This is an optimization exercise on Yosys and OpenROAD, whose aim is small area, not a production implementation. At most, simulation tests tie the RTL to the original design; equivalence was not proved. The series may have gaps, and a smaller design here may also do less where the tests do not look. No functional check of the RTL was part of runs 9 and 10. No activity file was given, so power comes from the tool's default toggle rates.

## flow/run.sh

```bash
#!/bin/bash
# synth_recipe.tcl (not shown) runs the flow's synth.tcl, then flattens the netlist and writes it again
# the make line also repeats each setting of config.mk as NAME=value (left out here)
make -C /OpenROAD-flow-scripts/flow DESIGN_CONFIG=/design/flow/config.mk WORK_HOME=/design/flow/orfs CLKGATE_MAP_FILE= SYNTH_SCRIPT=/design/flow/synth_recipe.tcl finish
```

## flow/config.mk

```make
export PLATFORM = sky130hd
export DESIGN_NAME = RISCy_CPU
export DESIGN_NICKNAME = RISCy_CPU
export VERILOG_FILES = /design/flow/design.v
export SDC_FILE = /design/flow/constraint.sdc
export NUM_CORES = 4
export LEC_CHECK = 0
export CAP_MARGIN = 20
export CORE_MARGIN = 2
export CORE_UTILIZATION = 40
export CTS_CLUSTER_DIAMETER = 100
export CTS_CLUSTER_SIZE = 25
export SLEW_MARGIN = 20
export SYNTH_HIERARCHICAL = 1
```

## flow/constraint.sdc

```tcl
create_clock -name core_clock -period 14.0 [get_ports {clk}]
set_input_delay 2.8000 -clock core_clock [delete_from_list [all_inputs] [get_ports {clk}]]
set_output_delay 2.8000 -clock core_clock [all_outputs]
set_load 0.01 [all_outputs]
```

## flow/design.v

```verilog
module ALU(input [31:0] a, input [31:0] b,
	input sel_add, input sel_neg, input sel_and, input sel_xor, input sel_diff,
	input sel_shr, input sel_shl, input arith,
	input [31:0] mem, input sel_mem, input [31:0] nxt, input sel_nxt,
	output [31:0] sum, output carry, output [31:0] out);
	wire [31:0] neg, sh, sh_rev;
	wire [4:0] idx;
	wire none;
	alu_add add(.a(a), .b(b), .sum(sum), .carry(carry));
	alu_neg ng(.b(b), .neg(neg));
	wire [31:0] x = a ^ b;
	wire [31:0] y = a & b;
	alu_diff df(.x(x), .idx(idx), .none(none));
	wire dn = sel_diff & none;
	wire fill = arith & a[31];
	wire big = |b[31:5];
	alu_shift shf(.a(a), .amt(b[4:0]), .left(sel_shl), .fill(fill), .sh(sh), .sh_rev(sh_rev));
	wire shr_n = sel_shr & ~big;
	wire shl_n = sel_shl & ~big;
	wire sh_big = sel_shr & big & fill;
	wire hi_one = dn | sh_big;
	wire n_sh_big = ~sh_big;
	genvar i;
	generate
		for (i = 0; i < 32; i = i + 1) begin : o
			wire l0, l1, l2;
			alu_aoi222 u0(.a1(sum[i]), .a2(sel_add), .b1(neg[i]), .b2(sel_neg), .c1(y[i]), .c2(sel_and), .y(l0));
			alu_aoi222 u1(.a1(x[i]), .a2(sel_xor), .b1(sh[i]), .b2(shr_n), .c1(sh_rev[i]), .c2(shl_n), .y(l1));
			if (i < 5) begin : lo
				wire l3;
				alu_aoi222 u2(.a1(mem[i]), .a2(sel_mem), .b1(nxt[i]), .b2(sel_nxt), .c1(idx[i]), .c2(sel_diff), .y(l2));
				alu_nand4 n(.a(l0), .b(l1), .c(l2), .d(n_sh_big), .y(out[i]));
			end else begin : hi
				alu_aoi222 u2(.a1(mem[i]), .a2(sel_mem), .b1(nxt[i]), .b2(sel_nxt), .c1(hi_one), .c2(1'b1), .y(l2));
				alu_nand3 n(.a(l0), .b(l1), .c(l2), .y(out[i]));
			end
		end
	endgenerate
endmodule
module alu_add(input [31:0] a, input [31:0] b, output [31:0] sum, output carry);
	genvar i, k;
	wire [4:0] cb;
	generate
		for (k = 0; k < 4; k = k + 1) begin : blk
			wire [8:0] c;
			wire [7:0] h;
			wire [8:0] pre;
			assign pre[0] = 1'b1;
			alu_ha h0(.a(a[8*k]), .b(b[8*k]), .s(h[0]), .co(c[1]));
			for (i = 1; i < 8; i = i + 1) begin : fa
				alu_fa f(.a(a[8*k+i]), .b(b[8*k+i]), .ci(c[i]), .s(h[i]), .co(c[i+1]));
			end
			for (i = 0; i < 8; i = i + 1) begin : pr
				assign pre[i+1] = pre[i] & h[i];
			end
			if (k == 0) begin : b0
				assign sum[7:0] = h;
				assign cb[1] = c[8];
			end else begin : bk
				assign sum[8*k +: 8] = h ^ ({8{cb[k]}} & pre[7:0]);
				assign cb[k+1] = c[8] | (cb[k] & pre[8]);
			end
		end
	endgenerate
	assign carry = cb[4];
endmodule
module alu_fa(input a, input b, input ci, output s, output co);
	assign s = a ^ b ^ ci;
	assign co = (a & b) | (ci & (a ^ b));
endmodule
module alu_ha(input a, input b, output s, output co);
	assign s = a ^ b;
	assign co = a & b;
endmodule
module alu_neg(input [31:0] b, output [31:0] neg);
	wire [32:0] lo_or;
	assign lo_or[0] = 1'b0;
	genvar i;
	generate
		for (i = 0; i < 32; i = i + 1) begin : ng
			assign lo_or[i+1] = lo_or[i] | b[i];
		end
	endgenerate
	assign neg = b ^ lo_or[31:0];
endmodule
module alu_diff(input [31:0] x, output [4:0] idx, output none);
	wire [15:0] any0, i0;
	wire [7:0] any1;
	wire [1:0] i1 [0:7];
	wire [3:0] any2;
	wire [2:0] i2 [0:3];
	wire [1:0] any3;
	wire [3:0] i3 [0:1];
	genvar p;
	generate
		for (p = 0; p < 16; p = p + 1) begin : l0
			assign any0[p] = x[2*p] | x[2*p+1];
			assign i0[p] = ~x[2*p];
		end
		for (p = 0; p < 8; p = p + 1) begin : l1
			assign any1[p] = any0[2*p] | any0[2*p+1];
			assign i1[p] = {~any0[2*p], any0[2*p] ? i0[2*p] : i0[2*p+1]};
		end
		for (p = 0; p < 4; p = p + 1) begin : l2
			assign any2[p] = any1[2*p] | any1[2*p+1];
			assign i2[p] = {~any1[2*p], any1[2*p] ? i1[2*p] : i1[2*p+1]};
		end
		for (p = 0; p < 2; p = p + 1) begin : l3
			assign any3[p] = any2[2*p] | any2[2*p+1];
			assign i3[p] = {~any2[2*p], any2[2*p] ? i2[2*p] : i2[2*p+1]};
		end
	endgenerate
	assign idx = {~any3[0], any3[0] ? i3[0] : i3[1]};
	assign none = ~(any3[0] | any3[1]);
endmodule
module alu_shift(input [31:0] a, input [4:0] amt, input left, input fill,
	output [31:0] sh, output [31:0] sh_rev);
	genvar i, k;
	wire [31:0] lv [0:5];
	wire fp = fill;
	wire fn = ~fill;
	generate
		for (i = 0; i < 32; i = i + 1) begin : in
			alu_mx2i m(.d0(a[i]), .d1(a[31-i]), .s(left), .y(lv[0][i]));
			assign sh_rev[i] = sh[31-i];
		end
		for (k = 0; k < 5; k = k + 1) begin : lvl
			for (i = 0; i < 32; i = i + 1) begin : b
				if (i + (1 << k) < 32) begin : m
					alu_mx2i m(.d0(lv[k][i]), .d1(lv[k][i + (1 << k)]), .s(amt[k]), .y(lv[k+1][i]));
				end else begin : f
					alu_mx2i m(.d0(lv[k][i]), .d1((k % 2) ? fp : fn), .s(amt[k]), .y(lv[k+1][i]));
				end
			end
		end
	endgenerate
	assign sh = lv[5];
endmodule
module alu_mx2i(input d0, input d1, input s, output y);
	assign y = ~(s ? d1 : d0);
endmodule
module alu_aoi222(input a1, input a2, input b1, input b2, input c1, input c2, output y);
	assign y = ~((a1 & a2) | (b1 & b2) | (c1 & c2));
endmodule
module alu_nand3(input a, input b, input c, output y);
	assign y = ~(a & b & c);
endmodule
module alu_nand4(input a, input b, input c, input d, output y);
	assign y = ~(a & b & c & d);
endmodule
module PC_unit(input clk, input rst, input hold, input take_rs, input take_abs,
	input take_rel, input [31:0] rs, input [25:0] target,
	output reg [31:0] pc, output [31:0] next);
	genvar i;
	wire [32:0] ic;
	assign next[0] = ~pc[0];
	assign ic[1] = pc[0];
	generate
		for (i = 1; i < 32; i = i + 1) begin : inc
			alu_ha h(.a(pc[i]), .b(ic[i]), .s(next[i]), .co(ic[i+1]));
		end
	endgenerate
	wire [31:0] rel;
	wire [21:0] c;
	assign rel[0] = ~(pc[0] ^ target[0]);
	assign c[1] = pc[0] | target[0];
	generate
		for (i = 1; i < 21; i = i + 1) begin : ra
			alu_fa f(.a(pc[i]), .b(target[i]), .ci(c[i]), .s(rel[i]), .co(c[i+1]));
		end
	endgenerate
	wire [10:0] hi = pc[31:21];
	wire [11:0] up, dn;
	assign up[0] = 1'b1;
	assign dn[0] = 1'b1;
	generate
		for (i = 0; i < 11; i = i + 1) begin : ud
			assign up[i+1] = up[i] & hi[i];
			assign dn[i+1] = dn[i] & ~hi[i];
		end
	endgenerate
	wire s = target[20];
	wire do_up = ~s & c[21];
	wire do_dn = s & ~c[21];
	assign rel[31:21] = hi ^ ({11{do_up}} & up[10:0]) ^ ({11{do_dn}} & dn[10:0]);
	wire s_hold = ~rst & hold;
	wire s_rs   = ~rst & ~hold & take_rs;
	wire s_abs  = ~rst & ~hold & take_abs;
	wire s_rel  = ~rst & ~hold & take_rel;
	wire s_next = ~rst & ~hold & ~take_rs & ~take_abs & ~take_rel;
	wire s_nxab = s_next | s_abs;
	wire [31:0] pc_n;
	generate
		for (i = 0; i < 32; i = i + 1) begin : m
			wire l0, n3;
			alu_aoi222 a(.a1(pc[i]), .a2(s_hold), .b1(rs[i]), .b2(s_rs), .c1(rel[i]), .c2(s_rel), .y(l0));
			if (i < 26) begin : lo
				wire n4;
				alu_nand2 t(.a(target[i]), .b(s_abs), .y(n3));
				alu_nand2 n(.a(next[i]), .b(s_next), .y(n4));
				alu_nand3 o(.a(l0), .b(n3), .c(n4), .y(pc_n[i]));
			end else begin : hi
				alu_nand2 n(.a(next[i]), .b(s_nxab), .y(n3));
				alu_nand2 o(.a(l0), .b(n3), .y(pc_n[i]));
			end
		end
	endgenerate
	always @(posedge clk)
		pc <= pc_n;
endmodule
module alu_nand2(input a, input b, output y);
	assign y = ~(a & b);
endmodule
module reg_file(input clk, input rst, input [4:0] rs_add, input [4:0] rt_add,
	input we, input [4:0] w_add, input [31:0] wd,
	output [31:0] rs_data, output [31:0] rt_data);
	wire [1023:0] flat;
	wire [31:0] wsel = 32'd1 << w_add;
	genvar i, j;
	generate
		for (i = 0; i < 32; i = i + 1) begin : r
			reg [31:0] q;
			wire e = rst | (we & wsel[i]);
			wire ne = ~e;
			wire [31:0] d;
			for (j = 0; j < 32; j = j + 1) begin : h
				rf_hold u(.wd(wd[j]), .e(e), .q(q[j]), .ne(ne), .d(d[j]));
			end
			always @(posedge clk)
				q <= d;
			assign flat[i*32 +: 32] = q;
		end
	endgenerate
	wire [31:0] rs_sel = 32'd1 << rs_add;
	wire [31:0] rt_sel = 32'd1 << rt_add;
	generate
		for (j = 0; j < 32; j = j + 1) begin : b
			wire [31:0] col;
			for (i = 0; i < 32; i = i + 1) begin : c
				assign col[i] = flat[i*32 + j];
			end
			rf_rd rd_s(.d(col), .s(rs_sel), .y(rs_data[j]));
			rf_rd rd_t(.d(col), .s(rt_sel), .y(rt_data[j]));
		end
	endgenerate
endmodule
module rf_rd(input [31:0] d, input [31:0] s, output y);
	wire [11:0] t;
	genvar i;
	generate
		for (i = 0; i < 10; i = i + 1) begin : g
			rf_aoi222 u(.a1(d[3*i]), .a2(s[3*i]), .b1(d[3*i+1]), .b2(s[3*i+1]),
				.c1(d[3*i+2]), .c2(s[3*i+2]), .y(t[i]));
		end
	endgenerate
	rf_nand2 u10(.a(d[30]), .b(s[30]), .y(t[10]));
	rf_nand2 u11(.a(d[31]), .b(s[31]), .y(t[11]));
	assign y = ~&t;
endmodule
module rf_aoi222(input a1, input a2, input b1, input b2, input c1, input c2, output y);
	assign y = ~((a1 & a2) | (b1 & b2) | (c1 & c2));
endmodule
module rf_nand2(input a, input b, output y);
	assign y = ~(a & b);
endmodule
module rf_hold(input wd, input e, input q, input ne, output d);
	assign d = (wd & e) | (q & ne);
endmodule
module RISCy_CPU(input clk, input rst,
	output [11:0] imem_addr, input [31:0] imem_rdata,
	output [11:0] dmem_addr, output [31:0] dmem_wdata, output dmem_we, input [31:0] dmem_rdata);
	wire [31:0] ins = imem_rdata;
	wire [5:0] op = ins[31:26];
	wire [3:0] fn = ins[3:0];
	wire [4:0] rs_a = ins[25:21];
	wire [4:0] rt_a = ins[20:16];
	wire op_r    = ~op[4] & ~op[3];               
	wire op_imm  = op[5] & op[4];                 
	wire op_sw   = op_imm & ~op[1] & ~op[0];      
	wire op_lw   = op_imm & ~op[1] & op[0];       
	wire op_neg  = op_imm & op[1] & ~op[0];       
	wire op_addi = op_imm & op[1] & op[0];        
	wire op_halt = op[5] & ~op[4];                
	wire op_b    = ~op[5] & op[3];                
	wire op_grp  = ~op[5] & op[4];                
	wire op_br   = op_grp & (op[2:0] == 3'd0);    
	wire op_bltz = op_grp & (op[2:0] == 3'd1);    
	wire op_bz   = op_grp & (op[2:0] == 3'd2);    
	wire op_bnz  = op_grp & (op[2:0] == 3'd3);    
	wire op_call = op_grp & (op[2:0] == 3'd4);    
	wire op_bcy  = op_grp & (op[2:0] == 3'd5);    
	wire op_bncy = op_grp & (op[2:0] == 3'd6);    
	wire f_add  = (fn == 4'd1);
	wire f_neg  = (fn == 4'd2);
	wire f_and  = (fn == 4'd3);
	wire f_xor  = (fn == 4'd4);
	wire f_diff = (fn == 4'd5);
	wire f_sham = (fn == 4'd6) | (fn == 4'd7) | (fn == 4'd10);
	wire f_shl  = (fn == 4'd6) | (fn == 4'd8);
	wire f_shr  = (fn == 4'd7) | (fn == 4'd9) | (fn == 4'd10) | (fn == 4'd11);
	wire f_ari  = (fn == 4'd10) | (fn == 4'd11);
	wire [31:0] rs_d, rt_d;
	wire nr = ~rst;
	reg C;
	wire [31:0] b = op_imm ? {{16{ins[15]}}, ins[15:0]} :
	                (op_r & f_sham) ? {22'd0, ins[15:6]} : rt_d;
	wire [31:0] sum, alu_out;
	wire carry;
	ALU alu(.a(rs_d), .b(b),
		.sel_add(nr & (op_addi | (op_r & f_add))), .sel_neg(nr & (op_neg | (op_r & f_neg))),
		.sel_and(nr & op_r & f_and), .sel_xor(nr & op_r & f_xor), .sel_diff(nr & op_r & f_diff),
		.sel_shr(nr & op_r & f_shr), .sel_shl(nr & op_r & f_shl), .arith(f_ari),
		.mem(dmem_rdata), .sel_mem(nr & op_lw), .nxt(next), .sel_nxt(nr & op_call),
		.sum(sum), .carry(carry), .out(alu_out));
	always @(posedge clk)
		if (rst) C <= 1'b0;
		else C <= carry;
	wire [31:0] pc, next;
	wire rs_zero = ~|rs_d;
	wire take_abs = op_b | op_call | (op_bcy & C) | (op_bncy & ~C);
	wire take_rel = (op_bltz & rs_d[31]) | (op_bz & rs_zero) | (op_bnz & ~rs_zero);
	PC_unit pcu(.clk(clk), .rst(rst), .hold(op_halt), .take_rs(op_br),
		.take_abs(take_abs), .take_rel(take_rel), .rs(rs_d), .target(ins[25:0]),
		.pc(pc), .next(next));
	wire we = op_r | op_neg | op_addi | op_lw | op_call;
	wire [4:0] w_add = op_lw ? rt_a : op_call ? 5'd31 : rs_a;
	wire [31:0] wd = alu_out;
	reg_file rf(.clk(clk), .rst(rst), .rs_add(rs_a), .rt_add(rt_a),
		.we(we), .w_add(w_add), .wd(wd), .rs_data(rs_d), .rt_data(rt_d));
	assign imem_addr = pc[11:0];
	assign dmem_addr = sum[11:0];
	assign dmem_wdata = rt_d;
	assign dmem_we = op_sw & ~rst;
endmodule
```

==> results.json, run 1 <==
{
  "p_comb_share_pct": 18.2,
  "top_register": "rf.r.q",
  "async_flop_share_pct": 0,
  "dieArea_um2": 123000,
  "drt-total-wl_mm": 249,
  "power.density_nw_per_um2": 114,
  "top_layer_used": "met5",
  "maxSlewHeadroom_pct": 21.6,
  "met3_usage_pct": 14.2,
  "grt_pass1_vias": 43900,
  "inverters_excl_clock": 45,
  "outcome": "finished clean",
  "critPathLaunchType": "input pin",
  "synth_top_area_share_pct": 43.9,
  "synth.distinct_cells": 82,
  "path_class": "input pin to primary output",
  "antenna_found_initial": 23,
  "via_per_inst": 7.82,
  "fin_nets": 4817,
  "crit_path_frequent_cell": "fa_1",
  "num_tap_cells": 1612,
  "reg_top3": "rf.r.q x1024, pcu.pc x32, C x1",
  "die_x_um": 351,
  "area_share_nonclk_buffers_pct": 5.12,
  "nFillCells": 11100,
  "grt_use_met1_pct": 48.9,
  "buffers_excl_clock": 318,
  "core_area_um2": 120000,
  "holdCritPathClass": "flop to flop",
  "synth_area_leaders": "dfxtp_1, a22o_1, a222oi_1",
  "io_buffers": 122,
  "fin_crit_sh_pct": 94.0,
  "yosysWarnings": 11,
  "fmax_ghz": 0.0760,
  "drtAntennaViolNets": 0,
  "multi_input_area_um2": 27600,
  "critical_path.max_fanout": 34,
  "netlist_instances": 4279,
  "largest_reg_flops": 1024,
  "clk_latency_ns": 0.73,
  "largest_cell_class": "multi-input combinational cells",
  "met2_usage_pct": 54.2,
  "critPathCaptureType": "primary output",
  "vias": 48800,
  "synth_ff_type": "dfxtp_1",
  "cts_tree": "built",
  "cpPeakStageDelay_ns": 0.74,
  "wl_per_cell_um": 39.9,
  "synth_edf_count": 0,
  "multi_input_area_share_pct": 49.9,
  "total_leakage_power_nw": 20.5,
  "route.detailed.drc": 0,
  "clkPwrFrac_pct": 28.6,
  "p_sw_share_pct": 31.9,
  "avgSynthCellArea_um2": 11.3,
  "final-setup-viol-count": 0,
  "synth_seq_cells": 1057,
  "met1Wirelength_mm": 92.6,
  "clkbuf_count": 53,
  "drv_slew": 0
}
run 1: placed cells by master (no fill, tap or decap), types with 48 or more instances in the layout:
cell type	n
clkdlybuf4s50_1	121
nor2_4	52
dfxtp_1	1057
nand4_1	203
fa_1	48
buf_4	188
ha_1	102
mux2i_1	207
clkbuf_16	53
a222oi_1	768
a22o_1	1024
or3_1	67
nand2_1	234
run 1: power groups by stage:
stage,registers (mW),clock network (mW),logic (mW)
after global routing,3.36,1.90,1.17
after detailed placement,3.39,0,1.08
final,3.34,1.80,1.14
after global placement,3.39,0,1.07
after floorplan,3.36,0,0.608
after CTS,3.33,1.80,1.09
run 1: worst paths after layout:
| check | start | to | slack [ns] | cells after the start |
|---|---|---|---|---|
| worst max-delay path | imem_rdata[19] | dmem_addr[9] | 0.84 | 20 |
| worst min register to register | rf.r[31].q[20] | rf.r[31].q[20] | 0.51 | 1 |
| worst max register to register | pcu.pc[0] | pcu.pc[28] | 3.49 | 29 |
| worst min-delay path | rf.r[31].q[20] | rf.r[31].q[20] | 0.51 | 1 |
run 1: cells by family after synthesis:
group | after synthesis | share of synthesized area (%)
adder cells (fa/ha/maj) | 150 | 4.64
other | 1 | 0.00778
AND/OR/NAND/NOR | 774 | 8.61
multiplexers | 207 | 4.30
XOR/XNOR | 34 | 0.618
AO/OA/AOI/OAI | 1935 | 36.6
buffers and inverters | 121 | 1.33
flip-flops | 1057 | 43.9
run 1: cells in the mapped netlist, drive strengths merged, types with 7 or more instances:
| master | instances |
|---|---|
| nand4 | 203 |
| a21o | 51 |
| nand2b | 10 |
| inv | 45 |
| a22o | 1024 |
| fa | 48 |
| nor4 | 18 |
| nand3b | 7 |
| or3 | 67 |
| xor2 | 13 |
| nor2 | 97 |
| mux2i | 207 |
| and2 | 7 |
| xnor2 | 21 |
| nand2 | 234 |
| dfxtp | 1057 |
| nor2b | 11 |
| nand3 | 62 |
| nor3 | 14 |
| a21oi | 43 |
| or3b | 7 |
| a222oi | 768 |
| o21ai | 18 |
| buf | 55 |
| clkbuf | 21 |
| ha | 102 |
run 1: metrics by stage:
stage                     hold WS (ns)  util [%]  power [mW]  cells  instance area [um2]
after floorplan                  0.464         -        3.97   4305                48300
after global placement           0.477      44.7        4.47   6150                53500
after detailed placement         0.478      44.7        4.48   6152                53600
after CTS                        0.509      46.0        6.22   6215                55100
after global routing             0.521      46.1        6.43   6225                55300
final                            0.510      46.1        6.28   6232                55300
**Run 1: clock tree branches**

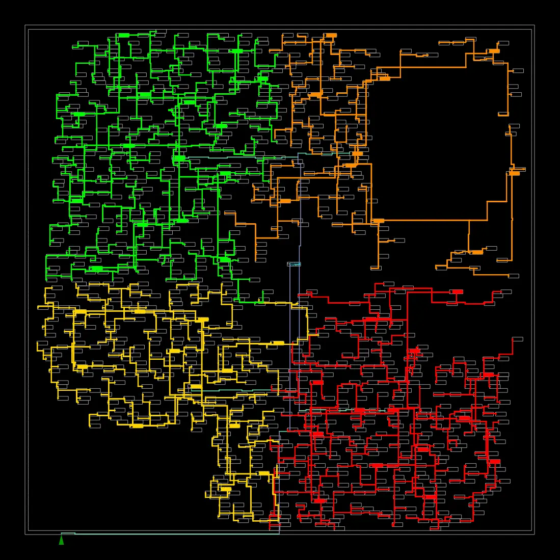
clk root buf: clkbuf_16
htree depth: 2
num sequential: 1057

**Run 1: signal wires on met3**

(1.5 px per um) Cells faint in the background.
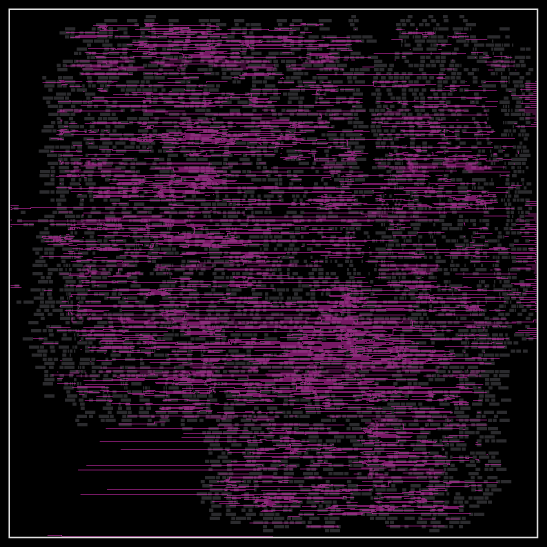
main direction: horizontal
share of all routed wire: 15%
nets with wire on the layer: 1069
longest straight run: 238 um
wire length on this layer: 37.4 mm

**Run 1: cell density map**

(1 px per um) 35 x 35 tiles, from dark purple (low) to yellow (high), 0 to 100% covered.
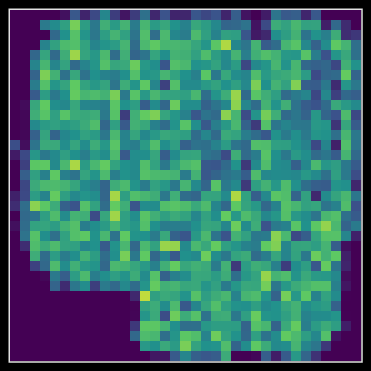
mean over tiles: 43%
tiles over 75% full: 4.2%
emptiest ninth of the die: bottom left

## Run 2: what changed since run 1
==> flow/flow/run.sh (new file) <==
#!/bin/bash
# The standard layout (standard.sh: ORFS with the standard synthesis)
# with two changes, passed to ORFS through its environment variables:
#  - port buffers use the smallest buffer cell (buf_1) instead of ORFS's
#    default choice; every input and output port still gets its buffer;
#  - clock tree synthesis clusters sinks by size 25 / diameter 100 um and
#    inserts no dummy loads.
# make's full output goes to make.log in this folder; ORFS writes each
# tool's own log under orfs/logs/.
set -euo pipefail
export BUFFER_PORTS_ARGS="-buffer_cell sky130_fd_sc_hd__buf_1"
export CTS_ARGS="-sink_clustering_enable -repair_clock_nets -sink_clustering_size 25 -sink_clustering_max_diameter 100 -dont_use_dummy_load"
bash standard.sh > make.log 2>&1
==> flow/standard.sh (new file) <==
#!/bin/bash
# synth_recipe.tcl (not shown) runs the flow's synth.tcl, then flattens the netlist and writes it again
# the make line also repeats each setting of config.mk as NAME=value (left out here)
make -C /OpenROAD-flow-scripts/flow DESIGN_CONFIG=/design/flow/config.mk WORK_HOME=/design/flow/orfs CLKGATE_MAP_FILE= SYNTH_SCRIPT=/design/flow/synth_recipe.tcl "${@:-finish}"
removed: flow/run.sh
==> results.json, run 2 <==
{
  "outcome": "finished clean",
  "fin_ws_ns": 1.16,
  "cts_tree": "built",
  "clockBufferDepth": 3,
  "synth_top_area_share_pct": 43.9,
  "fin_skew_ns": 0.0840,
  "dp_slack_ns": 0.890,
  "grt_pass1_vias": 44700,
  "cts_buffers": 51,
  "synth.distinct_cells": 82,
  "grt_pass1_wl_mm": 345,
  "wl_per_cell_um": 40.0,
  "top_register": "rf.r.q",
  "layout_common_cells": "dfxtp_1, a22o_1, a222oi_1",
  "worstSetupPathDepth": 20,
  "clkPwrFrac_pct": 27.3,
  "drv_slew": 0,
  "route.detailed.drc": 0,
  "power_leader": "registers",
  "cpLargestDelayFamily": "adder cells",
  "hold_start": "rf.r[21].q[23]",
  "drtIter0Drc": 12800,
  "critPathCaptureType": "primary output",
  "critPathLaunchType": "input pin",
  "synth_common_cells": "dfxtp_1, a22o_1, a222oi_1, nand2_1, mux2i_1",
  "largest_reg_flops": 1024,
  "ys_seq_area_share_pct": 43.9,
  "ir_drop_v": 0.0000992,
  "crit_path_frequent_cell": "fa_1",
  "rsz0062_at_grt": "no",
  "yosysWarnings": 11,
  "synth_seq_cells": 1057,
  "total_leakage_power_nw": 20.1,
  "p_switching_mw": 1.94,
  "nFillCells": 11200,
  "cpPeakStageDelay_ns": 0.64,
  "p_sw_share_pct": 31.6,
  "synth_area_leaders": "dfxtp_1, a22o_1, a222oi_1",
  "p_clk_mw": 1.67,
  "worst_r2r_path_depth": 29,
  "grt_overflow": 0,
  "avgSynthCellArea_um2": 11.3,
  "grtUsageTotal_pct": 38.4,
  "root_buffer": "clkbuf_16",
  "syn2layout_area_growth_pct": 12.8,
  "reg2reg_slack_ns": 3.46,
  "core_area_um2": 120000,
  "dieArea_um2": 123000,
  "synth_most_common_cell": "dfxtp_1",
  "final_layout_size_suffix_gt1_share_pct": 9.58,
  "htreeDepth": 2,
  "die_x_um": 351,
  "reg2reg_to": "pcu.pc[29]",
  "io_buffers": 122,
  "pwr-share-seq_pct": 54.5,
  "worstMarginPinSlew_ns": 1.23,
  "vias": 49000,
  "period_needed_ns": 12.84,
  "antenna_found_initial": 27,
  "p_comb_share_pct": 18.3,
  "fin_crit_sh_pct": 91.7,
  "drt-total-wl_mm": 249,
  "seq-power_mw": 3.34,
  "holdCritPathClass": "flop to flop",
  "cts_hold_buf": 0,
  "fmax_ghz": 0.0779,
  "arrival_ns": 10.04,
  "fin_nets": 4834,
  "maxSlewHeadroom_pct": 17.3,
  "final_common_cell": "dfxtp_1",
  "tns_ns": 0,
  "via_per_inst": 7.86,
  "reg_top3": "rf.r.q x1024, pcu.pc x32, C x1",
  "firstDrtPassIters": 14,
  "cp-startpoint": "imem_rdata[18]",
  "grt_max_degree": 39,
  "timing.max_cap.violations": 0,
  "synth_edf_count": 0,
  "start_util_pct": 40.2,
  "netlist_instances": 4279,
  "final-setup-viol-count": 0,
  "place_hpwl_mm": 159,
  "power.density_nw_per_um2": 113,
  "yosysTopAreaCell": "dfxtp_1",
  "path_cells": "buf_1 -> nand2b_1 -> nor2_2 -> a222oi_1 -> nand4_1 -> or3_1 -> mux2i_1 -> o21ai_4 -> buf_4 -> ha_1 -> fa_1 -> fa_1 -> fa_1 -> fa_1 -> fa_1 -> fa_1 -> fa_1 -> ha_1 -> xor2_1 -> buf_1",
  "gp_congestion": 1.03,
  "synth_ff_type": "dfxtp_1",
  "clk_latency_ns": 0.72,
  "async_flop_share_pct": 0,
  "drtAntennaViolNets": 0,
  "crit_path_end": "dmem_addr[9]",
  "core.rowCount": 127,
  "path_class": "input pin to primary output",
  "r2r_start": "pcu.pc[0]",
  "critical_path.max_fanout": 35,
  "critPathBufInv": 3,
  "pg_comb_mw": 1.12
}
[run 2: cell counts after synthesis]
Identical to the previous run, type by type.
[run 2: Yosys stat by module, one instance, submodules excluded, excerpt]
module	area [um2]	cells
rf_hold	8.76	1
RISCy_CPU	967	144
reg_file	21500	1215
PC_unit	1040	87
alu_shift	244	33
alu_neg	508	63
alu_ha	12.5	1
ALU	524	52
alu_aoi222	10.0	1
alu_fa	20.0	1
alu_nand2	3.75	1
rf_rd	25.0	4
[run 2: logic make-up (layout without fill, tap and decap cells)]
logic type,count (synthesis),after routing,synth area share (%)
DFF,1057,1057,43.9
other,1,38,0.00778
buffers and inverters,121,432,1.33
xor gates and xnor gates,34,34,0.618
AOI/OAI and AO/OA,1935,1935,36.6
adders and majority gates,150,150,4.64
muxes,207,207,4.30
and+or+nand+nor,774,774,8.61
[run 2: cell type report]
class / count / area, um2 / share of cell area, %
diodes: 11 / 27.5 / 0.0506
clock buffers: 51 / 1280 / 2.35
inverters: 45 / 169 / 0.311
multi-input cells: 3127 / 27600 / 50.7
flip-flops and latches: 1057 / 21200 / 38.9
well taps: 1612 / 2020 / 3.71
repair buffers: 336 / 2150 / 3.95
[run 2: how the worst min path moves through the flow]
stage                     endpoint  depth (start not counted)
detailed placement  rf.r[24].q[28]                          1
CTS                  rf.r[21].q[5]                          1
global route         rf.r[2].q[12]                          1
global placement     rf.r[9].q[23]                          1
finish              rf.r[21].q[23]                          1
floorplan             rf.r[0].q[0]                          1
[run 2: metal layers]
metal	up-vias	GRT usage [%]	part of all wire, %
met5	-	0.157	0.071
met4	26	26.1	7.8
met1	24000	48.4	37
met3	849	14.5	15
li1	19800	-	-
met2	4338	54.2	40
[run 2: through the flow]
| stage | cells | hold slack, ns | cell area [um2] | total power, mW | utilization (%) |
|---|---|---|---|---|---|
| 4_1_cts | 6226 | 0.507 | 54300 | 6.07 | 45.3 |
| 5_1_grt | 6232 | 0.521 | 54400 | 6.27 | 45.4 |
| 3_5_place_dp | 6175 | 0.476 | 53000 | 4.45 | 44.3 |
| 6_report | 6239 | 0.507 | 54400 | 6.13 | 45.4 |
| 2_1_floorplan | 4305 | 0.464 | 48300 | 3.97 | - |
| 3_3_place_gp | 6173 | 0.477 | 53000 | 4.44 | 44.2 |
**Run 2: sequential cells coloured by netlist name**

(2 px per um) Other sequential cells in the stronger grey, the rest of the logic in the fainter grey.
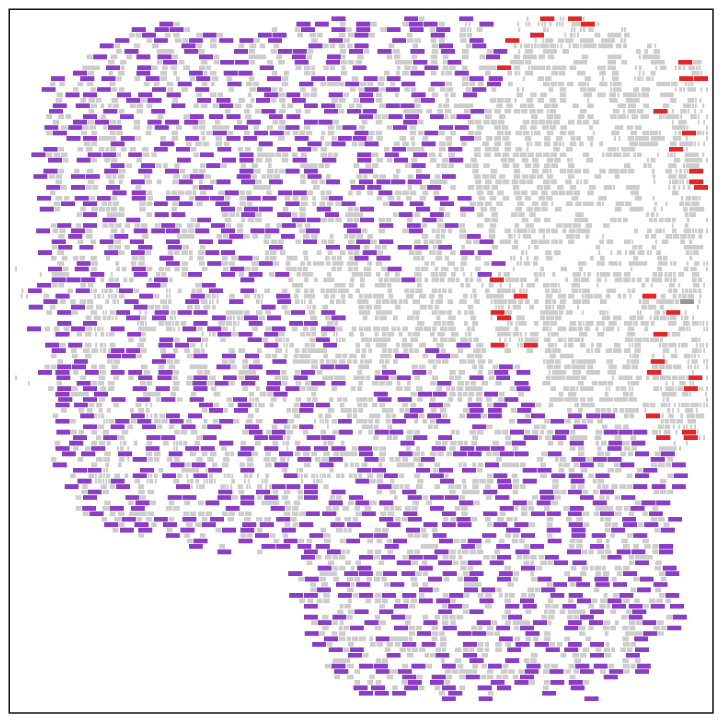
legend:
  rf.r.q:
    colour: purple
    flops: 1024
    where: all over the die
  pcu.pc:
    colour: red
    flops: 32
not coloured: 1

**Run 2: signal wires on met3**

(1.5 px per um) Cells faint in the background.
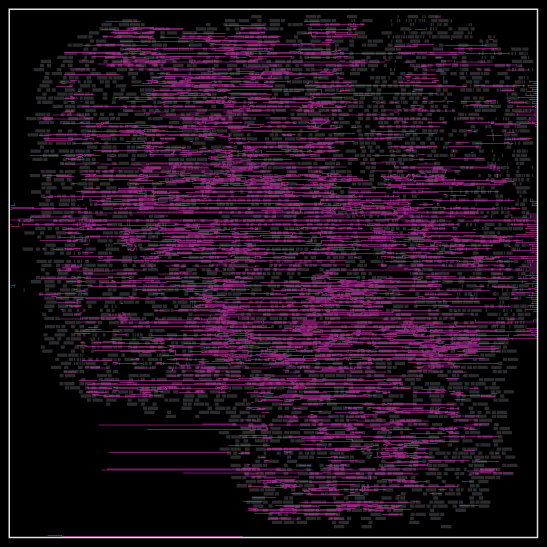
wire length on this layer: 37.3 mm
share of all routed wire: 15%

**Run 2: placement by cell class**

(1.5 px per um)
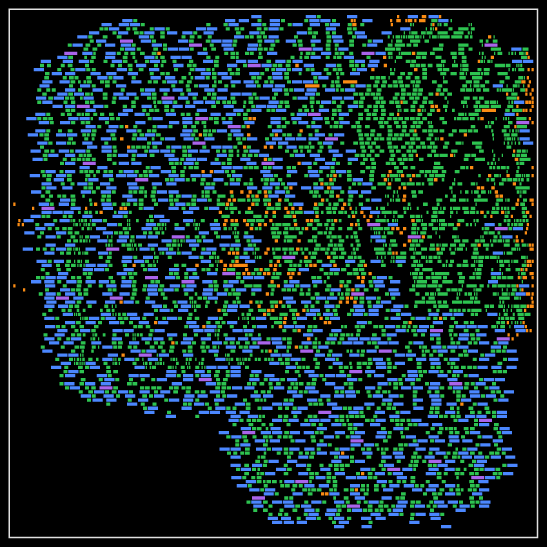
legend:
  other buffers and delay cells:
    colour: orange
    cells: 336
  clock drivers:
    colour: purple
    cells: 51
  combinational and other logic:
    colour: green
    cells: 3172
  flops:
    colour: blue
    cells: 1057

## Run 3: what changed since run 2
--- a/flow/config.mk
+++ b/flow/config.mk
@@ -8,7 +8,5 @@
 export CAP_MARGIN = 20
 export CORE_MARGIN = 2
-export CORE_UTILIZATION = 40
-export CTS_CLUSTER_DIAMETER = 100
-export CTS_CLUSTER_SIZE = 25
+export CORE_UTILIZATION = 55
 export SLEW_MARGIN = 20
 export SYNTH_HIERARCHICAL = 1
==> results.json, run 3 <==
{
  "netlist_instances": 4279,
  "layout_common_cells": "dfxtp_1, a22o_1, a222oi_1",
  "core.rowCount": 108,
  "met3_usage_pct": 21.8,
  "synth_most_common_cell": "dfxtp_1",
  "ys_seq_area_share_pct": 43.9,
  "fin_skew_ns": 0.0886,
  "synth.distinct_cells": 82,
  "io_buffers": 122,
  "clockBufferDepth": 3,
  "fin_crit_sh_pct": 91.6,
  "outcome": "finished clean",
  "crit_path_frequent_cell": "fa_1",
  "wl_met3_mm": 39.9,
  "fin_nets": 4812,
  "synth_xor_area_share_pct": 0.618,
  "root_buffer": "clkbuf_16",
  "reg2reg_slack_ns": 3.50,
  "syn2layout_area_growth_pct": 11.4,
  "clk_latency_ns": 0.72,
  "grt_use_met1_pct": 61.2,
  "antenna_found_initial": 60,
  "total_leakage_power_nw": 20.0,
  "die_x_um": 300,
  "core_area_um2": 86800,
  "largest_reg_flops": 1024,
  "wl_per_cell_um": 40.5,
  "vias": 49100,
  "hold_end": "rf.r[31].q[18]",
  "critPathCaptureType": "primary output",
  "worst_r2r_path_depth": 29,
  "synth_top_area_share_pct": 43.9,
  "place_hpwl_mm": 151,
  "ir_drop_v": 0.000128,
  "hold_start": "rf.r[31].q[18]",
  "busiest_layer": "met2",
  "power.density_nw_per_um2": 113,
  "arrival_ns": 10.03,
  "synth_compound_area_share_pct": 36.6,
  "rsz0062_at_grt": "no",
  "grt_overflow": 0,
  "maxSlewHeadroom_pct": 19.6,
  "cts_tree": "built",
  "top_layer_used": "met5",
  "path_class": "input pin to primary output",
  "firstDrtPassIters": 19,
  "fmax_ghz": 0.0779,
  "synth_top_family_by_area": "compound AO/OA/AOI/OAI gates",
  "holdCritPathClass": "flop to flop",
  "met2_usage_pct": 68.8,
  "reg2reg_to": "pcu.pc[30]",
  "htreeDepth": 2
}
==> run 3: cell families (layout without fill, tap and decap cells) <==
family / count (synthesis) / count (layout)
AO/OA/AOI/OAI: 1935 / 1935
flip-flops: 1057 / 1057
AND/OR/NAND/NOR: 774 / 774
multiplexers: 207 / 207
adder cells (fa/ha/maj): 150 / 150
buffers and inverters: 121 / 410
XOR/XNOR: 34 / 34
other: 1 / 55
==> run 3: report_power, final <==
group / internal (mW) / total (mW) / switching [mW]
Combinational: 0.350 / 1.08 / 0.728
Clock: 0.638 / 1.64 / 0.999
Sequential: 3.19 / 3.34 / 0.154
Total: 4.17 / 6.05 / 1.88
==> run 3: worst max-delay path: cells and delay by family <==
family,cells,cell delay [ns]
xor gates and xnor gates,1,0.25
buffers and inverters,3,0.89
adders and majority gates,9,3.33
AOI/OAI and AO/OA,2,0.59
and+or+nand+nor,4,1.83
muxes,1,0.29
==> run 3: per-stage QoR <==
| stage | setup slack [ns] | cells | total power [mW] | hold slack (ns) | utilization, % |
|---|---|---|---|---|---|
| after floorplan | 0.00643 | 4305 | 3.97 | 0.464 | - |
| final | 1.17 | 5777 | 6.05 | 0.504 | 61.9 |
| after detailed placement | 0.966 | 5693 | 4.40 | 0.477 | 60.2 |
| after global routing | 1.16 | 5755 | 6.18 | 0.516 | 61.9 |
| after global placement | 1.03 | 5692 | 4.39 | 0.477 | 60.2 |
| after CTS | 1.38 | 5743 | 5.96 | 0.504 | 61.7 |
==> run 3: cell type report <==
class | count | area (um2) | share of cell area (%)
antenna | 28 | 70.1 | 0.130
timing repair buffer | 315 | 2030 | 3.78
sequential | 1057 | 21200 | 39.4
multi-input combinational | 3127 | 27600 | 51.4
tap | 1155 | 1450 | 2.69
inverter | 45 | 169 | 0.314
clock buffer | 50 | 1250 | 2.33
==> run 3: how the worst max path moves through the flow <==
| stage | start | to | slack [ns] | cells after the start |
|---|---|---|---|---|
| CTS | imem_rdata[18] | dmem_addr[9] | 1.38 | 20 |
| global route | imem_rdata[18] | dmem_addr[9] | 1.16 | 20 |
| global placement | imem_rdata[0] | pcu.pc[30] | 1.03 | 30 |
| floorplan | imem_rdata[18] | rf.r[0].q[31] | 0.006 | 43 |
| detailed placement | imem_rdata[0] | pcu.pc[30] | 0.97 | 30 |
| finish | imem_rdata[18] | dmem_addr[9] | 1.17 | 20 |
**Run 3: cell density map**

(1 px per um) 30 x 30 tiles, from dark purple (low) to yellow (high), 0 to 100% covered.
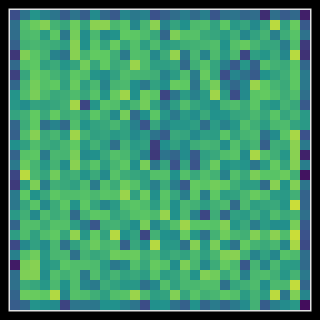
mean over tiles: 58%
fullest tile: 92%
tiles over 75% full: 13%

**Run 3: clock tree branches**

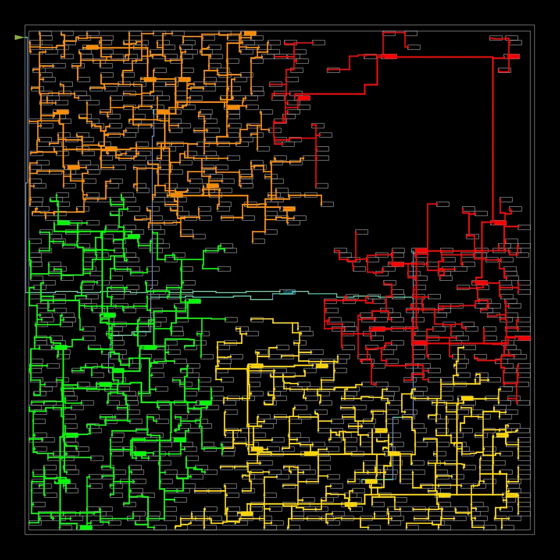
total CTS buffers: 50
TritonCTS Sinks: 1057

**Run 3: sequential cells coloured by netlist name**

(2 px per um) Other sequential cells in the stronger grey, the rest of the logic in the fainter grey.
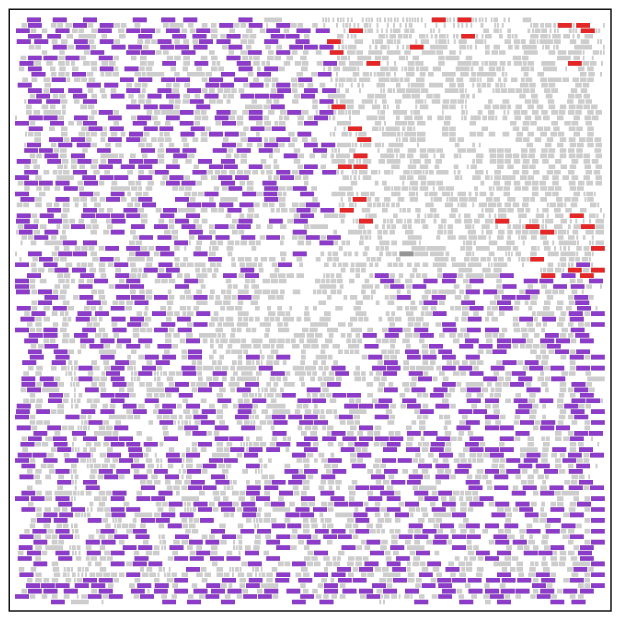
legend:
  pcu.pc:
    colour: red
    flops: 32
  rf.r.q:
    colour: purple
    flops: 1024
    where: all over the die
not coloured: 1

## Run 4: what changed since run 3
--- a/flow/design.v
+++ b/flow/design.v
@@ -32,5 +32,5 @@
 				alu_nand4 n(.a(l0), .b(l1), .c(l2), .d(n_sh_big), .y(out[i]));
 			end else begin : hi
-				alu_aoi222 u2(.a1(mem[i]), .a2(sel_mem), .b1(nxt[i]), .b2(sel_nxt), .c1(hi_one), .c2(1'b1), .y(l2));
+				alu_aoi222 u2(.a1(mem[i]), .a2(sel_mem), .b1(nxt[i]), .b2(sel_nxt), .c1(hi_one), .c2(hi_one), .y(l2));
 				alu_nand3 n(.a(l0), .b(l1), .c(l2), .y(out[i]));
 			end
--- a/flow/config.mk
+++ b/flow/config.mk
@@ -6,7 +6,7 @@
 export NUM_CORES = 4
 export LEC_CHECK = 0
-export CAP_MARGIN = 20
+export CAP_MARGIN = 10
 export CORE_MARGIN = 2
 export CORE_UTILIZATION = 55
-export SLEW_MARGIN = 20
+export SLEW_MARGIN = 10
 export SYNTH_HIERARCHICAL = 1
==> results.json, run 4 <==
{
  "outcome": "finished clean",
  "grtUsageTotal_pct": 51.7,
  "final_layout_size_suffix_gt1_share_pct": 8.99,
  "power.density_nw_per_um2": 114,
  "io_buffers": 122,
  "wl_per_cell_um": 42.6,
  "syn2layout_area_growth_pct": 10.9,
  "synth_most_common_cell": "dfxtp_1",
  "htreeDepth": 2,
  "hold_ws_ns": 0.512,
  "yosysWarnings": 11,
  "vias": 50500,
  "drt-total-wl_mm": 245,
  "met1Wirelength_mm": 84.9,
  "grt_pass1_vias": 44700,
  "drv_slew": 0,
  "synth_top_area_share_pct": 43.9,
  "critPathCaptureType": "flop",
  "reg_top3": "rf.r.q x1024, pcu.pc x32, C x1",
  "dieArea_um2": 90000,
  "wl_met2_mm": 93.5,
  "rsz0062_at_grt": "no",
  "path_class": "input pin to flop",
  "met3_usage_pct": 26.0,
  "layout_common_cells": "dfxtp_1, a22o_1, a222oi_1",
  "arrival_ns": 13.35,
  "final-setup-viol-count": 0,
  "total_power_mw": 6.07,
  "nFillCells": 7205,
  "synth_area_leaders": "dfxtp_1, a22o_1, a222oi_1",
  "avgSynthCellArea_um2": 11.3,
  "fin_crit_sh_pct": 91.3,
  "dp_slack_ns": 0.957,
  "cts_tree": "built",
  "synth.distinct_cells": 81,
  "worstMarginPinSlew_ns": 1.39,
  "critical_path.max_fanout": 32,
  "start_util_pct": 55.6,
  "cts_hold_buf": 0,
  "cpPeakStageDelay_ns": 0.81,
  "async_flop_share_pct": 0,
  "grt_max_degree": 39,
  "maxSlewHeadroom_pct": 7.06,
  "final_common_cell": "dfxtp_1",
  "synth_edf_count": 0,
  "via_per_inst": 8.79,
  "clk_latency_ns": 0.71,
  "largest_reg_flops": 1024,
  "core_area_um2": 86800,
  "grt_overflow": 0,
  "drtAntennaViolNets": 0,
  "synth_ff_type": "dfxtp_1",
  "fin_skew_ns": 0.101,
  "place_hpwl_mm": 153,
  "period_needed_ns": 12.79,
  "route.detailed.drc": 0
}
[run 4: cell count changes after synthesis]
| cell | delta |
|---|---|
| conb_1 | -1 |
[run 4: report_power, final]
| group | internal (mW) | total (mW) | switching [mW] |
|---|---|---|---|
| Clock | 0.626 | 1.63 | 1.00 |
| Combinational | 0.345 | 1.10 | 0.754 |
| Sequential | 3.18 | 3.34 | 0.160 |
| Total | 4.16 | 6.07 | 1.92 |
[run 4: worst paths after layout]
| path | cells past startpoint | endpoint | start |
|---|---|---|---|
| setup / recovery | 43 | rf.r[28].q[31] | imem_rdata[20] |
| hold / removal | 1 | rf.r[15].q[9] | rf.r[15].q[9] |
| setup reg to reg | 29 | pcu.pc[31] | pcu.pc[0] |
| hold reg to reg | 1 | rf.r[15].q[9] | rf.r[15].q[9] |
[run 4: logic make-up (layout without fill, tap and decap cells)]
family          after synthesis  in the layout  share of synthesized area [%]
compound gates             1935           1935                           36.6
flops                      1057           1057                           43.9
other cells                   0             35                              0
xor+xnor                     34             34                          0.618
fa+ha+maj                   150            150                           4.64
simple gates                774            774                           8.61
buf+inv                     121            403                           1.33
mux                         207            207                           4.30
[run 4: final cells by class]
cell class	instances	area, um2	share of cell area, %
multi-input combinational	3100	27500	51.4
sequential	1057	21200	39.6
timing repair buffer	309	1880	3.51
tap	1155	1450	2.70
clock buffer	49	1230	2.29
inverter	45	169	0.316
antenna	35	87.6	0.164
[run 4: metrics by stage]
step           instance area, um2  instances
3_3_place_gp                52100       5665
5_1_grt                     53400       5721
6_report                    53400       5750
2_1_floorplan               48200       4278
3_5_place_dp                52100       5665
4_1_cts                     53300       5714
[run 4: critical path: cells and delay by family]
family | cells | cell delay, ns
AO/OA/AOI/OAI | 4 | 1.29
XOR/XNOR | 1 | 0.12
adder cells (fa/ha/maj) | 30 | 5.45
buffers and inverters | 2 | 0.59
multiplexers | 1 | 0.17
AND/OR/NAND/NOR | 5 | 2.83
[run 4: per-module statistics from Yosys, one instance, submodules excluded, a selection]
module	flops+latches	cells inside
ALU	0	51
PC_unit	32	87
RISCy_CPU	1	144
alu_add	0	55
alu_diff	0	57
alu_fa	0	1
alu_ha	0	1
alu_mx2i	0	1
alu_nand3	0	1
alu_nand4	0	1
alu_shift	0	33
rf_aoi222	0	1
rf_nand2	0	1
**Run 4: placement by cell class**

(2 px per um)
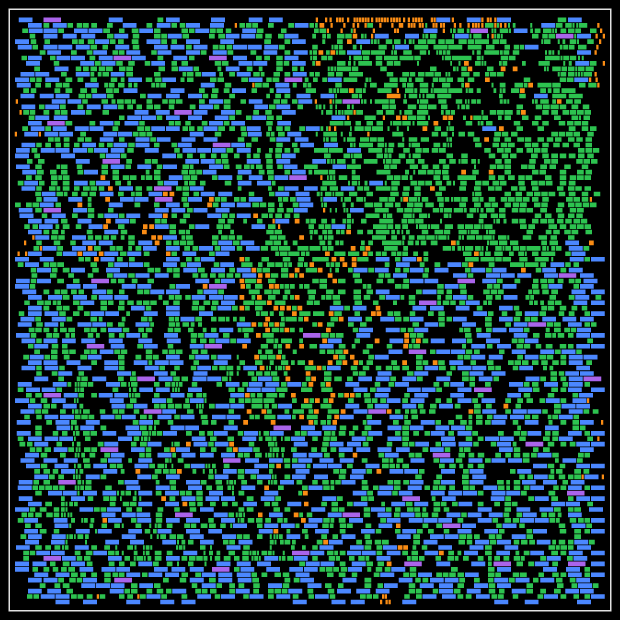
legend:
  clock drivers:
    colour: purple
    cells: 49
  flops:
    colour: blue
    cells: 1057
  combinational and other logic:
    colour: green
    cells: 3145
  other buffers and delay cells:
    colour: orange
    cells: 309

**Run 4: signal wires on met3**

(1.5 px per um) Cells faint in the background.
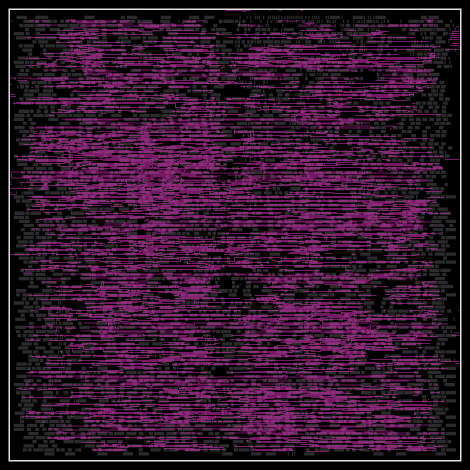
nets with wire on the layer: 1137
main direction: horizontal
longest straight run: 187 um
share of all routed wire: 18%

**Run 4: cell density map**

(1 px per um) 30 x 30 tiles, from dark purple (low) to yellow (high), 0 to 100% covered.
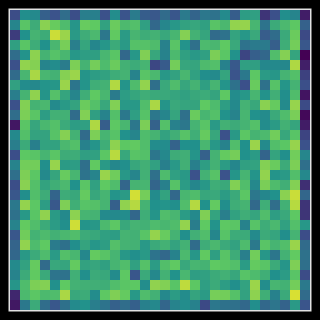
tiles over 75% full: 14%
emptiest ninth of the die: top right
fullest tile: 94%
mean over tiles: 58%
nearly empty tiles: 0.10%

## Run 5: what changed since run 4
--- a/flow/config.mk
+++ b/flow/config.mk
@@ -6,7 +6,7 @@
 export NUM_CORES = 4
 export LEC_CHECK = 0
-export CAP_MARGIN = 10
+export CAP_MARGIN = 5
 export CORE_MARGIN = 2
 export CORE_UTILIZATION = 55
-export SLEW_MARGIN = 10
+export SLEW_MARGIN = 5
 export SYNTH_HIERARCHICAL = 1
==> results.json, run 5 <==
{
  "tns_ns": 0,
  "fin_nets": 4777,
  "grt_pass1_wl_mm": 339,
  "drtIter0Drc": 14800,
  "critPathCaptureType": "flop",
  "synth_seq_cells": 1057,
  "grt_overflow": 0,
  "root_buffer": "clkbuf_16",
  "core.rowCount": 108,
  "finalInstanceArea_um2": 53400,
  "outcome": "finished clean",
  "timing.max_cap.violations": 0,
  "nFillCells": 7202,
  "clkPwrFrac_pct": 26.9,
  "wl_per_cell_um": 42.7,
  "final-setup-viol-count": 0,
  "placedInstanceArea_um2": 52100,
  "arrival_ns": 13.25,
  "drtAntennaViolNets": 0,
  "holdCritPathClass": "flop to flop",
  "syn2layout_area_growth_pct": 10.8,
  "antenna_found_initial": 60,
  "yosysWarnings": 11,
  "netlist_instances": 4278,
  "worst_r2r_path_depth": 29,
  "crit_path_frequent_cell": "ha_1",
  "via_per_inst": 8.81,
  "reg_top3": "rf.r.q x1024, pcu.pc x32, C x1",
  "p_switching_mw": 1.92,
  "yosysTopAreaCell": "dfxtp_1",
  "path_class": "input pin to flop",
  "pwr-share-seq_pct": 55.0,
  "cts_hold_buf": 0,
  "fmax_ghz": 0.0788,
  "route.detailed.drc": 0,
  "place_hpwl_mm": 153,
  "critPathBufInv": 3,
  "hold_end": "rf.r[18].q[22]",
  "die_x_um": 300,
  "largest_reg_flops": 1024,
  "synth_ff_type": "dfxtp_1",
  "r2r_start": "pcu.pc[0]",
  "total_power_mw": 6.08,
  "hold_start": "rf.r[18].q[22]",
  "grtUsageTotal_pct": 51.7,
  "drv_slew": 0,
  "clk_latency_ns": 0.71,
  "fin_skew_ns": 0.102,
  "internal_power_mw": 4.16,
  "fin_crit_sh_pct": 90.7,
  "worstMarginPinSlew_ns": 1.40,
  "cpLargestDelayFamily": "adder cells",
  "top_register": "rf.r.q",
  "ir_drop_v": 0.000126,
  "synth_edf_count": 0,
  "critical_path.max_fanout": 32,
  "async_flop_share_pct": 0,
  "cpPeakStageDelay_ns": 0.83,
  "avgSynthCellArea_um2": 11.3,
  "firstDrtPassIters": 17,
  "synth_common_cells": "dfxtp_1, a22o_1, a222oi_1, nand2_1, mux2i_1",
  "reg2reg_slack_ns": 3.57
}
run 5: how the worst max path moves through the flow:
stage,from,endpoint,slack (ns),cells after the start
after CTS,imem_rdata[18],dmem_addr[9],1.57,20
after detailed placement,imem_rdata[20],rf.r[28].q[31],0.96,43
after global routing,imem_rdata[20],rf.r[28].q[31],1.07,43
after global placement,imem_rdata[20],rf.r[8].q[31],1.13,43
final,imem_rdata[16],rf.r[28].q[31],1.31,40
after floorplan,imem_rdata[18],rf.r[0].q[31],0.006,43
run 5: metal layers:
| metal | global-route usage, % | routed length, um |
|---|---|---|
| met3 | 26.0 | 45100 |
| met4 | 36.1 | 20400 |
| met2 | 68.0 | 94200 |
| met1 | 65.0 | 85300 |
| met5 | 0.847 | 497 |
run 5: stage by stage:
step | hold slack, ns | cells | setup slack [ns] | util, %
after floorplan | 0.464 | 4278 | 0.00640 | -
after global placement | 0.477 | 5665 | 1.13 | 60.1
after detailed placement | 0.476 | 5665 | 0.957 | 60.1
after CTS | 0.509 | 5714 | 1.57 | 61.5
after global routing | 0.521 | 5720 | 1.07 | 61.5
final | 0.508 | 5750 | 1.31 | 61.6
run 5: cell type report:
cell class	count	area [um2]	area share, %
Antenna cell	36	90.1	0.169
Inverter	45	169	0.316
Tap cell	1155	1450	2.70
Clock buffer	49	1230	2.30
Sequential cell	1057	21200	39.6
Multi-Input combinational cell	3100	27500	51.4
Timing Repair Buffer	308	1860	3.48
run 5: power by group through the flow:
stage / combinational (mW) / clock (mW) / sequential (mW)
after floorplan: 0.605 / 0 / 3.36
after global placement: 1.01 / 0 / 3.40
after detailed placement: 1.02 / 0 / 3.40
after CTS: 1.02 / 1.61 / 3.33
after global routing: 1.11 / 1.71 / 3.36
final: 1.10 / 1.64 / 3.34
run 5: cell families (layout without fill, tap and decap cells):
family	Yosys count	in the layout	synth area share [%]
other	0	36	0
DFF	1057	1057	43.9
adders and majority gates	150	150	4.64
xor gates and xnor gates	34	34	0.618
muxes	207	207	4.30
buffers and inverters	121	402	1.33
and+or+nand+nor	774	774	8.61
AOI/OAI and AO/OA	1935	1935	36.6
run 5: per-module statistics from Yosys, one instance, submodules excluded, a selection:
| module | flops+latches | times used |
|---|---|---|
| alu_diff | 0 | 1 |
| alu_shift | 0 | 1 |
| rf_nand2 | 0 | 128 |
| alu_fa | 0 | 48 |
| alu_ha | 0 | 35 |
| alu_aoi222 | 0 | 128 |
| alu_nand3 | 0 | 53 |
**Run 5: sequential cells coloured by netlist name**

(2 px per um) Other sequential cells in the stronger grey, the rest of the logic in the fainter grey.
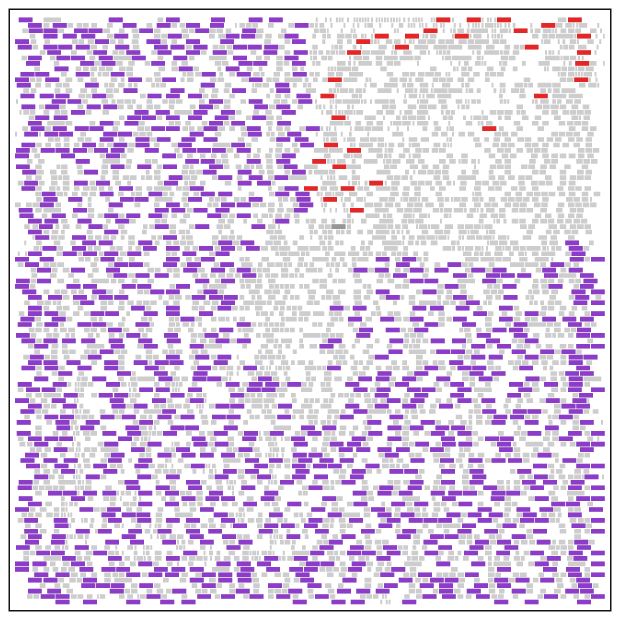
legend:
  rf.r.q:
    colour: purple
    flops: 1024
    where: all over the die
  pcu.pc:
    colour: red
    flops: 32
not coloured: 1

**Run 5: clock tree branches**

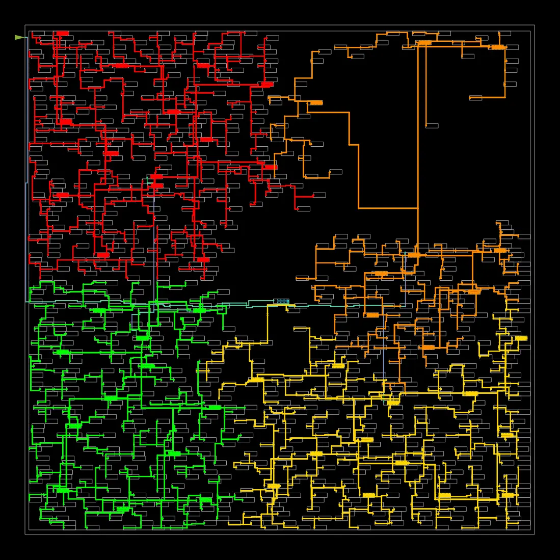
total CTS buffers: 49

**Run 5: cell density map**

(1 px per um) 30 x 30 tiles, from dark purple (low) to yellow (high), 0 to 100% covered.
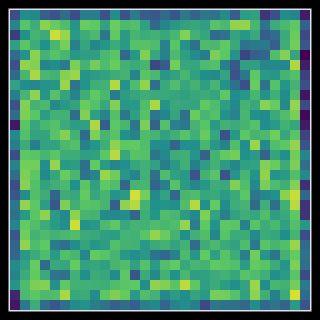
fullest tile: 94%
mean over tiles: 58%
tiles over 75% full: 14%
emptiest ninth of the die: top right

## Run 6: what changed since run 5
--- a/flow/config.mk
+++ b/flow/config.mk
@@ -8,5 +8,6 @@
 export CAP_MARGIN = 5
 export CORE_MARGIN = 2
-export CORE_UTILIZATION = 55
+export CORE_UTILIZATION = 60
+export PLACE_DENSITY = 0.7
 export SLEW_MARGIN = 5
 export SYNTH_HIERARCHICAL = 1
==> results.json, run 6 <==
{
  "ys_seq_area_share_pct": 43.9,
  "hold_end": "rf.r[31].q[22]",
  "synth_edf_count": 0,
  "crit_path_frequent_cell": "ha_1",
  "fin_crit_sh_pct": 91.7,
  "rsz0062_at_grt": "no",
  "layout_common_cells": "dfxtp_1, a22o_1, a222oi_1",
  "cts_tree": "built",
  "top_register": "rf.r.q",
  "outcome": "complete, but fails checks",
  "grt_pass1_vias": 45400,
  "start_util_pct": 60.8,
  "final_common_cell": "dfxtp_1",
  "reg_top3": "rf.r.q x1024, pcu.pc x32, C x1",
  "core.rowCount": 103,
  "die_h_um": 287,
  "avgSynthCellArea_um2": 11.3,
  "hold_viol": 0,
  "clk_latency_ns": 0.69,
  "cp.required_ns": 14.52,
  "worst_r2r_path_depth": 29,
  "period_needed_ns": 12.84,
  "final-setup-viol-count": 0,
  "clk_pin_slew_ns": 0.10,
  "critPathCaptureType": "flop",
  "fin_nets": 4759,
  "synth_ff_type": "dfxtp_1",
  "grt_max_degree": 39,
  "drv_slew": 33,
  "largest_reg_flops": 1024,
  "cp-startpoint": "imem_rdata[20]",
  "htreeDepth": 2,
  "gp_congestion": 1.05,
  "yosysWarnings": 11,
  "syn2layout_area_growth_pct": 10.1,
  "timing.max_cap.violations": 1,
  "ioPinCount": 123,
  "postCtsSetupRepairBufs": 0,
  "core_area_um2": 79300,
  "drt-total-wl_mm": 234,
  "synth_common_cells": "dfxtp_1, a22o_1, a222oi_1, nand2_1, mux2i_1",
  "busiest_layer": "met2",
  "violatedChecks": "max-capacitance violations, max-slew violations",
  "cpPeakStageDelay_ns": 0.79,
  "cts_hold_buf": 0,
  "io_buffers": 122,
  "worstMarginPinSlew_ns": 1.51,
  "synth_most_common_cell": "dfxtp_1",
  "tns_ns": 0,
  "reg2reg_slack_ns": 3.50,
  "nFillCells": 6342,
  "die_x_um": 287,
  "drtAntennaViolNets": 0,
  "ir_drop_v": 0.000108,
  "whs_path_depth": 1,
  "r2r_start": "pcu.pc[0]",
  "critical_path.max_fanout": 32,
  "arrival_ns": 13.36,
  "cp_slowest_cell": "nand3_2",
  "hold_start": "rf.r[31].q[22]",
  "grt_overflow": 0,
  "path_class": "input pin to flop",
  "fin_ws_ns": 1.16,
  "total_power_mw": 6.03,
  "grt_use_met1_pct": 66.7,
  "drtIter0Drc": 14500,
  "grtUsageTotal_pct": 53.8,
  "grt_pass1_wl_mm": 328,
  "firstDrtPassIters": 17,
  "met3_usage_pct": 25.6,
  "synth_top_area_share_pct": 43.9,
  "async_flop_share_pct": 0,
  "total_leakage_power_nw": 19.7,
  "root_buffer": "clkbuf_16",
  "dieArea_um2": 82600,
  "via_per_inst": 8.96,
  "fin_skew_ns": 0.124,
  "clockBufferDepth": 3,
  "yosysTopAreaCell": "dfxtp_1",
  "vias": 50400,
  "final_layout_size_suffix_gt1_share_pct": 8.54,
  "maxSlewHeadroom_pct": -0.703,
  "netlist_area_um2": 48200,
  "holdCritPathClass": "flop to flop",
  "wl_per_cell_um": 41.7,
  "cts_sinks": 1057,
  "critPathLaunchType": "input pin",
  "synth_area_leaders": "dfxtp_1, a22o_1, a222oi_1",
  "power.density_nw_per_um2": 114,
  "place_hpwl_mm": 148,
  "fmax_ghz": 0.0779,
  "met2_usage_pct": 72.9,
  "route.detailed.drc": 0,
  "netlist_instances": 4278,
  "synth_seq_cells": 1057,
  "antenna_found_initial": 40,
  "reg2reg_to": "pcu.pc[30]",
  "cts_resized": 0,
  "dp_slack_ns": 0.897,
  "synth.distinct_cells": 81,
  "cts_buffers": 49
}
[run 6: cell counts after synthesis]
No cell type changed its count.
[run 6: critical path, delay by kind of cell]
family | cells | cell delay, ns
fa+ha+maj | 29 | 5.38
simple gates | 5 | 2.75
compound gates | 4 | 1.12
buf+inv | 3 | 1.05
mux | 1 | 0.20
[run 6: cell families after synthesis]
group | after synthesis | share of synthesized area, %
compound gates | 1935 | 36.6
xor+xnor | 34 | 0.618
fa+ha+maj | 150 | 4.64
buf+inv | 121 | 1.33
flops | 1057 | 43.9
mux | 207 | 4.30
simple gates | 774 | 8.61
[run 6: layout make-up]
| cell class | instances | area [um2] | area share [%] |
|---|---|---|---|
| flip-flops and latches | 1057 | 21200 | 39.9 |
| repair buffers | 290 | 1720 | 3.24 |
| multi-input cells | 3100 | 27400 | 51.6 |
| well taps | 1050 | 1310 | 2.47 |
| inverters | 45 | 169 | 0.318 |
| diodes | 32 | 80.1 | 0.151 |
| clock buffers | 49 | 1230 | 2.31 |
[run 6: routing by layer]
| layer | share of wire (%) | up-vias |
|---|---|---|
| li1 | - | 19700 |
| met1 | 33 | 23900 |
| met2 | 39 | 5541 |
| met3 | 18 | 1257 |
| met4 | 9.2 | 38 |
| met5 | 0.17 | - |
[run 6: where the power goes]
part	switching [mW]	total (mW)	internal (mW)
clock network	0.980	1.61	0.626
logic	0.736	1.08	0.342
registers	0.158	3.34	3.18
total	1.87	6.03	4.15
[run 6: how the worst max path moves through the flow]
| stage | to | slack [ns] | cells past startpoint |
|---|---|---|---|
| after global placement | rf.r[26].q[30] | 1.03 | 42 |
| after CTS | dmem_addr[9] | 1.44 | 20 |
| after detailed placement | rf.r[24].q[30] | 0.90 | 42 |
| after global routing | rf.r[2].q[30] | 0.91 | 42 |
| final | rf.r[19].q[30] | 1.16 | 42 |
| after floorplan | rf.r[0].q[31] | 0.006 | 43 |
[run 6: through the flow]
stage | area [um2] | cells | util (%) | hold slack, ns
after floorplan | 48200 | 4278 | - | 0.464
after global placement | 51800 | 5542 | 65.3 | 0.477
after detailed placement | 51800 | 5542 | 65.3 | 0.477
after CTS | 53000 | 5591 | 66.9 | 0.504
after global routing | 53000 | 5593 | 66.9 | 0.517
final | 53100 | 5623 | 67.0 | 0.505
**Run 6: placement by cell class**

(2 px per um)
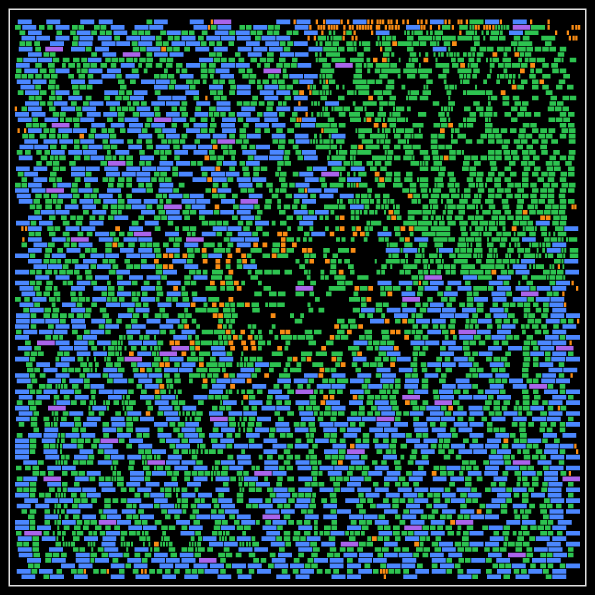
legend:
  flops:
    colour: blue
    cells: 1057
  other buffers and delay cells:
    colour: orange
    cells: 290
  clock drivers:
    colour: purple
    cells: 49
  combinational and other logic:
    colour: green
    cells: 3145

**Run 6: signal wires on met3**

(1.5 px per um) Cells faint in the background.
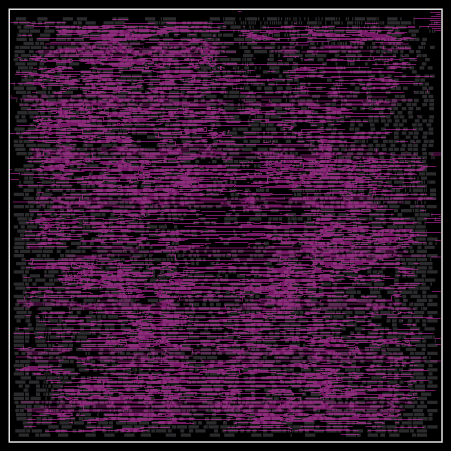
share of all routed wire: 18%
main direction: horizontal

**Run 6: clock tree branches**

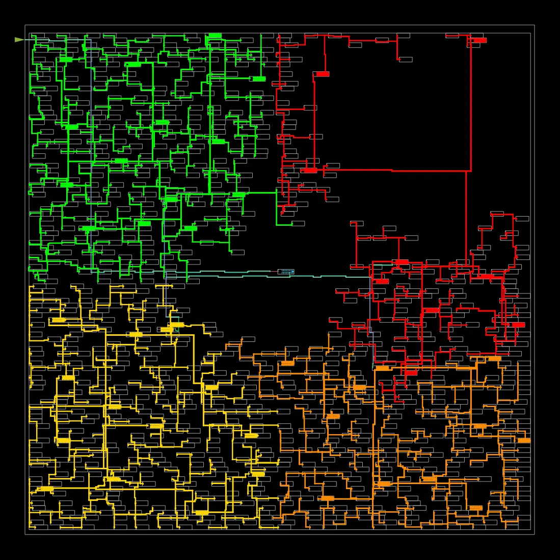

## Run 7: what changed since run 6
==> flow/flow/run.sh (replaced) <==
#!/bin/bash
# The standard layout (standard.sh: ORFS with the standard synthesis)
# with these changes, passed to ORFS through its environment variables:
#  - port buffers use the smallest buffer cell (buf_1) instead of ORFS's
#    default choice; every input and output port still gets its buffer;
#  - clock tree synthesis clusters sinks by size 25 / diameter 100 um and
#    inserts no dummy loads;
#  - after global routing, ORFS's power recovery downsizes gates on paths
#    with positive slack (RECOVER_POWER).
# make's full output goes to make.log in this folder; ORFS writes each
# tool's own log under orfs/logs/.
set -euo pipefail
export BUFFER_PORTS_ARGS="-buffer_cell sky130_fd_sc_hd__buf_1"
export CTS_ARGS="-sink_clustering_enable -repair_clock_nets -sink_clustering_size 25 -sink_clustering_max_diameter 100 -dont_use_dummy_load"
export RECOVER_POWER=100
bash standard.sh > make.log 2>&1
--- a/flow/config.mk
+++ b/flow/config.mk
@@ -6,8 +6,7 @@
 export NUM_CORES = 4
 export LEC_CHECK = 0
-export CAP_MARGIN = 5
+export CAP_MARGIN = 20
 export CORE_MARGIN = 2
-export CORE_UTILIZATION = 60
-export PLACE_DENSITY = 0.7
-export SLEW_MARGIN = 5
+export CORE_UTILIZATION = 40
+export SLEW_MARGIN = 20
 export SYNTH_HIERARCHICAL = 1
==> results.json, run 7 <==
{
  "reg_top3": "rf.r.q x1024, pcu.pc x32, C x1",
  "outcome": "complete, but fails checks",
  "netlist_area_um2": 48200,
  "grt_pass1_wl_mm": 346,
  "synth_top_area_share_pct": 43.9,
  "critPathLaunchType": "input pin",
  "clk_pin_slew_ns": 0.10,
  "period_needed_ns": 13.56,
  "via_per_inst": 7.87,
  "ys_seq_area_share_pct": 43.9,
  "clockBufferDepth": 3,
  "async_flop_share_pct": 0,
  "drtAntennaViolNets": 0,
  "total_leakage_power_nw": 19.8,
  "dieArea_um2": 123000,
  "die_x_um": 351,
  "nFillCells": 11300,
  "cts_tree": "built",
  "timing.max_cap.violations": 14,
  "cts_sinks": 1057,
  "drt-total-wl_mm": 250,
  "ir_drop_v": 0.000104,
  "firstDrtPassIters": 17,
  "core_area_um2": 120000,
  "arrival_ns": 14.22,
  "rsz0062_at_grt": "no",
  "grt_overflow": 0,
  "synth_common_cells": "dfxtp_1, a22o_1, a222oi_1, nand2_1, mux2i_1",
  "grtUsageTotal_pct": 38.6,
  "gp_congestion": 1.06,
  "ioPinCount": 123,
  "critPathCaptureType": "flop",
  "cts_buffers": 50,
  "clk_latency_ns": 0.72,
  "met2_usage_pct": 53.3,
  "synth_seq_cells": 1057,
  "io_buffers": 122,
  "cts_hold_buf": 0,
  "synth_most_common_cell": "dfxtp_1",
  "root_buffer": "clkbuf_16",
  "final-setup-viol-count": 0,
  "drv_slew": 384,
  "wl_per_cell_um": 40.3,
  "fin_nets": 4785,
  "path_cells": "clkbuf_1 -> nand2b_1 -> nor2_1 -> clkbuf_1 -> a222oi_1 -> nand4_1 -> or3_1 -> ha_1 -> nor4_1 -> nand4_1 -> nor4bb_1 -> nand2_1 -> nand4_1 -> a2bb2oi_4 -> clkbuf_1 -> a222oi_1 -> nand3_1 -> buf_4 -> a22o_1",
  "antenna_found_initial": 15,
  "final_common_cell": "dfxtp_1",
  "regArea_um2": 21200,
  "netlist_instances": 4278,
  "cpLargestDelayFamily": "simple AND/OR/NAND/NOR gates",
  "start_util_pct": 40.2,
  "met3_usage_pct": 14.8,
  "fin_ws_ns": 0.444,
  "maxSlewHeadroom_pct": -70.4,
  "busiest_layer": "met2",
  "hold_viol": 0,
  "tns_ns": 0,
  "synth_area_leaders": "dfxtp_1, a22o_1, a222oi_1",
  "violatedChecks": "max-capacitance violations, max-slew violations",
  "final_layout_size_suffix_gt1_share_pct": 8.67,
  "fin_crit_sh_pct": 96.8,
  "syn2layout_area_growth_pct": 12.0,
  "worstMarginPinSlew_ns": 2.56,
  "fin_skew_ns": 0.107,
  "synth.distinct_cells": 81,
  "layout_common_cells": "dfxtp_1, a22o_1, a222oi_1",
  "holdCritPathClass": "flop to flop"
}
[run 7: final timing paths]
| path | start | to | cells after the start | slack, ns |
|---|---|---|---|---|
| worst min-delay path | rf.r[27].q[2] | rf.r[27].q[2] | 1 | 0.51 |
| worst max-delay path | imem_rdata[25] | rf.r[27].q[11] | 19 | 0.44 |
| worst min register to register | rf.r[27].q[2] | rf.r[27].q[2] | 1 | 0.51 |
| worst max register to register | pcu.pc[0] | pcu.pc[28] | 29 | 3.31 |
[run 7: report_power, final]
part           internal, mW  leakage (nW)  total [mW]  switching (mW)
logic                 0.350          10.6        1.11           0.758
clock network         0.639         0.616        1.64            1.00
registers              3.18          8.59        3.34           0.154
[run 7: kinds of logic (layout without fill, tap and decap cells)]
| logic type | count (synthesis) | count (layout) | share of synthesized area, % |
|---|---|---|---|
| buffers and inverters | 121 | 410 | 1.33 |
| AO/OA/AOI/OAI | 1935 | 1935 | 36.6 |
| adder cells (fa/ha/maj) | 150 | 150 | 4.64 |
| XOR/XNOR | 34 | 34 | 0.618 |
| multiplexers | 207 | 207 | 4.30 |
| other | 0 | 12 | 0 |
| AND/OR/NAND/NOR | 774 | 774 | 8.61 |
| flip-flops | 1057 | 1057 | 43.9 |
[run 7: final cells by class]
class | count | share of cell area [%]
Tap cell | 1612 | 3.74
Clock buffer | 50 | 2.32
Timing Repair Buffer | 315 | 3.51
Sequential cell | 1057 | 39.2
Inverter | 45 | 0.313
Multi-Input combinational cell | 3100 | 50.9
Antenna cell | 12 | 0.0556
[run 7: modules after synthesis (local to each module, per instance), excerpt]
module	flops+latches	cells
alu_nand4	0	1
ALU	0	51
alu_fa	0	1
alu_nand2	0	1
alu_neg	0	63
RISCy_CPU	1	144
rf_hold	0	1
rf_nand2	0	1
rf_rd	0	4
alu_shift	0	33
rf_aoi222	0	1
[run 7: metrics by stage]
step,std cells,power (mW),util (%),hold WS (ns)
2_1_floorplan,4278,3.96,-,0.464
6_report,6191,6.09,45.0,0.510
3_3_place_gp,6124,4.43,44.0,0.477
5_1_grt,6180,6.22,45.0,0.516
4_1_cts,6174,6.02,45.1,0.503
3_5_place_dp,6124,4.44,44.0,0.479
[run 7: per-layer routing]
metal / up-vias / part of all wire, % / routed length, um
li1: 19700 / - / -
met1: 24000 / 37 / 92300
met2: 4202 / 39 / 98100
met3: 784 / 15 / 38000
met4: 10 / 8.5 / 21300
met5: - / 0.024 / 59
**Run 7: placement by cell class**

(1.5 px per um)
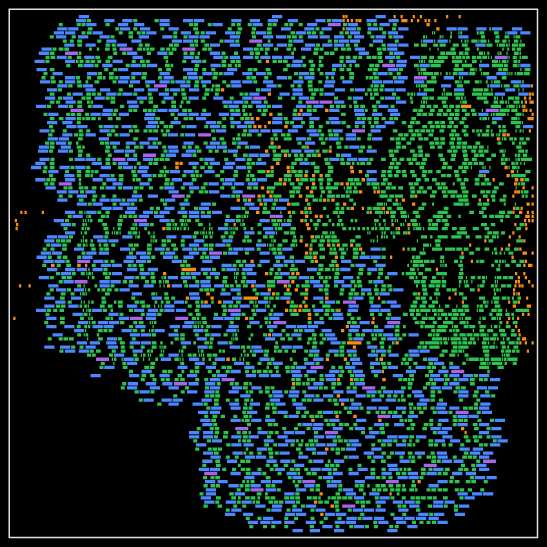
legend:
  flops:
    colour: blue
    cells: 1057
  clock drivers:
    colour: purple
    cells: 50
  other buffers and delay cells:
    colour: orange
    cells: 315
  combinational and other logic:
    colour: green
    cells: 3145

**Run 7: cell density map**

(1 px per um) 35 x 35 tiles, from dark purple (low) to yellow (high), 0 to 100% covered.
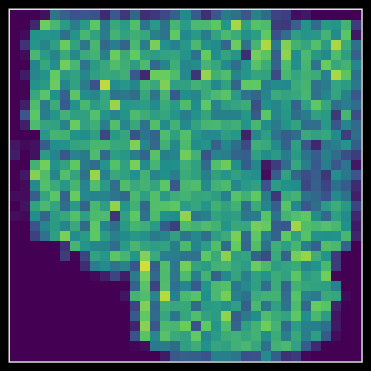
emptiest ninth of the die: bottom left
fullest tile: 93%
mean over tiles: 42%
nearly empty tiles: 15%

**Run 7: signal wires on met3**

(1.5 px per um) Cells faint in the background.
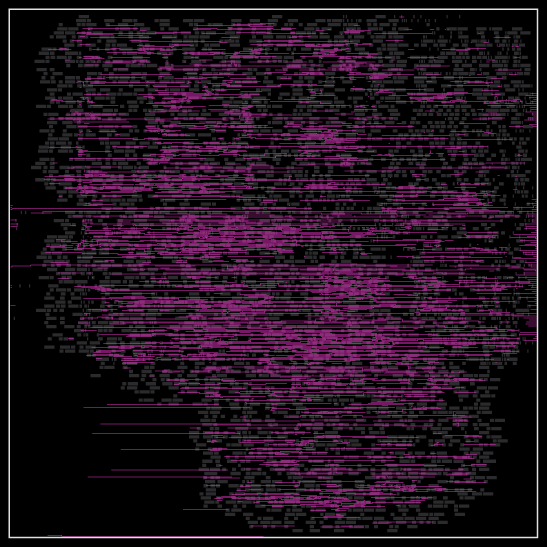
main direction: horizontal
longest straight run: 259 um
share of all routed wire: 15%
wire length on this layer: 38.0 mm

## Run 8: what changed since run 7
==> flow/flow/run.sh (replaced) <==
#!/bin/bash
# The standard layout (standard.sh: ORFS with the standard synthesis)
# with two changes, passed to ORFS through its environment variables:
#  - port buffers use the smallest buffer cell (buf_1) instead of ORFS's
#    default choice; every input and output port still gets its buffer;
#  - clock tree synthesis clusters sinks by size 28 / diameter 120 um and
#    inserts no dummy loads.
# make's full output goes to make.log in this folder; ORFS writes each
# tool's own log under orfs/logs/.
set -euo pipefail
export BUFFER_PORTS_ARGS="-buffer_cell sky130_fd_sc_hd__buf_1"
export CTS_ARGS="-sink_clustering_enable -repair_clock_nets -sink_clustering_size 28 -sink_clustering_max_diameter 120 -dont_use_dummy_load"
bash standard.sh > make.log 2>&1
--- a/flow/config.mk
+++ b/flow/config.mk
@@ -6,7 +6,8 @@
 export NUM_CORES = 4
 export LEC_CHECK = 0
-export CAP_MARGIN = 20
+export CAP_MARGIN = 5
 export CORE_MARGIN = 2
-export CORE_UTILIZATION = 40
-export SLEW_MARGIN = 20
+export CORE_UTILIZATION = 55
+export PLACE_DENSITY = 0.65
+export SLEW_MARGIN = 5
 export SYNTH_HIERARCHICAL = 1
==> results.json, run 8 <==
{
  "outcome": "finished clean",
  "die_x_um": 300,
  "placedInstanceArea_um2": 52100,
  "grt_max_degree": 39,
  "synth.distinct_cells": 81,
  "reg_top3": "rf.r.q x1024, pcu.pc x32, C x1",
  "cpPeakStageDelay_ns": 0.82,
  "drt-total-wl_mm": 245,
  "netlist_area_um2": 48200,
  "drv_slew": 0,
  "final-setup-viol-count": 0,
  "netlist_instances": 4278,
  "cts_hold_buf": 0,
  "critPathLaunchType": "input pin",
  "wl_per_cell_um": 42.7,
  "worstMarginPinSlew_ns": 1.39,
  "final_common_cell": "dfxtp_1",
  "via_per_inst": 8.74,
  "antenna_found_initial": 52,
  "cp_slowest_cell": "nand3_2",
  "critical_path.max_fanout": 32,
  "grtUsageTotal_pct": 51.6,
  "gp_congestion": 1.04,
  "root_buffer": "clkbuf_16",
  "final_core_util_pct": 61.4,
  "period_needed_ns": 12.72,
  "route.detailed.drc": 0,
  "final_layout_size_suffix_gt1_share_pct": 8.87,
  "cts_tree": "built",
  "fin_nets": 4772,
  "clk_pin_slew_ns": 0.12,
  "drtIter0Drc": 14700,
  "clkPwrFrac_pct": 25.9,
  "vias": 50100,
  "avgSynthCellArea_um2": 11.3,
  "grt_overflow": 0,
  "total_power_mw": 5.99,
  "dieArea_um2": 90000,
  "fin_ws_ns": 1.28,
  "p_switching_mw": 1.90,
  "p_comb_share_pct": 18.3,
  "tns_ns": 0,
  "path_class": "input pin to flop",
  "io_buffers": 122,
  "largest_reg_flops": 1024,
  "core_area_um2": 86800,
  "hold_ws_ns": 0.514,
  "syn2layout_area_growth_pct": 10.5,
  "fmax_ghz": 0.0786,
  "die_h_um": 300,
  "grt_pass1_vias": 44500,
  "crit_path_frequent_cell": "ha_1",
  "synth_ff_type": "dfxtp_1",
  "hold_viol": 0,
  "ir_drop_v": 0.000131,
  "stdcell_count": 5738,
  "postCtsSetupRepairBufs": 0,
  "cts_sinks": 1057,
  "dp_slack_ns": 0.957,
  "firstDrtPassIters": 21,
  "p_sw_share_pct": 31.6,
  "yosysTopAreaCell": "dfxtp_1",
  "rsz0062_at_grt": "no",
  "layout_common_cells": "dfxtp_1, a22o_1, a222oi_1",
  "cts_resized": 0,
  "ioPinCount": 123,
  "yosysWarnings": 11,
  "clk_latency_ns": 0.72,
  "critPathCaptureType": "flop",
  "power.density_nw_per_um2": 112,
  "holdCritPathClass": "flop to flop",
  "internal_power_mw": 4.10,
  "pwr-share-seq_pct": 55.8,
  "top_register": "rf.r.q",
  "maxSlewHeadroom_pct": 7.25,
  "place_hpwl_mm": 153,
  "fin_skew_ns": 0.140,
  "htreeDepth": 2,
  "synth_most_common_cell": "dfxtp_1",
  "clockBufferDepth": 3,
  "ys_seq_area_share_pct": 43.9,
  "async_flop_share_pct": 0,
  "total_leakage_power_nw": 19.8,
  "synth_edf_count": 0,
  "drtAntennaViolNets": 0,
  "arrival_ns": 13.29,
  "core.rowCount": 108,
  "dp.cells": 5665,
  "grt_pass1_wl_mm": 338,
  "synth_top_area_share_pct": 43.9,
  "start_util_pct": 55.6,
  "fin_crit_sh_pct": 90.8,
  "synth_common_cells": "dfxtp_1, a22o_1, a222oi_1, nand2_1, mux2i_1",
  "finalInstanceArea_um2": 53300
}
## run 8: cell count changes in the layout (fill, tap and decap cells not counted), sizes merged
| cell | change |
|---|---|
| clkbuf | -42 |
| diode | +17 |
| buf | +29 |
## run 8: modules after synthesis, one instance, submodules excluded, a selection
module	flip-flops and latches	copies in the design
ALU	0	1
PC_unit	32	1
RISCy_CPU	1	1
alu_aoi222	0	128
alu_nand3	0	53
alu_neg	0	1
rf_hold	0	1024
rf_nand2	0	128
## run 8: worst paths after layout
| check | start | end | slack [ns] | cells past startpoint |
|---|---|---|---|---|
| min reg2reg | rf.r[15].q[9] | rf.r[15].q[9] | 0.51 | 1 |
| max reg2reg | pcu.pc[0] | pcu.pc[30] | 3.55 | 29 |
| min | rf.r[15].q[9] | rf.r[15].q[9] | 0.51 | 1 |
| max | imem_rdata[20] | rf.r[28].q[31] | 1.28 | 43 |
## run 8: kinds of logic after synthesis
| logic type | synth area share [%] |
|---|---|
| adders and majority gates | 4.64 |
| buffers and inverters | 1.33 |
| AOI/OAI and AO/OA | 36.6 |
| xor gates and xnor gates | 0.618 |
| DFF | 43.9 |
| and+or+nand+nor | 8.61 |
| muxes | 4.30 |
## run 8: metal layers
layer  share of wire (%)  global-route usage [%]
met1                  35                    64.7
met2                  38                    67.8
met3                  18                    25.7
met4                 8.6                    36.4
met5                0.25                    1.11
## run 8: power by group through the flow
stage,logic [mW],registers (mW),clock network [mW]
6_report,1.10,3.35,1.55
5_1_grt,1.11,3.36,1.63
4_1_cts,1.02,3.33,1.53
3_5_place_dp,1.02,3.40,0
3_3_place_gp,1.01,3.40,0
2_1_floorplan,0.605,3.36,0
## run 8: worst max-delay path, delay by kind of cell
family                     cells  cell delay [ns]
adders and majority gates     29             5.27
and+or+nand+nor                6             2.80
AOI/OAI and AO/OA              3             1.08
buffers and inverters          3             0.96
muxes                          1             0.18
xor gates and xnor gates       1             0.12
## run 8: cell type report
| class | count | area (um2) | share of cell area, % |
|---|---|---|---|
| Tap cell | 1155 | 1450 | 2.71 |
| Clock buffer | 44 | 1100 | 2.07 |
| Timing Repair Buffer | 308 | 1860 | 3.49 |
| Antenna cell | 29 | 72.6 | 0.136 |
| Multi-Input combinational cell | 3100 | 27500 | 51.6 |
| Sequential cell | 1057 | 21200 | 39.7 |
| Inverter | 45 | 169 | 0.317 |
**Run 8: clock tree branches**

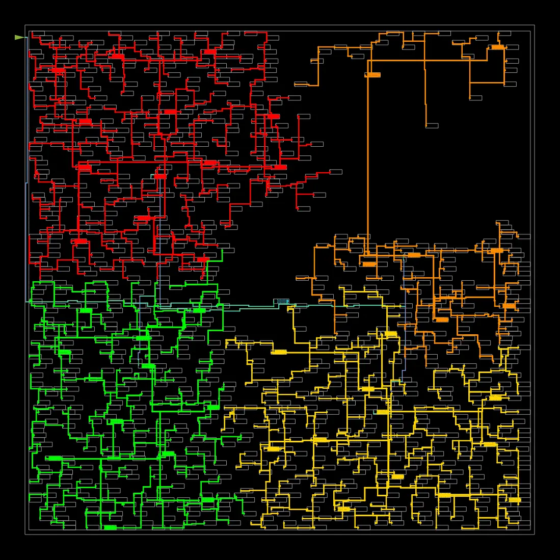
total CTS buffers: 44

**Run 8: placement by cell class**

(2 px per um)
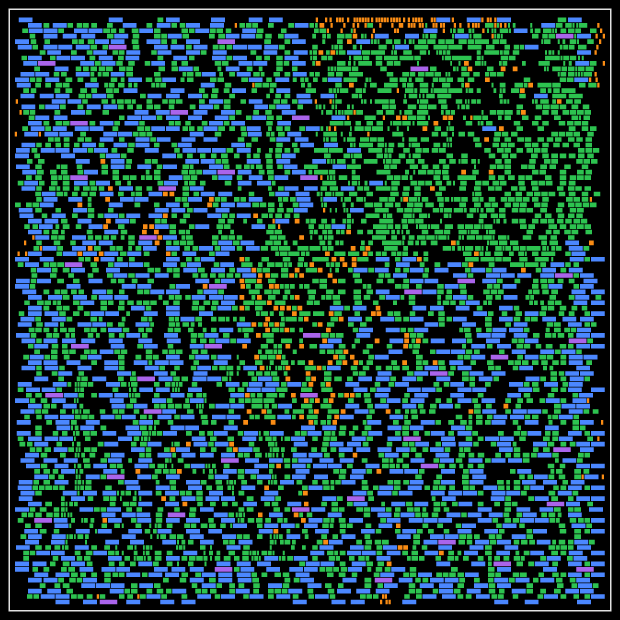
legend:
  clock drivers:
    colour: purple
    cells: 44
  flops:
    colour: blue
    cells: 1057
  other buffers and delay cells:
    colour: orange
    cells: 308
  combinational and other logic:
    colour: green
    cells: 3145

**Run 8: signal wires on met3**

(1.5 px per um) Cells faint in the background.
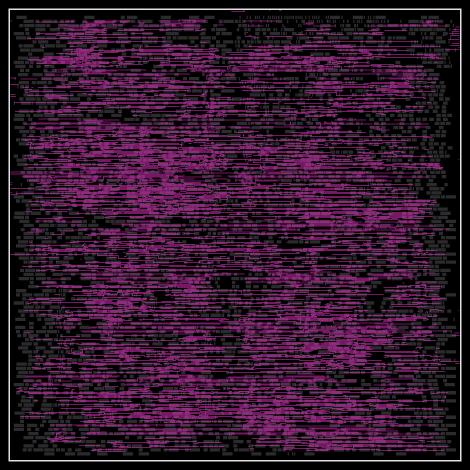
nets with wire on the layer: 1165
main direction: horizontal
longest straight run: 189 um
share of all routed wire: 18%

==> run 9: a larger rewrite; changed files in full <==
removed: flow/flow/run.sh
removed: flow/standard.sh
==> flow/design.v <==
module ALU(input [31:0] a, input [31:0] b,
	input sel_add, input sel_neg, input sel_and, input sel_xor, input sel_diff,
	input sel_shr, input sel_shl, input arith,
	output [31:0] sum, output carry, output [31:0] out);
	wire [31:0] neg, diff, sh, sh_rev;
	alu_add add(.a(a), .b(b), .sum(sum), .carry(carry));
	alu_neg ng(.b(b), .neg(neg));
	wire [31:0] x = a ^ b;
	wire [31:0] y = a & b;
	alu_diff df(.x(x), .diff(diff));
	wire fill = arith & a[31];
	wire big = |b[31:5];
	alu_shift shf(.a(a), .amt(b[4:0]), .left(sel_shl), .fill(fill), .sh(sh), .sh_rev(sh_rev));
	wire shr_n = sel_shr & ~big;
	wire shl_n = sel_shl & ~big;
	wire sh_big = sel_shr & big & fill;
	assign out = ({32{sel_add}} & sum) | ({32{sel_neg}} & neg) |
		({32{sel_and}} & y) | ({32{sel_xor}} & x) | ({32{sel_diff}} & diff) |
		({32{shr_n}} & sh) | ({32{shl_n}} & sh_rev) | {32{sh_big}};
endmodule
module alu_add(input [31:0] a, input [31:0] b, output [31:0] sum, output carry);
	genvar i, k;
	wire [4:0] cb;
	assign cb[0] = 1'b0;
	generate
		for (k = 0; k < 4; k = k + 1) begin : blk
			wire [8:0] c;
			wire [7:0] h;
			wire [8:0] pre;
			assign c[0] = 1'b0;
			assign pre[0] = 1'b1;
			for (i = 0; i < 8; i = i + 1) begin : fa
				assign h[i] = a[8*k+i] ^ b[8*k+i] ^ c[i];
				assign c[i+1] = (a[8*k+i] & b[8*k+i]) | (c[i] & (a[8*k+i] ^ b[8*k+i]));
				assign pre[i+1] = pre[i] & h[i];
			end
			if (k == 0) begin : b0
				assign sum[7:0] = h;
				assign cb[1] = c[8];
			end else begin : bk
				assign sum[8*k +: 8] = h ^ ({8{cb[k]}} & pre[7:0]);
				assign cb[k+1] = c[8] | (cb[k] & pre[8]);
			end
		end
	endgenerate
	assign carry = cb[4];
endmodule
module alu_neg(input [31:0] b, output [31:0] neg);
	wire [32:0] lo_or;
	assign lo_or[0] = 1'b0;
	genvar i;
	generate
		for (i = 0; i < 32; i = i + 1) begin : ng
			assign lo_or[i+1] = lo_or[i] | b[i];
		end
	endgenerate
	assign neg = b ^ lo_or[31:0];
endmodule
module alu_diff(input [31:0] x, output [31:0] diff);
	reg [4:0] idx;
	integer n;
	always @(*) begin
		idx = 5'd0;
		for (n = 31; n >= 0; n = n - 1)
			if (x[n]) idx = n;
	end
	wire none = ~|x;
	assign diff = {{27{none}}, idx | {5{none}}};
endmodule
module alu_shift(input [31:0] a, input [4:0] amt, input left, input fill,
	output [31:0] sh, output [31:0] sh_rev);
	genvar i, k;
	wire [31:0] lv [0:5];
	wire fp = fill;
	wire fn = ~fill;
	generate
		for (i = 0; i < 32; i = i + 1) begin : in
			alu_mx2i m(.d0(a[i]), .d1(a[31-i]), .s(left), .y(lv[0][i]));
			assign sh_rev[i] = sh[31-i];
		end
		for (k = 0; k < 5; k = k + 1) begin : lvl
			for (i = 0; i < 32; i = i + 1) begin : b
				if (i + (1 << k) < 32) begin : m
					alu_mx2i m(.d0(lv[k][i]), .d1(lv[k][i + (1 << k)]), .s(amt[k]), .y(lv[k+1][i]));
				end else begin : f
					alu_mx2i m(.d0(lv[k][i]), .d1((k % 2) ? fp : fn), .s(amt[k]), .y(lv[k+1][i]));
				end
			end
		end
	endgenerate
	assign sh = lv[5];
endmodule
module alu_mx2i(input d0, input d1, input s, output y);
	assign y = ~(s ? d1 : d0);
endmodule
module PC_unit(input clk, input rst, input hold, input take_rs, input take_abs,
	input take_rel, input [31:0] rs, input [25:0] target,
	output reg [31:0] pc, output [31:0] next);
	wire [32:0] ic;
	assign ic[0] = 1'b1;
	genvar i;
	generate
		for (i = 0; i < 32; i = i + 1) begin : inc
			assign next[i] = pc[i] ^ ic[i];
			assign ic[i+1] = pc[i] & ic[i];
		end
	endgenerate
	wire [31:0] rel;
	wire [21:0] c;
	assign c[0] = 1'b1;
	generate
		for (i = 0; i < 21; i = i + 1) begin : ra
			assign rel[i] = pc[i] ^ target[i] ^ c[i];
			assign c[i+1] = (pc[i] & target[i]) | (c[i] & (pc[i] ^ target[i]));
		end
	endgenerate
	wire [10:0] hi = pc[31:21];
	wire [11:0] up, dn;
	assign up[0] = 1'b1;
	assign dn[0] = 1'b1;
	generate
		for (i = 0; i < 11; i = i + 1) begin : ud
			assign up[i+1] = up[i] & hi[i];
			assign dn[i+1] = dn[i] & ~hi[i];
		end
	endgenerate
	wire [10:0] hi_p = hi ^ up[10:0];
	wire [10:0] hi_m = hi ^ dn[10:0];
	wire s = target[20];
	assign rel[31:21] = (s == c[21]) ? hi : s ? hi_m : hi_p;
	wire s_hold = ~rst & hold;
	wire s_rs   = ~rst & ~hold & take_rs;
	wire s_abs  = ~rst & ~hold & take_abs;
	wire s_rel  = ~rst & ~hold & take_rel;
	wire s_next = ~rst & ~hold & ~take_rs & ~take_abs & ~take_rel;
	wire [31:0] absa = {next[31:26], target};
	wire [31:0] pc_n = ({32{s_hold}} & pc) | ({32{s_rs}} & rs) | ({32{s_abs}} & absa) |
		({32{s_rel}} & rel) | ({32{s_next}} & next);
	always @(posedge clk)
		pc <= pc_n;
endmodule
module reg_file(input clk, input rst, input [4:0] rs_add, input [4:0] rt_add,
	input we, input [4:0] w_add, input [31:0] wd,
	output [31:0] rs_data, output [31:0] rt_data);
	wire [1023:0] flat;
	wire [31:0] wsel = 32'd1 << w_add;
	genvar i, j;
	generate
		for (i = 0; i < 32; i = i + 1) begin : r
			reg [31:0] q;
			always @(posedge clk)
				if (rst | (we & wsel[i]))
					q <= wd;
			assign flat[i*32 +: 32] = q;
		end
	endgenerate
	wire [31:0] rs_sel = 32'd1 << rs_add;
	wire [31:0] rt_sel = 32'd1 << rt_add;
	generate
		for (j = 0; j < 32; j = j + 1) begin : b
			wire [31:0] col;
			for (i = 0; i < 32; i = i + 1) begin : c
				assign col[i] = flat[i*32 + j];
			end
			rf_rd rd_s(.d(col), .s(rs_sel), .y(rs_data[j]));
			rf_rd rd_t(.d(col), .s(rt_sel), .y(rt_data[j]));
		end
	endgenerate
endmodule
module rf_rd(input [31:0] d, input [31:0] s, output y);
	wire [11:0] t;
	genvar i;
	generate
		for (i = 0; i < 10; i = i + 1) begin : g
			rf_aoi222 u(.a1(d[3*i]), .a2(s[3*i]), .b1(d[3*i+1]), .b2(s[3*i+1]),
				.c1(d[3*i+2]), .c2(s[3*i+2]), .y(t[i]));
		end
	endgenerate
	rf_nand2 u10(.a(d[30]), .b(s[30]), .y(t[10]));
	rf_nand2 u11(.a(d[31]), .b(s[31]), .y(t[11]));
	assign y = ~&t;
endmodule
module rf_aoi222(input a1, input a2, input b1, input b2, input c1, input c2, output y);
	assign y = ~((a1 & a2) | (b1 & b2) | (c1 & c2));
endmodule
module rf_nand2(input a, input b, output y);
	assign y = ~(a & b);
endmodule
module RISCy_CPU(input clk, input rst,
	output [11:0] imem_addr, input [31:0] imem_rdata,
	output [11:0] dmem_addr, output [31:0] dmem_wdata, output dmem_we, input [31:0] dmem_rdata);
	wire [31:0] ins = imem_rdata;
	wire [5:0] op = ins[31:26];
	wire [3:0] fn = ins[3:0];
	wire [4:0] rs_a = ins[25:21];
	wire [4:0] rt_a = ins[20:16];
	wire op_r    = ~op[4] & ~op[3];               
	wire op_imm  = op[5] & op[4];                 
	wire op_sw   = op_imm & ~op[1] & ~op[0];      
	wire op_lw   = op_imm & ~op[1] & op[0];       
	wire op_neg  = op_imm & op[1] & ~op[0];       
	wire op_addi = op_imm & op[1] & op[0];        
	wire op_halt = op[5] & ~op[4];                
	wire op_b    = ~op[5] & op[3];                
	wire op_grp  = ~op[5] & op[4];                
	wire op_br   = op_grp & (op[2:0] == 3'd0);    
	wire op_bltz = op_grp & (op[2:0] == 3'd1);    
	wire op_bz   = op_grp & (op[2:0] == 3'd2);    
	wire op_bnz  = op_grp & (op[2:0] == 3'd3);    
	wire op_call = op_grp & (op[2:0] == 3'd4);    
	wire op_bcy  = op_grp & (op[2:0] == 3'd5);    
	wire op_bncy = op_grp & (op[2:0] == 3'd6);    
	wire f_add  = (fn == 4'd1);
	wire f_neg  = (fn == 4'd2);
	wire f_and  = (fn == 4'd3);
	wire f_xor  = (fn == 4'd4);
	wire f_diff = (fn == 4'd5);
	wire f_sham = (fn == 4'd6) | (fn == 4'd7) | (fn == 4'd10);
	wire f_shl  = (fn == 4'd6) | (fn == 4'd8);
	wire f_shr  = (fn == 4'd7) | (fn == 4'd9) | (fn == 4'd10) | (fn == 4'd11);
	wire f_ari  = (fn == 4'd10) | (fn == 4'd11);
	wire [31:0] rs_d, rt_d;
	wire nr = ~rst;
	reg C;
	wire [31:0] b = op_imm ? {{16{ins[15]}}, ins[15:0]} :
	                (op_r & f_sham) ? {22'd0, ins[15:6]} : rt_d;
	wire [31:0] sum, alu_out;
	wire carry;
	ALU alu(.a(rs_d), .b(b),
		.sel_add(nr & (op_addi | (op_r & f_add))), .sel_neg(nr & (op_neg | (op_r & f_neg))),
		.sel_and(nr & op_r & f_and), .sel_xor(nr & op_r & f_xor), .sel_diff(nr & op_r & f_diff),
		.sel_shr(nr & op_r & f_shr), .sel_shl(nr & op_r & f_shl), .arith(f_ari),
		.sum(sum), .carry(carry), .out(alu_out));
	always @(posedge clk)
		if (rst) C <= 1'b0;
		else C <= carry;
	wire [31:0] pc, next;
	wire rs_zero = ~|rs_d;
	wire take_abs = op_b | op_call | (op_bcy & C) | (op_bncy & ~C);
	wire take_rel = (op_bltz & rs_d[31]) | (op_bz & rs_zero) | (op_bnz & ~rs_zero);
	PC_unit pcu(.clk(clk), .rst(rst), .hold(op_halt), .take_rs(op_br),
		.take_abs(take_abs), .take_rel(take_rel), .rs(rs_d), .target(ins[25:0]),
		.pc(pc), .next(next));
	wire we = op_r | op_neg | op_addi | op_lw | op_call;
	wire [4:0] w_add = op_lw ? rt_a : op_call ? 5'd31 : rs_a;
	wire [31:0] wd = ({32{nr & op_lw}} & dmem_rdata) | ({32{nr & op_call}} & next) | alu_out;
	reg_file rf(.clk(clk), .rst(rst), .rs_add(rs_a), .rt_add(rt_a),
		.we(we), .w_add(w_add), .wd(wd), .rs_data(rs_d), .rt_data(rt_d));
	assign imem_addr = pc[11:0];
	assign dmem_addr = sum[11:0];
	assign dmem_wdata = rt_d;
	assign dmem_we = op_sw & ~rst;
endmodule
==> flow/run.sh <==
#!/bin/bash
# synth_recipe.tcl (not shown) runs the flow's synth.tcl, then flattens the netlist and writes it again
# the make line also repeats each setting of config.mk as NAME=value (left out here)
make -C /OpenROAD-flow-scripts/flow DESIGN_CONFIG=/design/flow/config.mk WORK_HOME=/design/flow/orfs CLKGATE_MAP_FILE= SYNTH_SCRIPT=/design/flow/synth_recipe.tcl finish
==> flow/config.mk <==
export PLATFORM = sky130hd
export DESIGN_NAME = RISCy_CPU
export DESIGN_NICKNAME = RISCy_CPU
export VERILOG_FILES = /design/flow/design.v
export SDC_FILE = /design/flow/constraint.sdc
export NUM_CORES = 4
export LEC_CHECK = 0
export CAP_MARGIN = 20
export CORE_MARGIN = 2
export CORE_UTILIZATION = 40
export CTS_CLUSTER_DIAMETER = 100
export CTS_CLUSTER_SIZE = 25
export SLEW_MARGIN = 20
export SYNTH_HIERARCHICAL = 1
==> results.json, run 9 <==
{
  "drv_slew": 0,
  "cp.required_ns": 11.20,
  "cp-startpoint": "imem_rdata[22]",
  "met2_usage_pct": 47.2,
  "final_common_cell": "edfxtp_1",
  "path_class": "input pin to primary output",
  "die_h_um": 359,
  "grt_pass1_wl_mm": 289,
  "hold_ws_ns": 0.551,
  "power.density_nw_per_um2": 126,
  "synth_ff_type": "edfxtp_1",
  "grt_pass1_vias": 37200,
  "gp_congestion": 0.984,
  "period_needed_ns": 13.20,
  "critPathBufInv": 2,
  "async_flop_share_pct": 0,
  "path_cells": "clkdlybuf4s50_1 -> nand2b_1 -> nor2_4 -> a222oi_1 -> nand4_1 -> or3_1 -> ha_1 -> fa_1 -> fa_1 -> fa_1 -> fa_1 -> fa_1 -> fa_1 -> fa_1 -> nand4bb_1 -> xor2_1 -> clkdlybuf4s50_1",
  "fin_skew_ns": 0.0379,
  "layout_common_cells": "edfxtp_1, a222oi_1, mux2i_1",
  "fin_nets": 3854,
  "io_buffers": 122,
  "cts_sinks": 1057,
  "cp_slowest_cell": "nand2b_1",
  "antenna_found_initial": 17,
  "grtUsageTotal_pct": 31.3,
  "critPathLaunchType": "input pin",
  "start_util_pct": 40.2,
  "fmax_ghz": 0.0757,
  "cpPeakStageDelay_ns": 0.88,
  "maxSlewHeadroom_pct": 28.0,
  "holdCritPathClass": "flop to flop",
  "critical_path.max_fanout": 11,
  "dp.cells": 5238,
  "cts_tree": "built",
  "place_hpwl_mm": 140,
  "synth_edf_count": 1024,
  "synth_most_common_cell": "edfxtp_1",
  "worstMarginPinSlew_ns": 1.08,
  "wl_per_cell_um": 39.4,
  "cts_hold_buf": 0,
  "outcome": "finished clean",
  "postCtsSetupRepairBufs": 0,
  "rsz0062_at_grt": "no",
  "syn2layout_area_growth_pct": 11.6,
  "via_per_inst": 7.49,
  "synth_area_leaders": "edfxtp_1, a222oi_1, mux2i_1",
  "drtIter0Drc": 11000,
  "ir_drop_v": 0.0000896,
  "cts_resized": 0,
  "synth_top_area_share_pct": 61.0,
  "avgSynthCellArea_um2": 14.7,
  "timing.max_cap.violations": 0,
  "placedInstanceArea_um2": 54800,
  "grt_max_degree": 35,
  "fin_crit_sh_pct": 94.3,
  "critPathCaptureType": "primary output",
  "stdcell_count": 5322,
  "netlist_instances": 3439,
  "drt-total-wl_mm": 210,
  "die_x_um": 359,
  "synth.distinct_cells": 88,
  "total_power_mw": 7.08,
  "top_register": "rf.r.q",
  "synth_common_cells": "edfxtp_1, a222oi_1, mux2i_1, nand2_1, nand4_1",
  "cpLargestDelayFamily": "adder cells",
  "dieArea_um2": 129000,
  "final-setup-viol-count": 0,
  "final_core_util_pct": 44.9,
  "firstDrtPassIters": 15,
  "root_buffer": "clkbuf_16",
  "route.detailed.drc": 0,
  "clk_pin_slew_ns": 0.09,
  "finalInstanceArea_um2": 56300,
  "reg_top3": "rf.r.q x1024, pcu.pc x32, C x1",
  "ys_seq_area_share_pct": 62.3
}
## run 9: cell count changes after synthesis, sizes merged, moves of 14 or more
| cell | before | now |
|---|---|---|
| a22o | 1024 | 0 |
| dfxtp | 1057 | 33 |
| edfxtp | 0 | 1024 |
| a222oi | 768 | 682 |
| inv | 45 | 126 |
| a221o | 0 | 64 |
| a22oi | 1 | 55 |
| buf | 55 | 98 |
| nand2 | 234 | 201 |
| o21ai | 18 | 48 |
| nor2 | 97 | 123 |
| a21o | 51 | 27 |
| clkbuf | 21 | 39 |
| a21oi | 43 | 29 |
## run 9: layer usage
| metal | up-vias | wire length, um |
|---|---|---|
| li1 | 15800 | - |
| met1 | 19900 | 75300 |
| met2 | 3517 | 91500 |
| met3 | 594 | 29900 |
| met4 | 4 | 12900 |
| met5 | - | 27 |
## run 9: per-module statistics from Yosys, one instance, submodules excluded, a selection
module     area, um2  copies in the design
PC_unit         2870                     1
RISCy_CPU       1310                     1
alu_shift        244                     1
rf_nand2        3.75                   128
alu_diff         666                     1
rf_aoi222       10.0                   640
## run 9: layout make-up
class	instances	area share [%]
multi-input cells	2119	32.7
clock inverters	12	0.291
flip-flops and latches	1057	55.8
diodes	13	0.0578
repair buffers	286	4.39
well taps	1650	3.67
clock buffers	59	2.28
inverters	126	0.840
## run 9: cells by family (layout without fill, tap and decap cells)
logic type | after synthesis | after routing | share of synthesized area [%]
mux | 207 | 207 | 4.11
other cells | 0 | 13 | 0
xor+xnor | 29 | 29 | 0.503
buf+inv | 263 | 483 | 2.67
fa+ha+maj | 148 | 148 | 4.38
simple gates | 782 | 782 | 8.40
flops | 1057 | 1057 | 62.3
compound gates | 953 | 953 | 17.7
## run 9: final timing paths
check                  end  slack (ns)  depth (start not counted)
max reg2reg     pcu.pc[26]        4.02                         28
max          dmem_addr[11]        0.80                         17
min             pcu.pc[17]        0.55                          2
min reg2reg     pcu.pc[17]        0.55                          2
## run 9: where the power goes
part	total [mW]	switching (mW)	leakage (nW)	internal, mW
clock	1.71	1.02	0.699	0.688
combinational	1.47	1.02	7.89	0.451
sequential	3.90	0.140	10.8	3.76
total	7.08	2.18	19.4	4.90
## run 9: worst min-delay path, delay by kind of cell, from the launching register on
family | cells | cell delay, ns
simple gates | 1 | 0.08
compound gates | 1 | 0.08
flops | 1 | 0.36
**Run 9: cell density map**

(1 px per um) 36 x 36 tiles, from dark purple (low) to yellow (high), 0 to 100% covered.
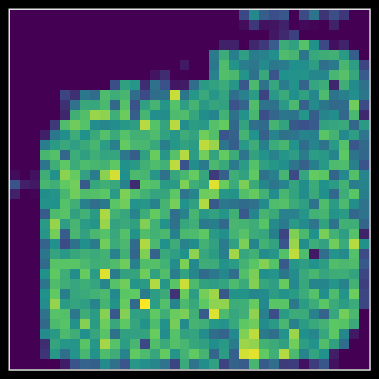
tiles over 75% full: 8.3%
emptiest ninth of the die: top left
nearly empty tiles: 22%
mean over tiles: 42%

**Run 9: clock tree branches**

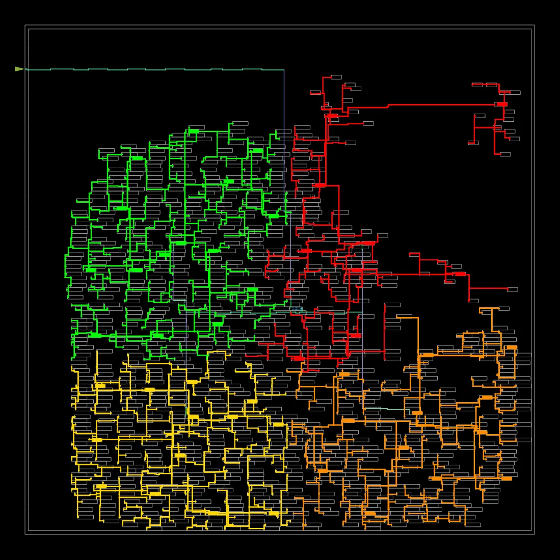
total CTS buffers: 50

**Run 9: sequential cells coloured by netlist name**

(2 px per um) Other sequential cells in the stronger grey, the rest of the logic in the fainter grey.
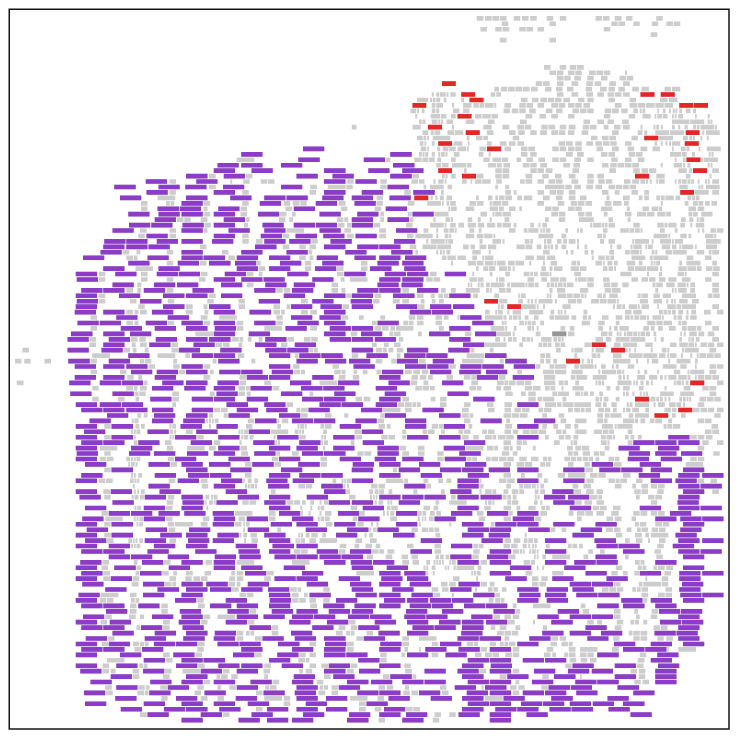
legend:
  pcu.pc:
    colour: red
    flops: 32
    where: top right
  rf.r.q:
    colour: purple
    flops: 1024
not coloured: 1

## Run 10: large edit since run 9, in outline
flow/design.v: 253 -> 230 lines; modules unchanged: 5
  ALU: edited, 20 -> 76 lines
  PC_unit: edited, 46 -> 42 lines
  removed: alu_add, alu_neg, alu_diff, alu_shift, alu_mx2i
==> module PC_unit as of run 10 <==
module PC_unit(input clk, input rst, input hold, input take_rs, input take_abs,
	input take_rel, input [31:0] rs, input [25:0] target,
	output reg [31:0] pc, output [31:0] next);
	wire [32:0] ic;
	assign ic[0] = 1'b1;
	genvar i;
	generate
		for (i = 0; i < 32; i = i + 1) begin : inc
			assign next[i] = pc[i] ^ ic[i];
			assign ic[i+1] = pc[i] & ic[i];
		end
	endgenerate
	wire [31:0] rel;
	wire [21:0] c;
	assign c[0] = 1'b1;
	generate
		for (i = 0; i < 21; i = i + 1) begin : ra
			assign rel[i] = pc[i] ^ target[i] ^ c[i];
			assign c[i+1] = (pc[i] & target[i]) | (c[i] & (pc[i] ^ target[i]));
		end
	endgenerate
	wire [10:0] hi = pc[31:21];
	wire [11:0] up, dn;
	assign up[0] = 1'b1;
	assign dn[0] = 1'b1;
	generate
		for (i = 0; i < 11; i = i + 1) begin : ud
			assign up[i+1] = up[i] & hi[i];
			assign dn[i+1] = dn[i] & ~hi[i];
		end
	endgenerate
	wire [10:0] hi_p = hi ^ up[10:0];
	wire [10:0] hi_m = hi ^ dn[10:0];
	wire s = target[20];
	assign rel[31:21] = (s == c[21]) ? hi : s ? hi_m : hi_p;
	wire [31:0] absa = {next[31:26], target};
	always @(posedge clk)
		if (rst)
			pc <= 32'd0;
		else if (!hold)
			pc <= take_rs ? rs : take_abs ? absa : take_rel ? rel : next;
endmodule
==> module ALU as of run 10 <==
module ALU(input [31:0] a, input [31:0] b,
	input sel_add, input sel_neg, input sel_and, input sel_xor, input sel_diff,
	input sel_shr, input sel_shl, input arith,
	output [31:0] sum, output carry, output [31:0] out);
	genvar i, k;
	wire [8:0] cl;
	assign cl[0] = 1'b0;
	generate
		for (i = 0; i < 8; i = i + 1) begin : fa
			assign sum[i] = a[i] ^ b[i] ^ cl[i];
			assign cl[i+1] = (a[i] & b[i]) | (cl[i] & (a[i] ^ b[i]));
		end
	endgenerate
	wire [4:0] cb;
	assign cb[1] = cl[8];
	generate
		for (k = 1; k < 4; k = k + 1) begin : blk
			wire [8:0] c0, c1;
			wire [7:0] h0, h1;
			assign c0[0] = 1'b0;
			assign c1[0] = 1'b1;
			for (i = 0; i < 8; i = i + 1) begin : fa
				assign h0[i] = a[8*k+i] ^ b[8*k+i] ^ c0[i];
				assign c0[i+1] = (a[8*k+i] & b[8*k+i]) | (c0[i] & (a[8*k+i] ^ b[8*k+i]));
				assign h1[i] = a[8*k+i] ^ b[8*k+i] ^ c1[i];
				assign c1[i+1] = (a[8*k+i] & b[8*k+i]) | (c1[i] & (a[8*k+i] ^ b[8*k+i]));
			end
			assign sum[8*k +: 8] = (h1 & {8{cb[k]}}) | (h0 & {8{~cb[k]}});
			assign cb[k+1] = (c1[8] & cb[k]) | (c0[8] & ~cb[k]);
		end
	endgenerate
	assign carry = cb[4];
	wire [32:0] lo_or;
	assign lo_or[0] = 1'b0;
	generate
		for (i = 0; i < 32; i = i + 1) begin : ng
			assign lo_or[i+1] = lo_or[i] | b[i];
		end
	endgenerate
	wire [31:0] neg = b ^ lo_or[31:0];
	wire [31:0] x = a ^ b;
	wire [31:0] y = a & b;
	reg [4:0] idx;
	integer n;
	always @(*) begin
		idx = 5'd0;
		for (n = 31; n >= 0; n = n - 1)
			if (x[n]) idx = n;
	end
	wire none = ~|x;
	wire [31:0] diff = {{27{none}}, idx | {5{none}}};
	wire [31:0] a_rev;
	generate
		for (i = 0; i < 32; i = i + 1) begin : rv
			assign a_rev[i] = a[31-i];
		end
	endgenerate
	wire [31:0] s_in = sel_shl ? a_rev : a;
	wire fill = arith & a[31];
	wire big = |b[31:5];
	wire [31:0] s0 = b[0] ? {fill, s_in[31:1]} : s_in;
	wire [31:0] s1 = b[1] ? {{2{fill}}, s0[31:2]} : s0;
	wire [31:0] s2 = b[2] ? {{4{fill}}, s1[31:4]} : s1;
	wire [31:0] s3 = b[3] ? {{8{fill}}, s2[31:8]} : s2;
	wire [31:0] s4 = b[4] ? {{16{fill}}, s3[31:16]} : s3;
	wire [31:0] sh = big ? {32{fill}} : s4;
	wire [31:0] sh_rev;
	generate
		for (i = 0; i < 32; i = i + 1) begin : rv2
			assign sh_rev[i] = sh[31-i];
		end
	endgenerate
	assign out = ({32{sel_add}} & sum) | ({32{sel_neg}} & neg) |
		({32{sel_and}} & y) | ({32{sel_xor}} & x) | ({32{sel_diff}} & diff) |
		({32{sel_shr}} & sh) | ({32{sel_shl}} & sh_rev);
endmodule
--- a/flow/config.mk
+++ b/flow/config.mk
@@ -9,6 +9,4 @@
 export CORE_MARGIN = 2
 export CORE_UTILIZATION = 40
-export CTS_CLUSTER_DIAMETER = 100
-export CTS_CLUSTER_SIZE = 25
 export SLEW_MARGIN = 20
 export SYNTH_HIERARCHICAL = 1
==> results.json, run 10 <==
{
  "die_h_um": 363,
  "vias": 42900,
  "cts_sinks": 1057,
  "grt_max_degree": 57,
  "multi_input_area_um2": 19800,
  "clkPwrFrac_pct": 33.2,
  "fin_skew_ns": 0.0527,
  "clk_pin_slew_ns": 0.06,
  "drt-total-wl_mm": 234,
  "drtAntennaViolNets": 0,
  "outcome": "finished clean",
  "largest_reg_flops": 1024,
  "netlist_area_um2": 51500,
  "nFillCells": 11000,
  "postCtsSetupRepairBufs": 0,
  "path_class": "input pin to primary output",
  "core.rowCount": 131,
  "ioPinCount": 123,
  "netlist_instances": 3542,
  "p_switching_mw": 2.64,
  "place_hpwl_mm": 158,
  "hold_ws_ns": 0.520,
  "drtIter0Drc": 11500,
  "pwr-share-seq_pct": 46.3,
  "final_common_cell": "edfxtp_1",
  "critical_path.max_fanout": 42,
  "cts_hold_buf": 0,
  "dp.cells": 5429,
  "path_cells": "clkdlybuf4s50_1 -> nand2b_1 -> nor2_2 -> a222oi_1 -> nand4_1 -> or3_1 -> mux2i_1 -> o21ai_4 -> buf_4 -> fa_1 -> fa_1 -> inv_1 -> fa_1 -> fa_1 -> fa_1 -> fa_1 -> fa_1 -> mux2i_1 -> clkdlybuf4s50_1",
  "cts_tree": "built",
  "placedInstanceArea_um2": 56600,
  "critPathLaunchType": "input pin",
  "finalInstanceArea_um2": 60100,
  "total_leakage_power_nw": 21.0,
  "fin_crit_sh_pct": 92.9,
  "ir_drop_v": 0.000117,
  "drv_slew": 0,
  "grtUsageTotal_pct": 34.5,
  "die_x_um": 363,
  "holdCritPathClass": "flop to flop",
  "layout_common_cells": "edfxtp_1, a222oi_1, nand2_1",
  "grt_pass1_wl_mm": 319,
  "final_layout_size_suffix_gt1_share_pct": 14.3,
  "cp_slowest_cell": "nor2_2",
  "root_buffer": "clkbuf_16",
  "reg_top3": "rf.r.q x1024, pcu.pc x32, C x1",
  "grt_pass1_vias": 39200,
  "arrival_ns": 10.20,
  "start_util_pct": 40.3,
  "via_per_inst": 7.59,
  "power.density_nw_per_um2": 144
}
run 10: through the flow:
stage / power (mW) / setup slack, ns
final: 8.67 / 0.995
after global routing: 8.88 / 0.923
after CTS: 8.61 / 1.07
after detailed placement: 5.77 / 0.887
after global placement: 5.76 / 0.935
after floorplan: 4.91 / 1.48
run 10: power groups by stage:
stage	Sequential [mW]	Clock, mW	Combinational, mW
after detailed placement	4.06	0	1.71
after floorplan	4.01	0	0.900
after global placement	4.06	0	1.71
after CTS	4.00	2.89	1.71
after global routing	4.04	3.01	1.83
final	4.01	2.88	1.78
run 10: worst paths after layout:
kind	end	slack, ns	from	cells after the start
max reg2reg	pcu.pc[26]	3.93	pcu.pc[0]	29
min	pcu.pc[16]	0.52	pcu.pc[16]	2
min reg2reg	pcu.pc[16]	0.52	pcu.pc[16]	2
max	dmem_addr[10]	1.0	imem_rdata[19]	19
run 10: final cells by class:
type                            instances  area share, %
Antenna cell                           19         0.0791
Clock buffer                          128           4.69
Clock inverter                         71           1.12
Inverter                              121          0.755
Multi-Input combinational cell       2250           32.9
Sequential cell                      1057           52.2
Tap cell                             1662           3.46
Timing Repair Buffer                  339           4.81
run 10: worst max-delay path, delay by kind of cell:
kind | cells | cell delay (ns)
adder cells (fa/ha/maj) | 7 | 2.75
buffers and inverters | 4 | 1.88
AO/OA/AOI/OAI | 2 | 0.42
multiplexers | 2 | 0.60
AND/OR/NAND/NOR | 4 | 1.72
run 10: routing by layer:
layer	track usage, %	vias to the layer above	share of wire, %
li1	-	16700	-
met1	43.5	21300	34
met2	50.8	4119	42
met3	11.3	695	15
met4	22.6	22	7.9
met5	0.777	-	0.11
**Run 10: clock tree branches**

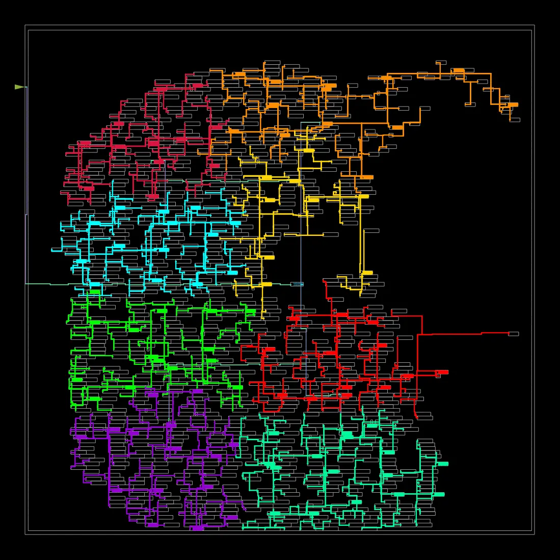
total CTS buffers: 108
htree depth: 3

**Run 10: sequential cells coloured by netlist name**

(2 px per um) Other sequential cells in the stronger grey, the rest of the logic in the fainter grey.
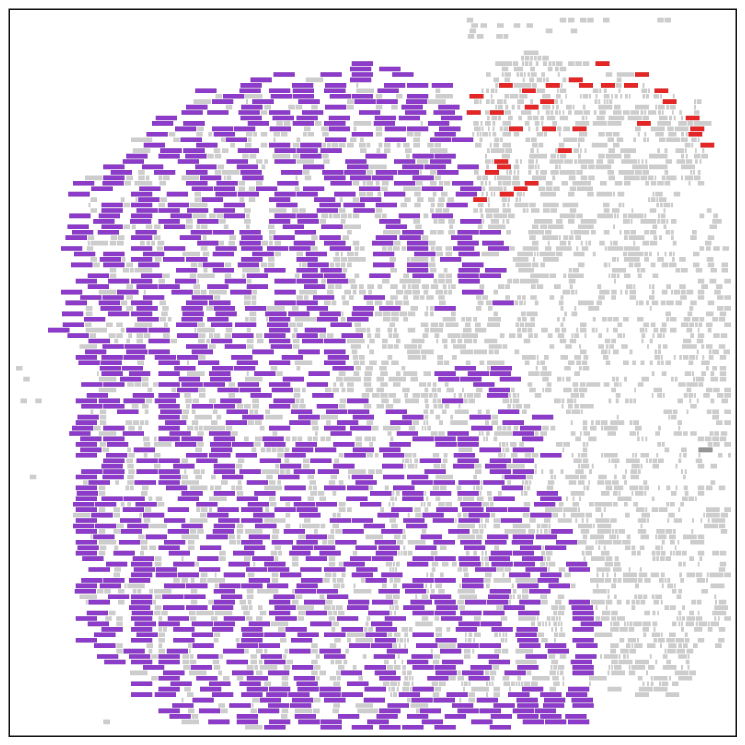
legend:
  rf.r.q:
    colour: purple
    flops: 1024
  pcu.pc:
    colour: red
    flops: 32
    where: top right
not coloured: 1

**Run 10: cell density map**

(1 px per um) 36 x 36 tiles, from dark purple (low) to yellow (high), 0 to 100% covered.
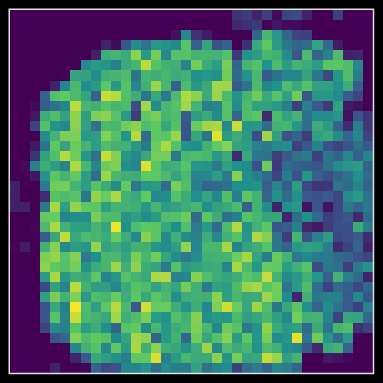
nearly empty tiles: 17%
tiles over 75% full: 12%
emptiest ninth of the die: top left
fullest tile: 99%
mean over tiles: 44%


==> screenshots <==
Placement by cell class.
Plate I
(1.5 px per um)
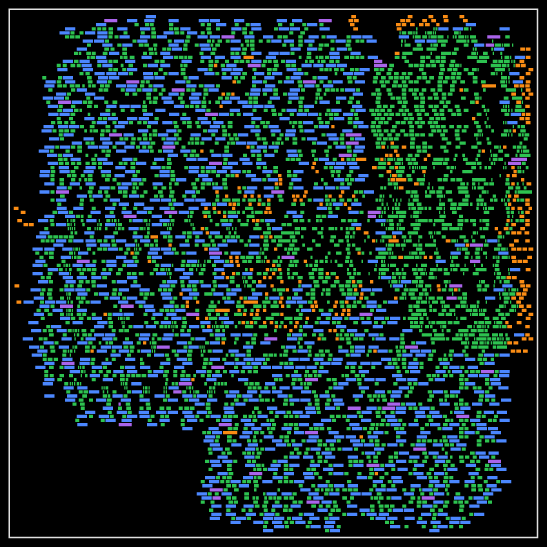
Plate II
(1.5 px per um)
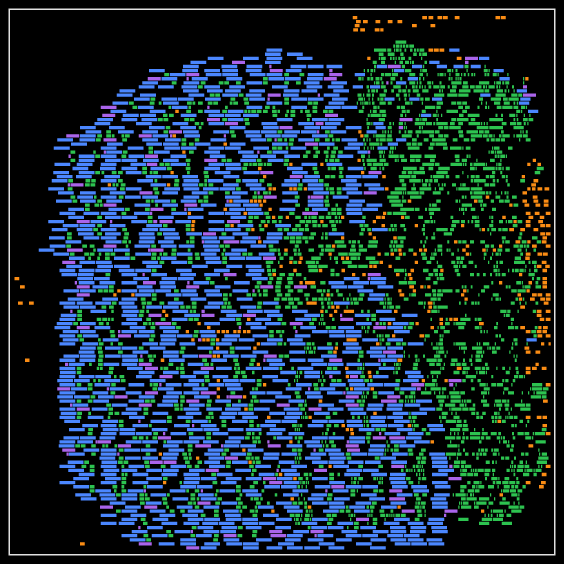
Plate III
(2 px per um)
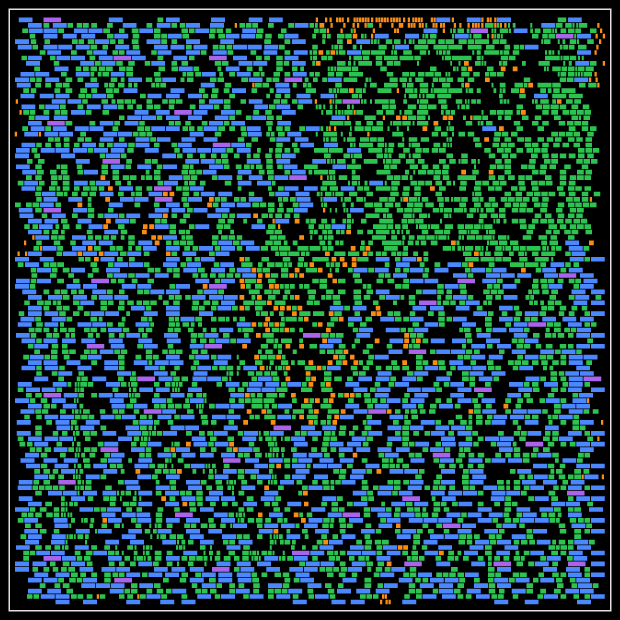
Plate IV
(2 px per um)
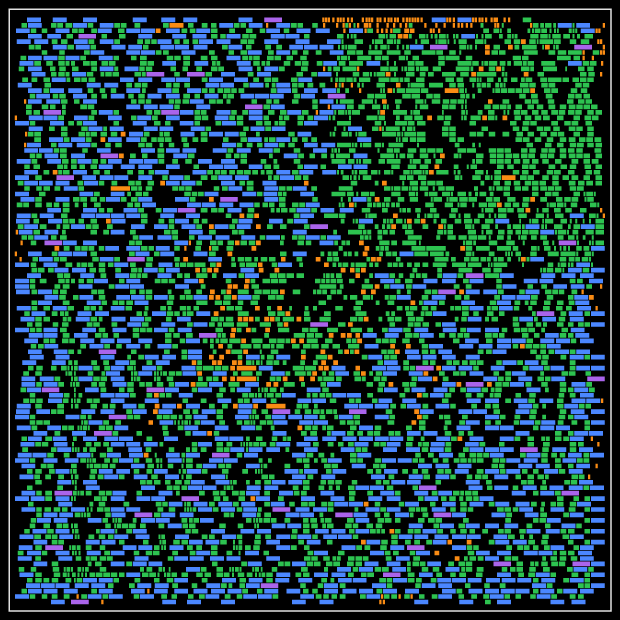
| from | picture |
|---|---|
| run 3 | Plate IV |
| run 5 | Plate III |
| run 10 | Plate II |
| run 1 | Plate I |

Key to Plate III:
legend:
  clock drivers:
    colour: purple
    cells: 49
  other buffers and delay cells:
    colour: orange
    cells: 308
  flops:
    colour: blue
    cells: 1057
  combinational and other logic:
    colour: green
    cells: 3145


==> gallery <==
Clock tree branches.
(a)
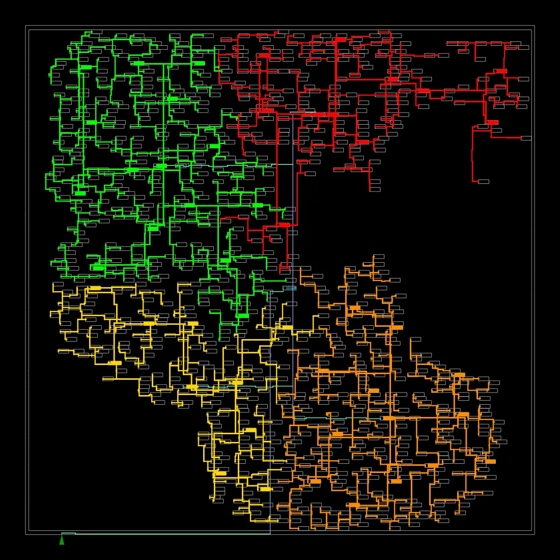
(b)
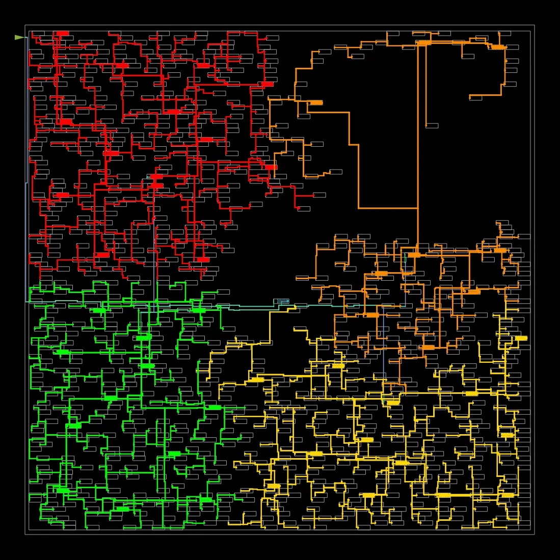
- run 7 = (a)
- run 4 = (b)

## separate check: timing with driven ports
No port has a modelled driver above. Below, the same layouts with a new extraction and two added sets of constraints. Step 1 (the two cells are an assumption about what drives the block):
set clk [get_ports {clk}]
set_driving_cell -lib_cell sky130_fd_sc_hd__clkbuf_16 $clk
set_driving_cell -lib_cell sky130_fd_sc_hd__buf_2 [delete_from_list [all_inputs] $clk]
Step 2 times the ports against the registers' clock, not the clock port: input delays grow and output delays shrink by t, the midpoint of the rising clock arrivals with the driver on. a / b / c = ideal ports / drivers / drivers and shift; a / b = the first two.
| run | t, ns | setup WS [ns] | hold WS [ns] | slew at the worst register clock pin (ns) | cell pins on the clock port's net |
|---|---|---|---|---|---|
| run 1 | 0.779 | 0.837 / 0.795 / 0.566 | 0.510 / 0.510 / 0.510 | 0.11 / 0.11 | 1 |
| run 2 | 0.749 | 1.158 / 1.034 / 0.519 | 0.507 / 0.507 / 0.507 | 0.11 / 0.11 | 1 |
| run 3 | 0.749 | 1.171 / 1.147 / 0.847 | 0.504 / 0.504 / 0.504 | 0.11 / 0.11 | 1 |
| run 4 | 0.729 | 1.211 / 1.259 / 0.530 | 0.512 / 0.512 / 0.512 | 0.11 / 0.11 | 1 |
| run 5 | 0.730 | 1.308 / 1.350 / 0.620 | 0.508 / 0.508 / 0.508 | 0.11 / 0.11 | 1 |
| run 6 | 0.708 | 1.158 / 1.183 / 0.502 | 0.505 / 0.505 / 0.505 | 0.11 / 0.11 | 1 |
| run 7 | 0.739 | 0.444 / 0.486 / -0.253 | 0.510 / 0.510 / 0.510 | 0.11 / 0.11 | 1 |
| run 8 | 0.720 | 1.284 / 1.333 / 0.613 | 0.514 / 0.514 / 0.514 | 0.12 / 0.12 | 1 |
| run 9 | 0.767 | 0.797 / 0.763 / 0.620 | 0.551 / 0.551 / 0.551 | 0.11 / 0.11 | 1 |
| run 10 | 0.769 | 0.995 / 0.969 / 0.697 | 0.520 / 0.520 / 0.520 | 0.08 / 0.08 | 1 |
The setup slack of run 7, which loses most, moves by +0.042 ns with the drivers and by -0.697 ns with both steps.
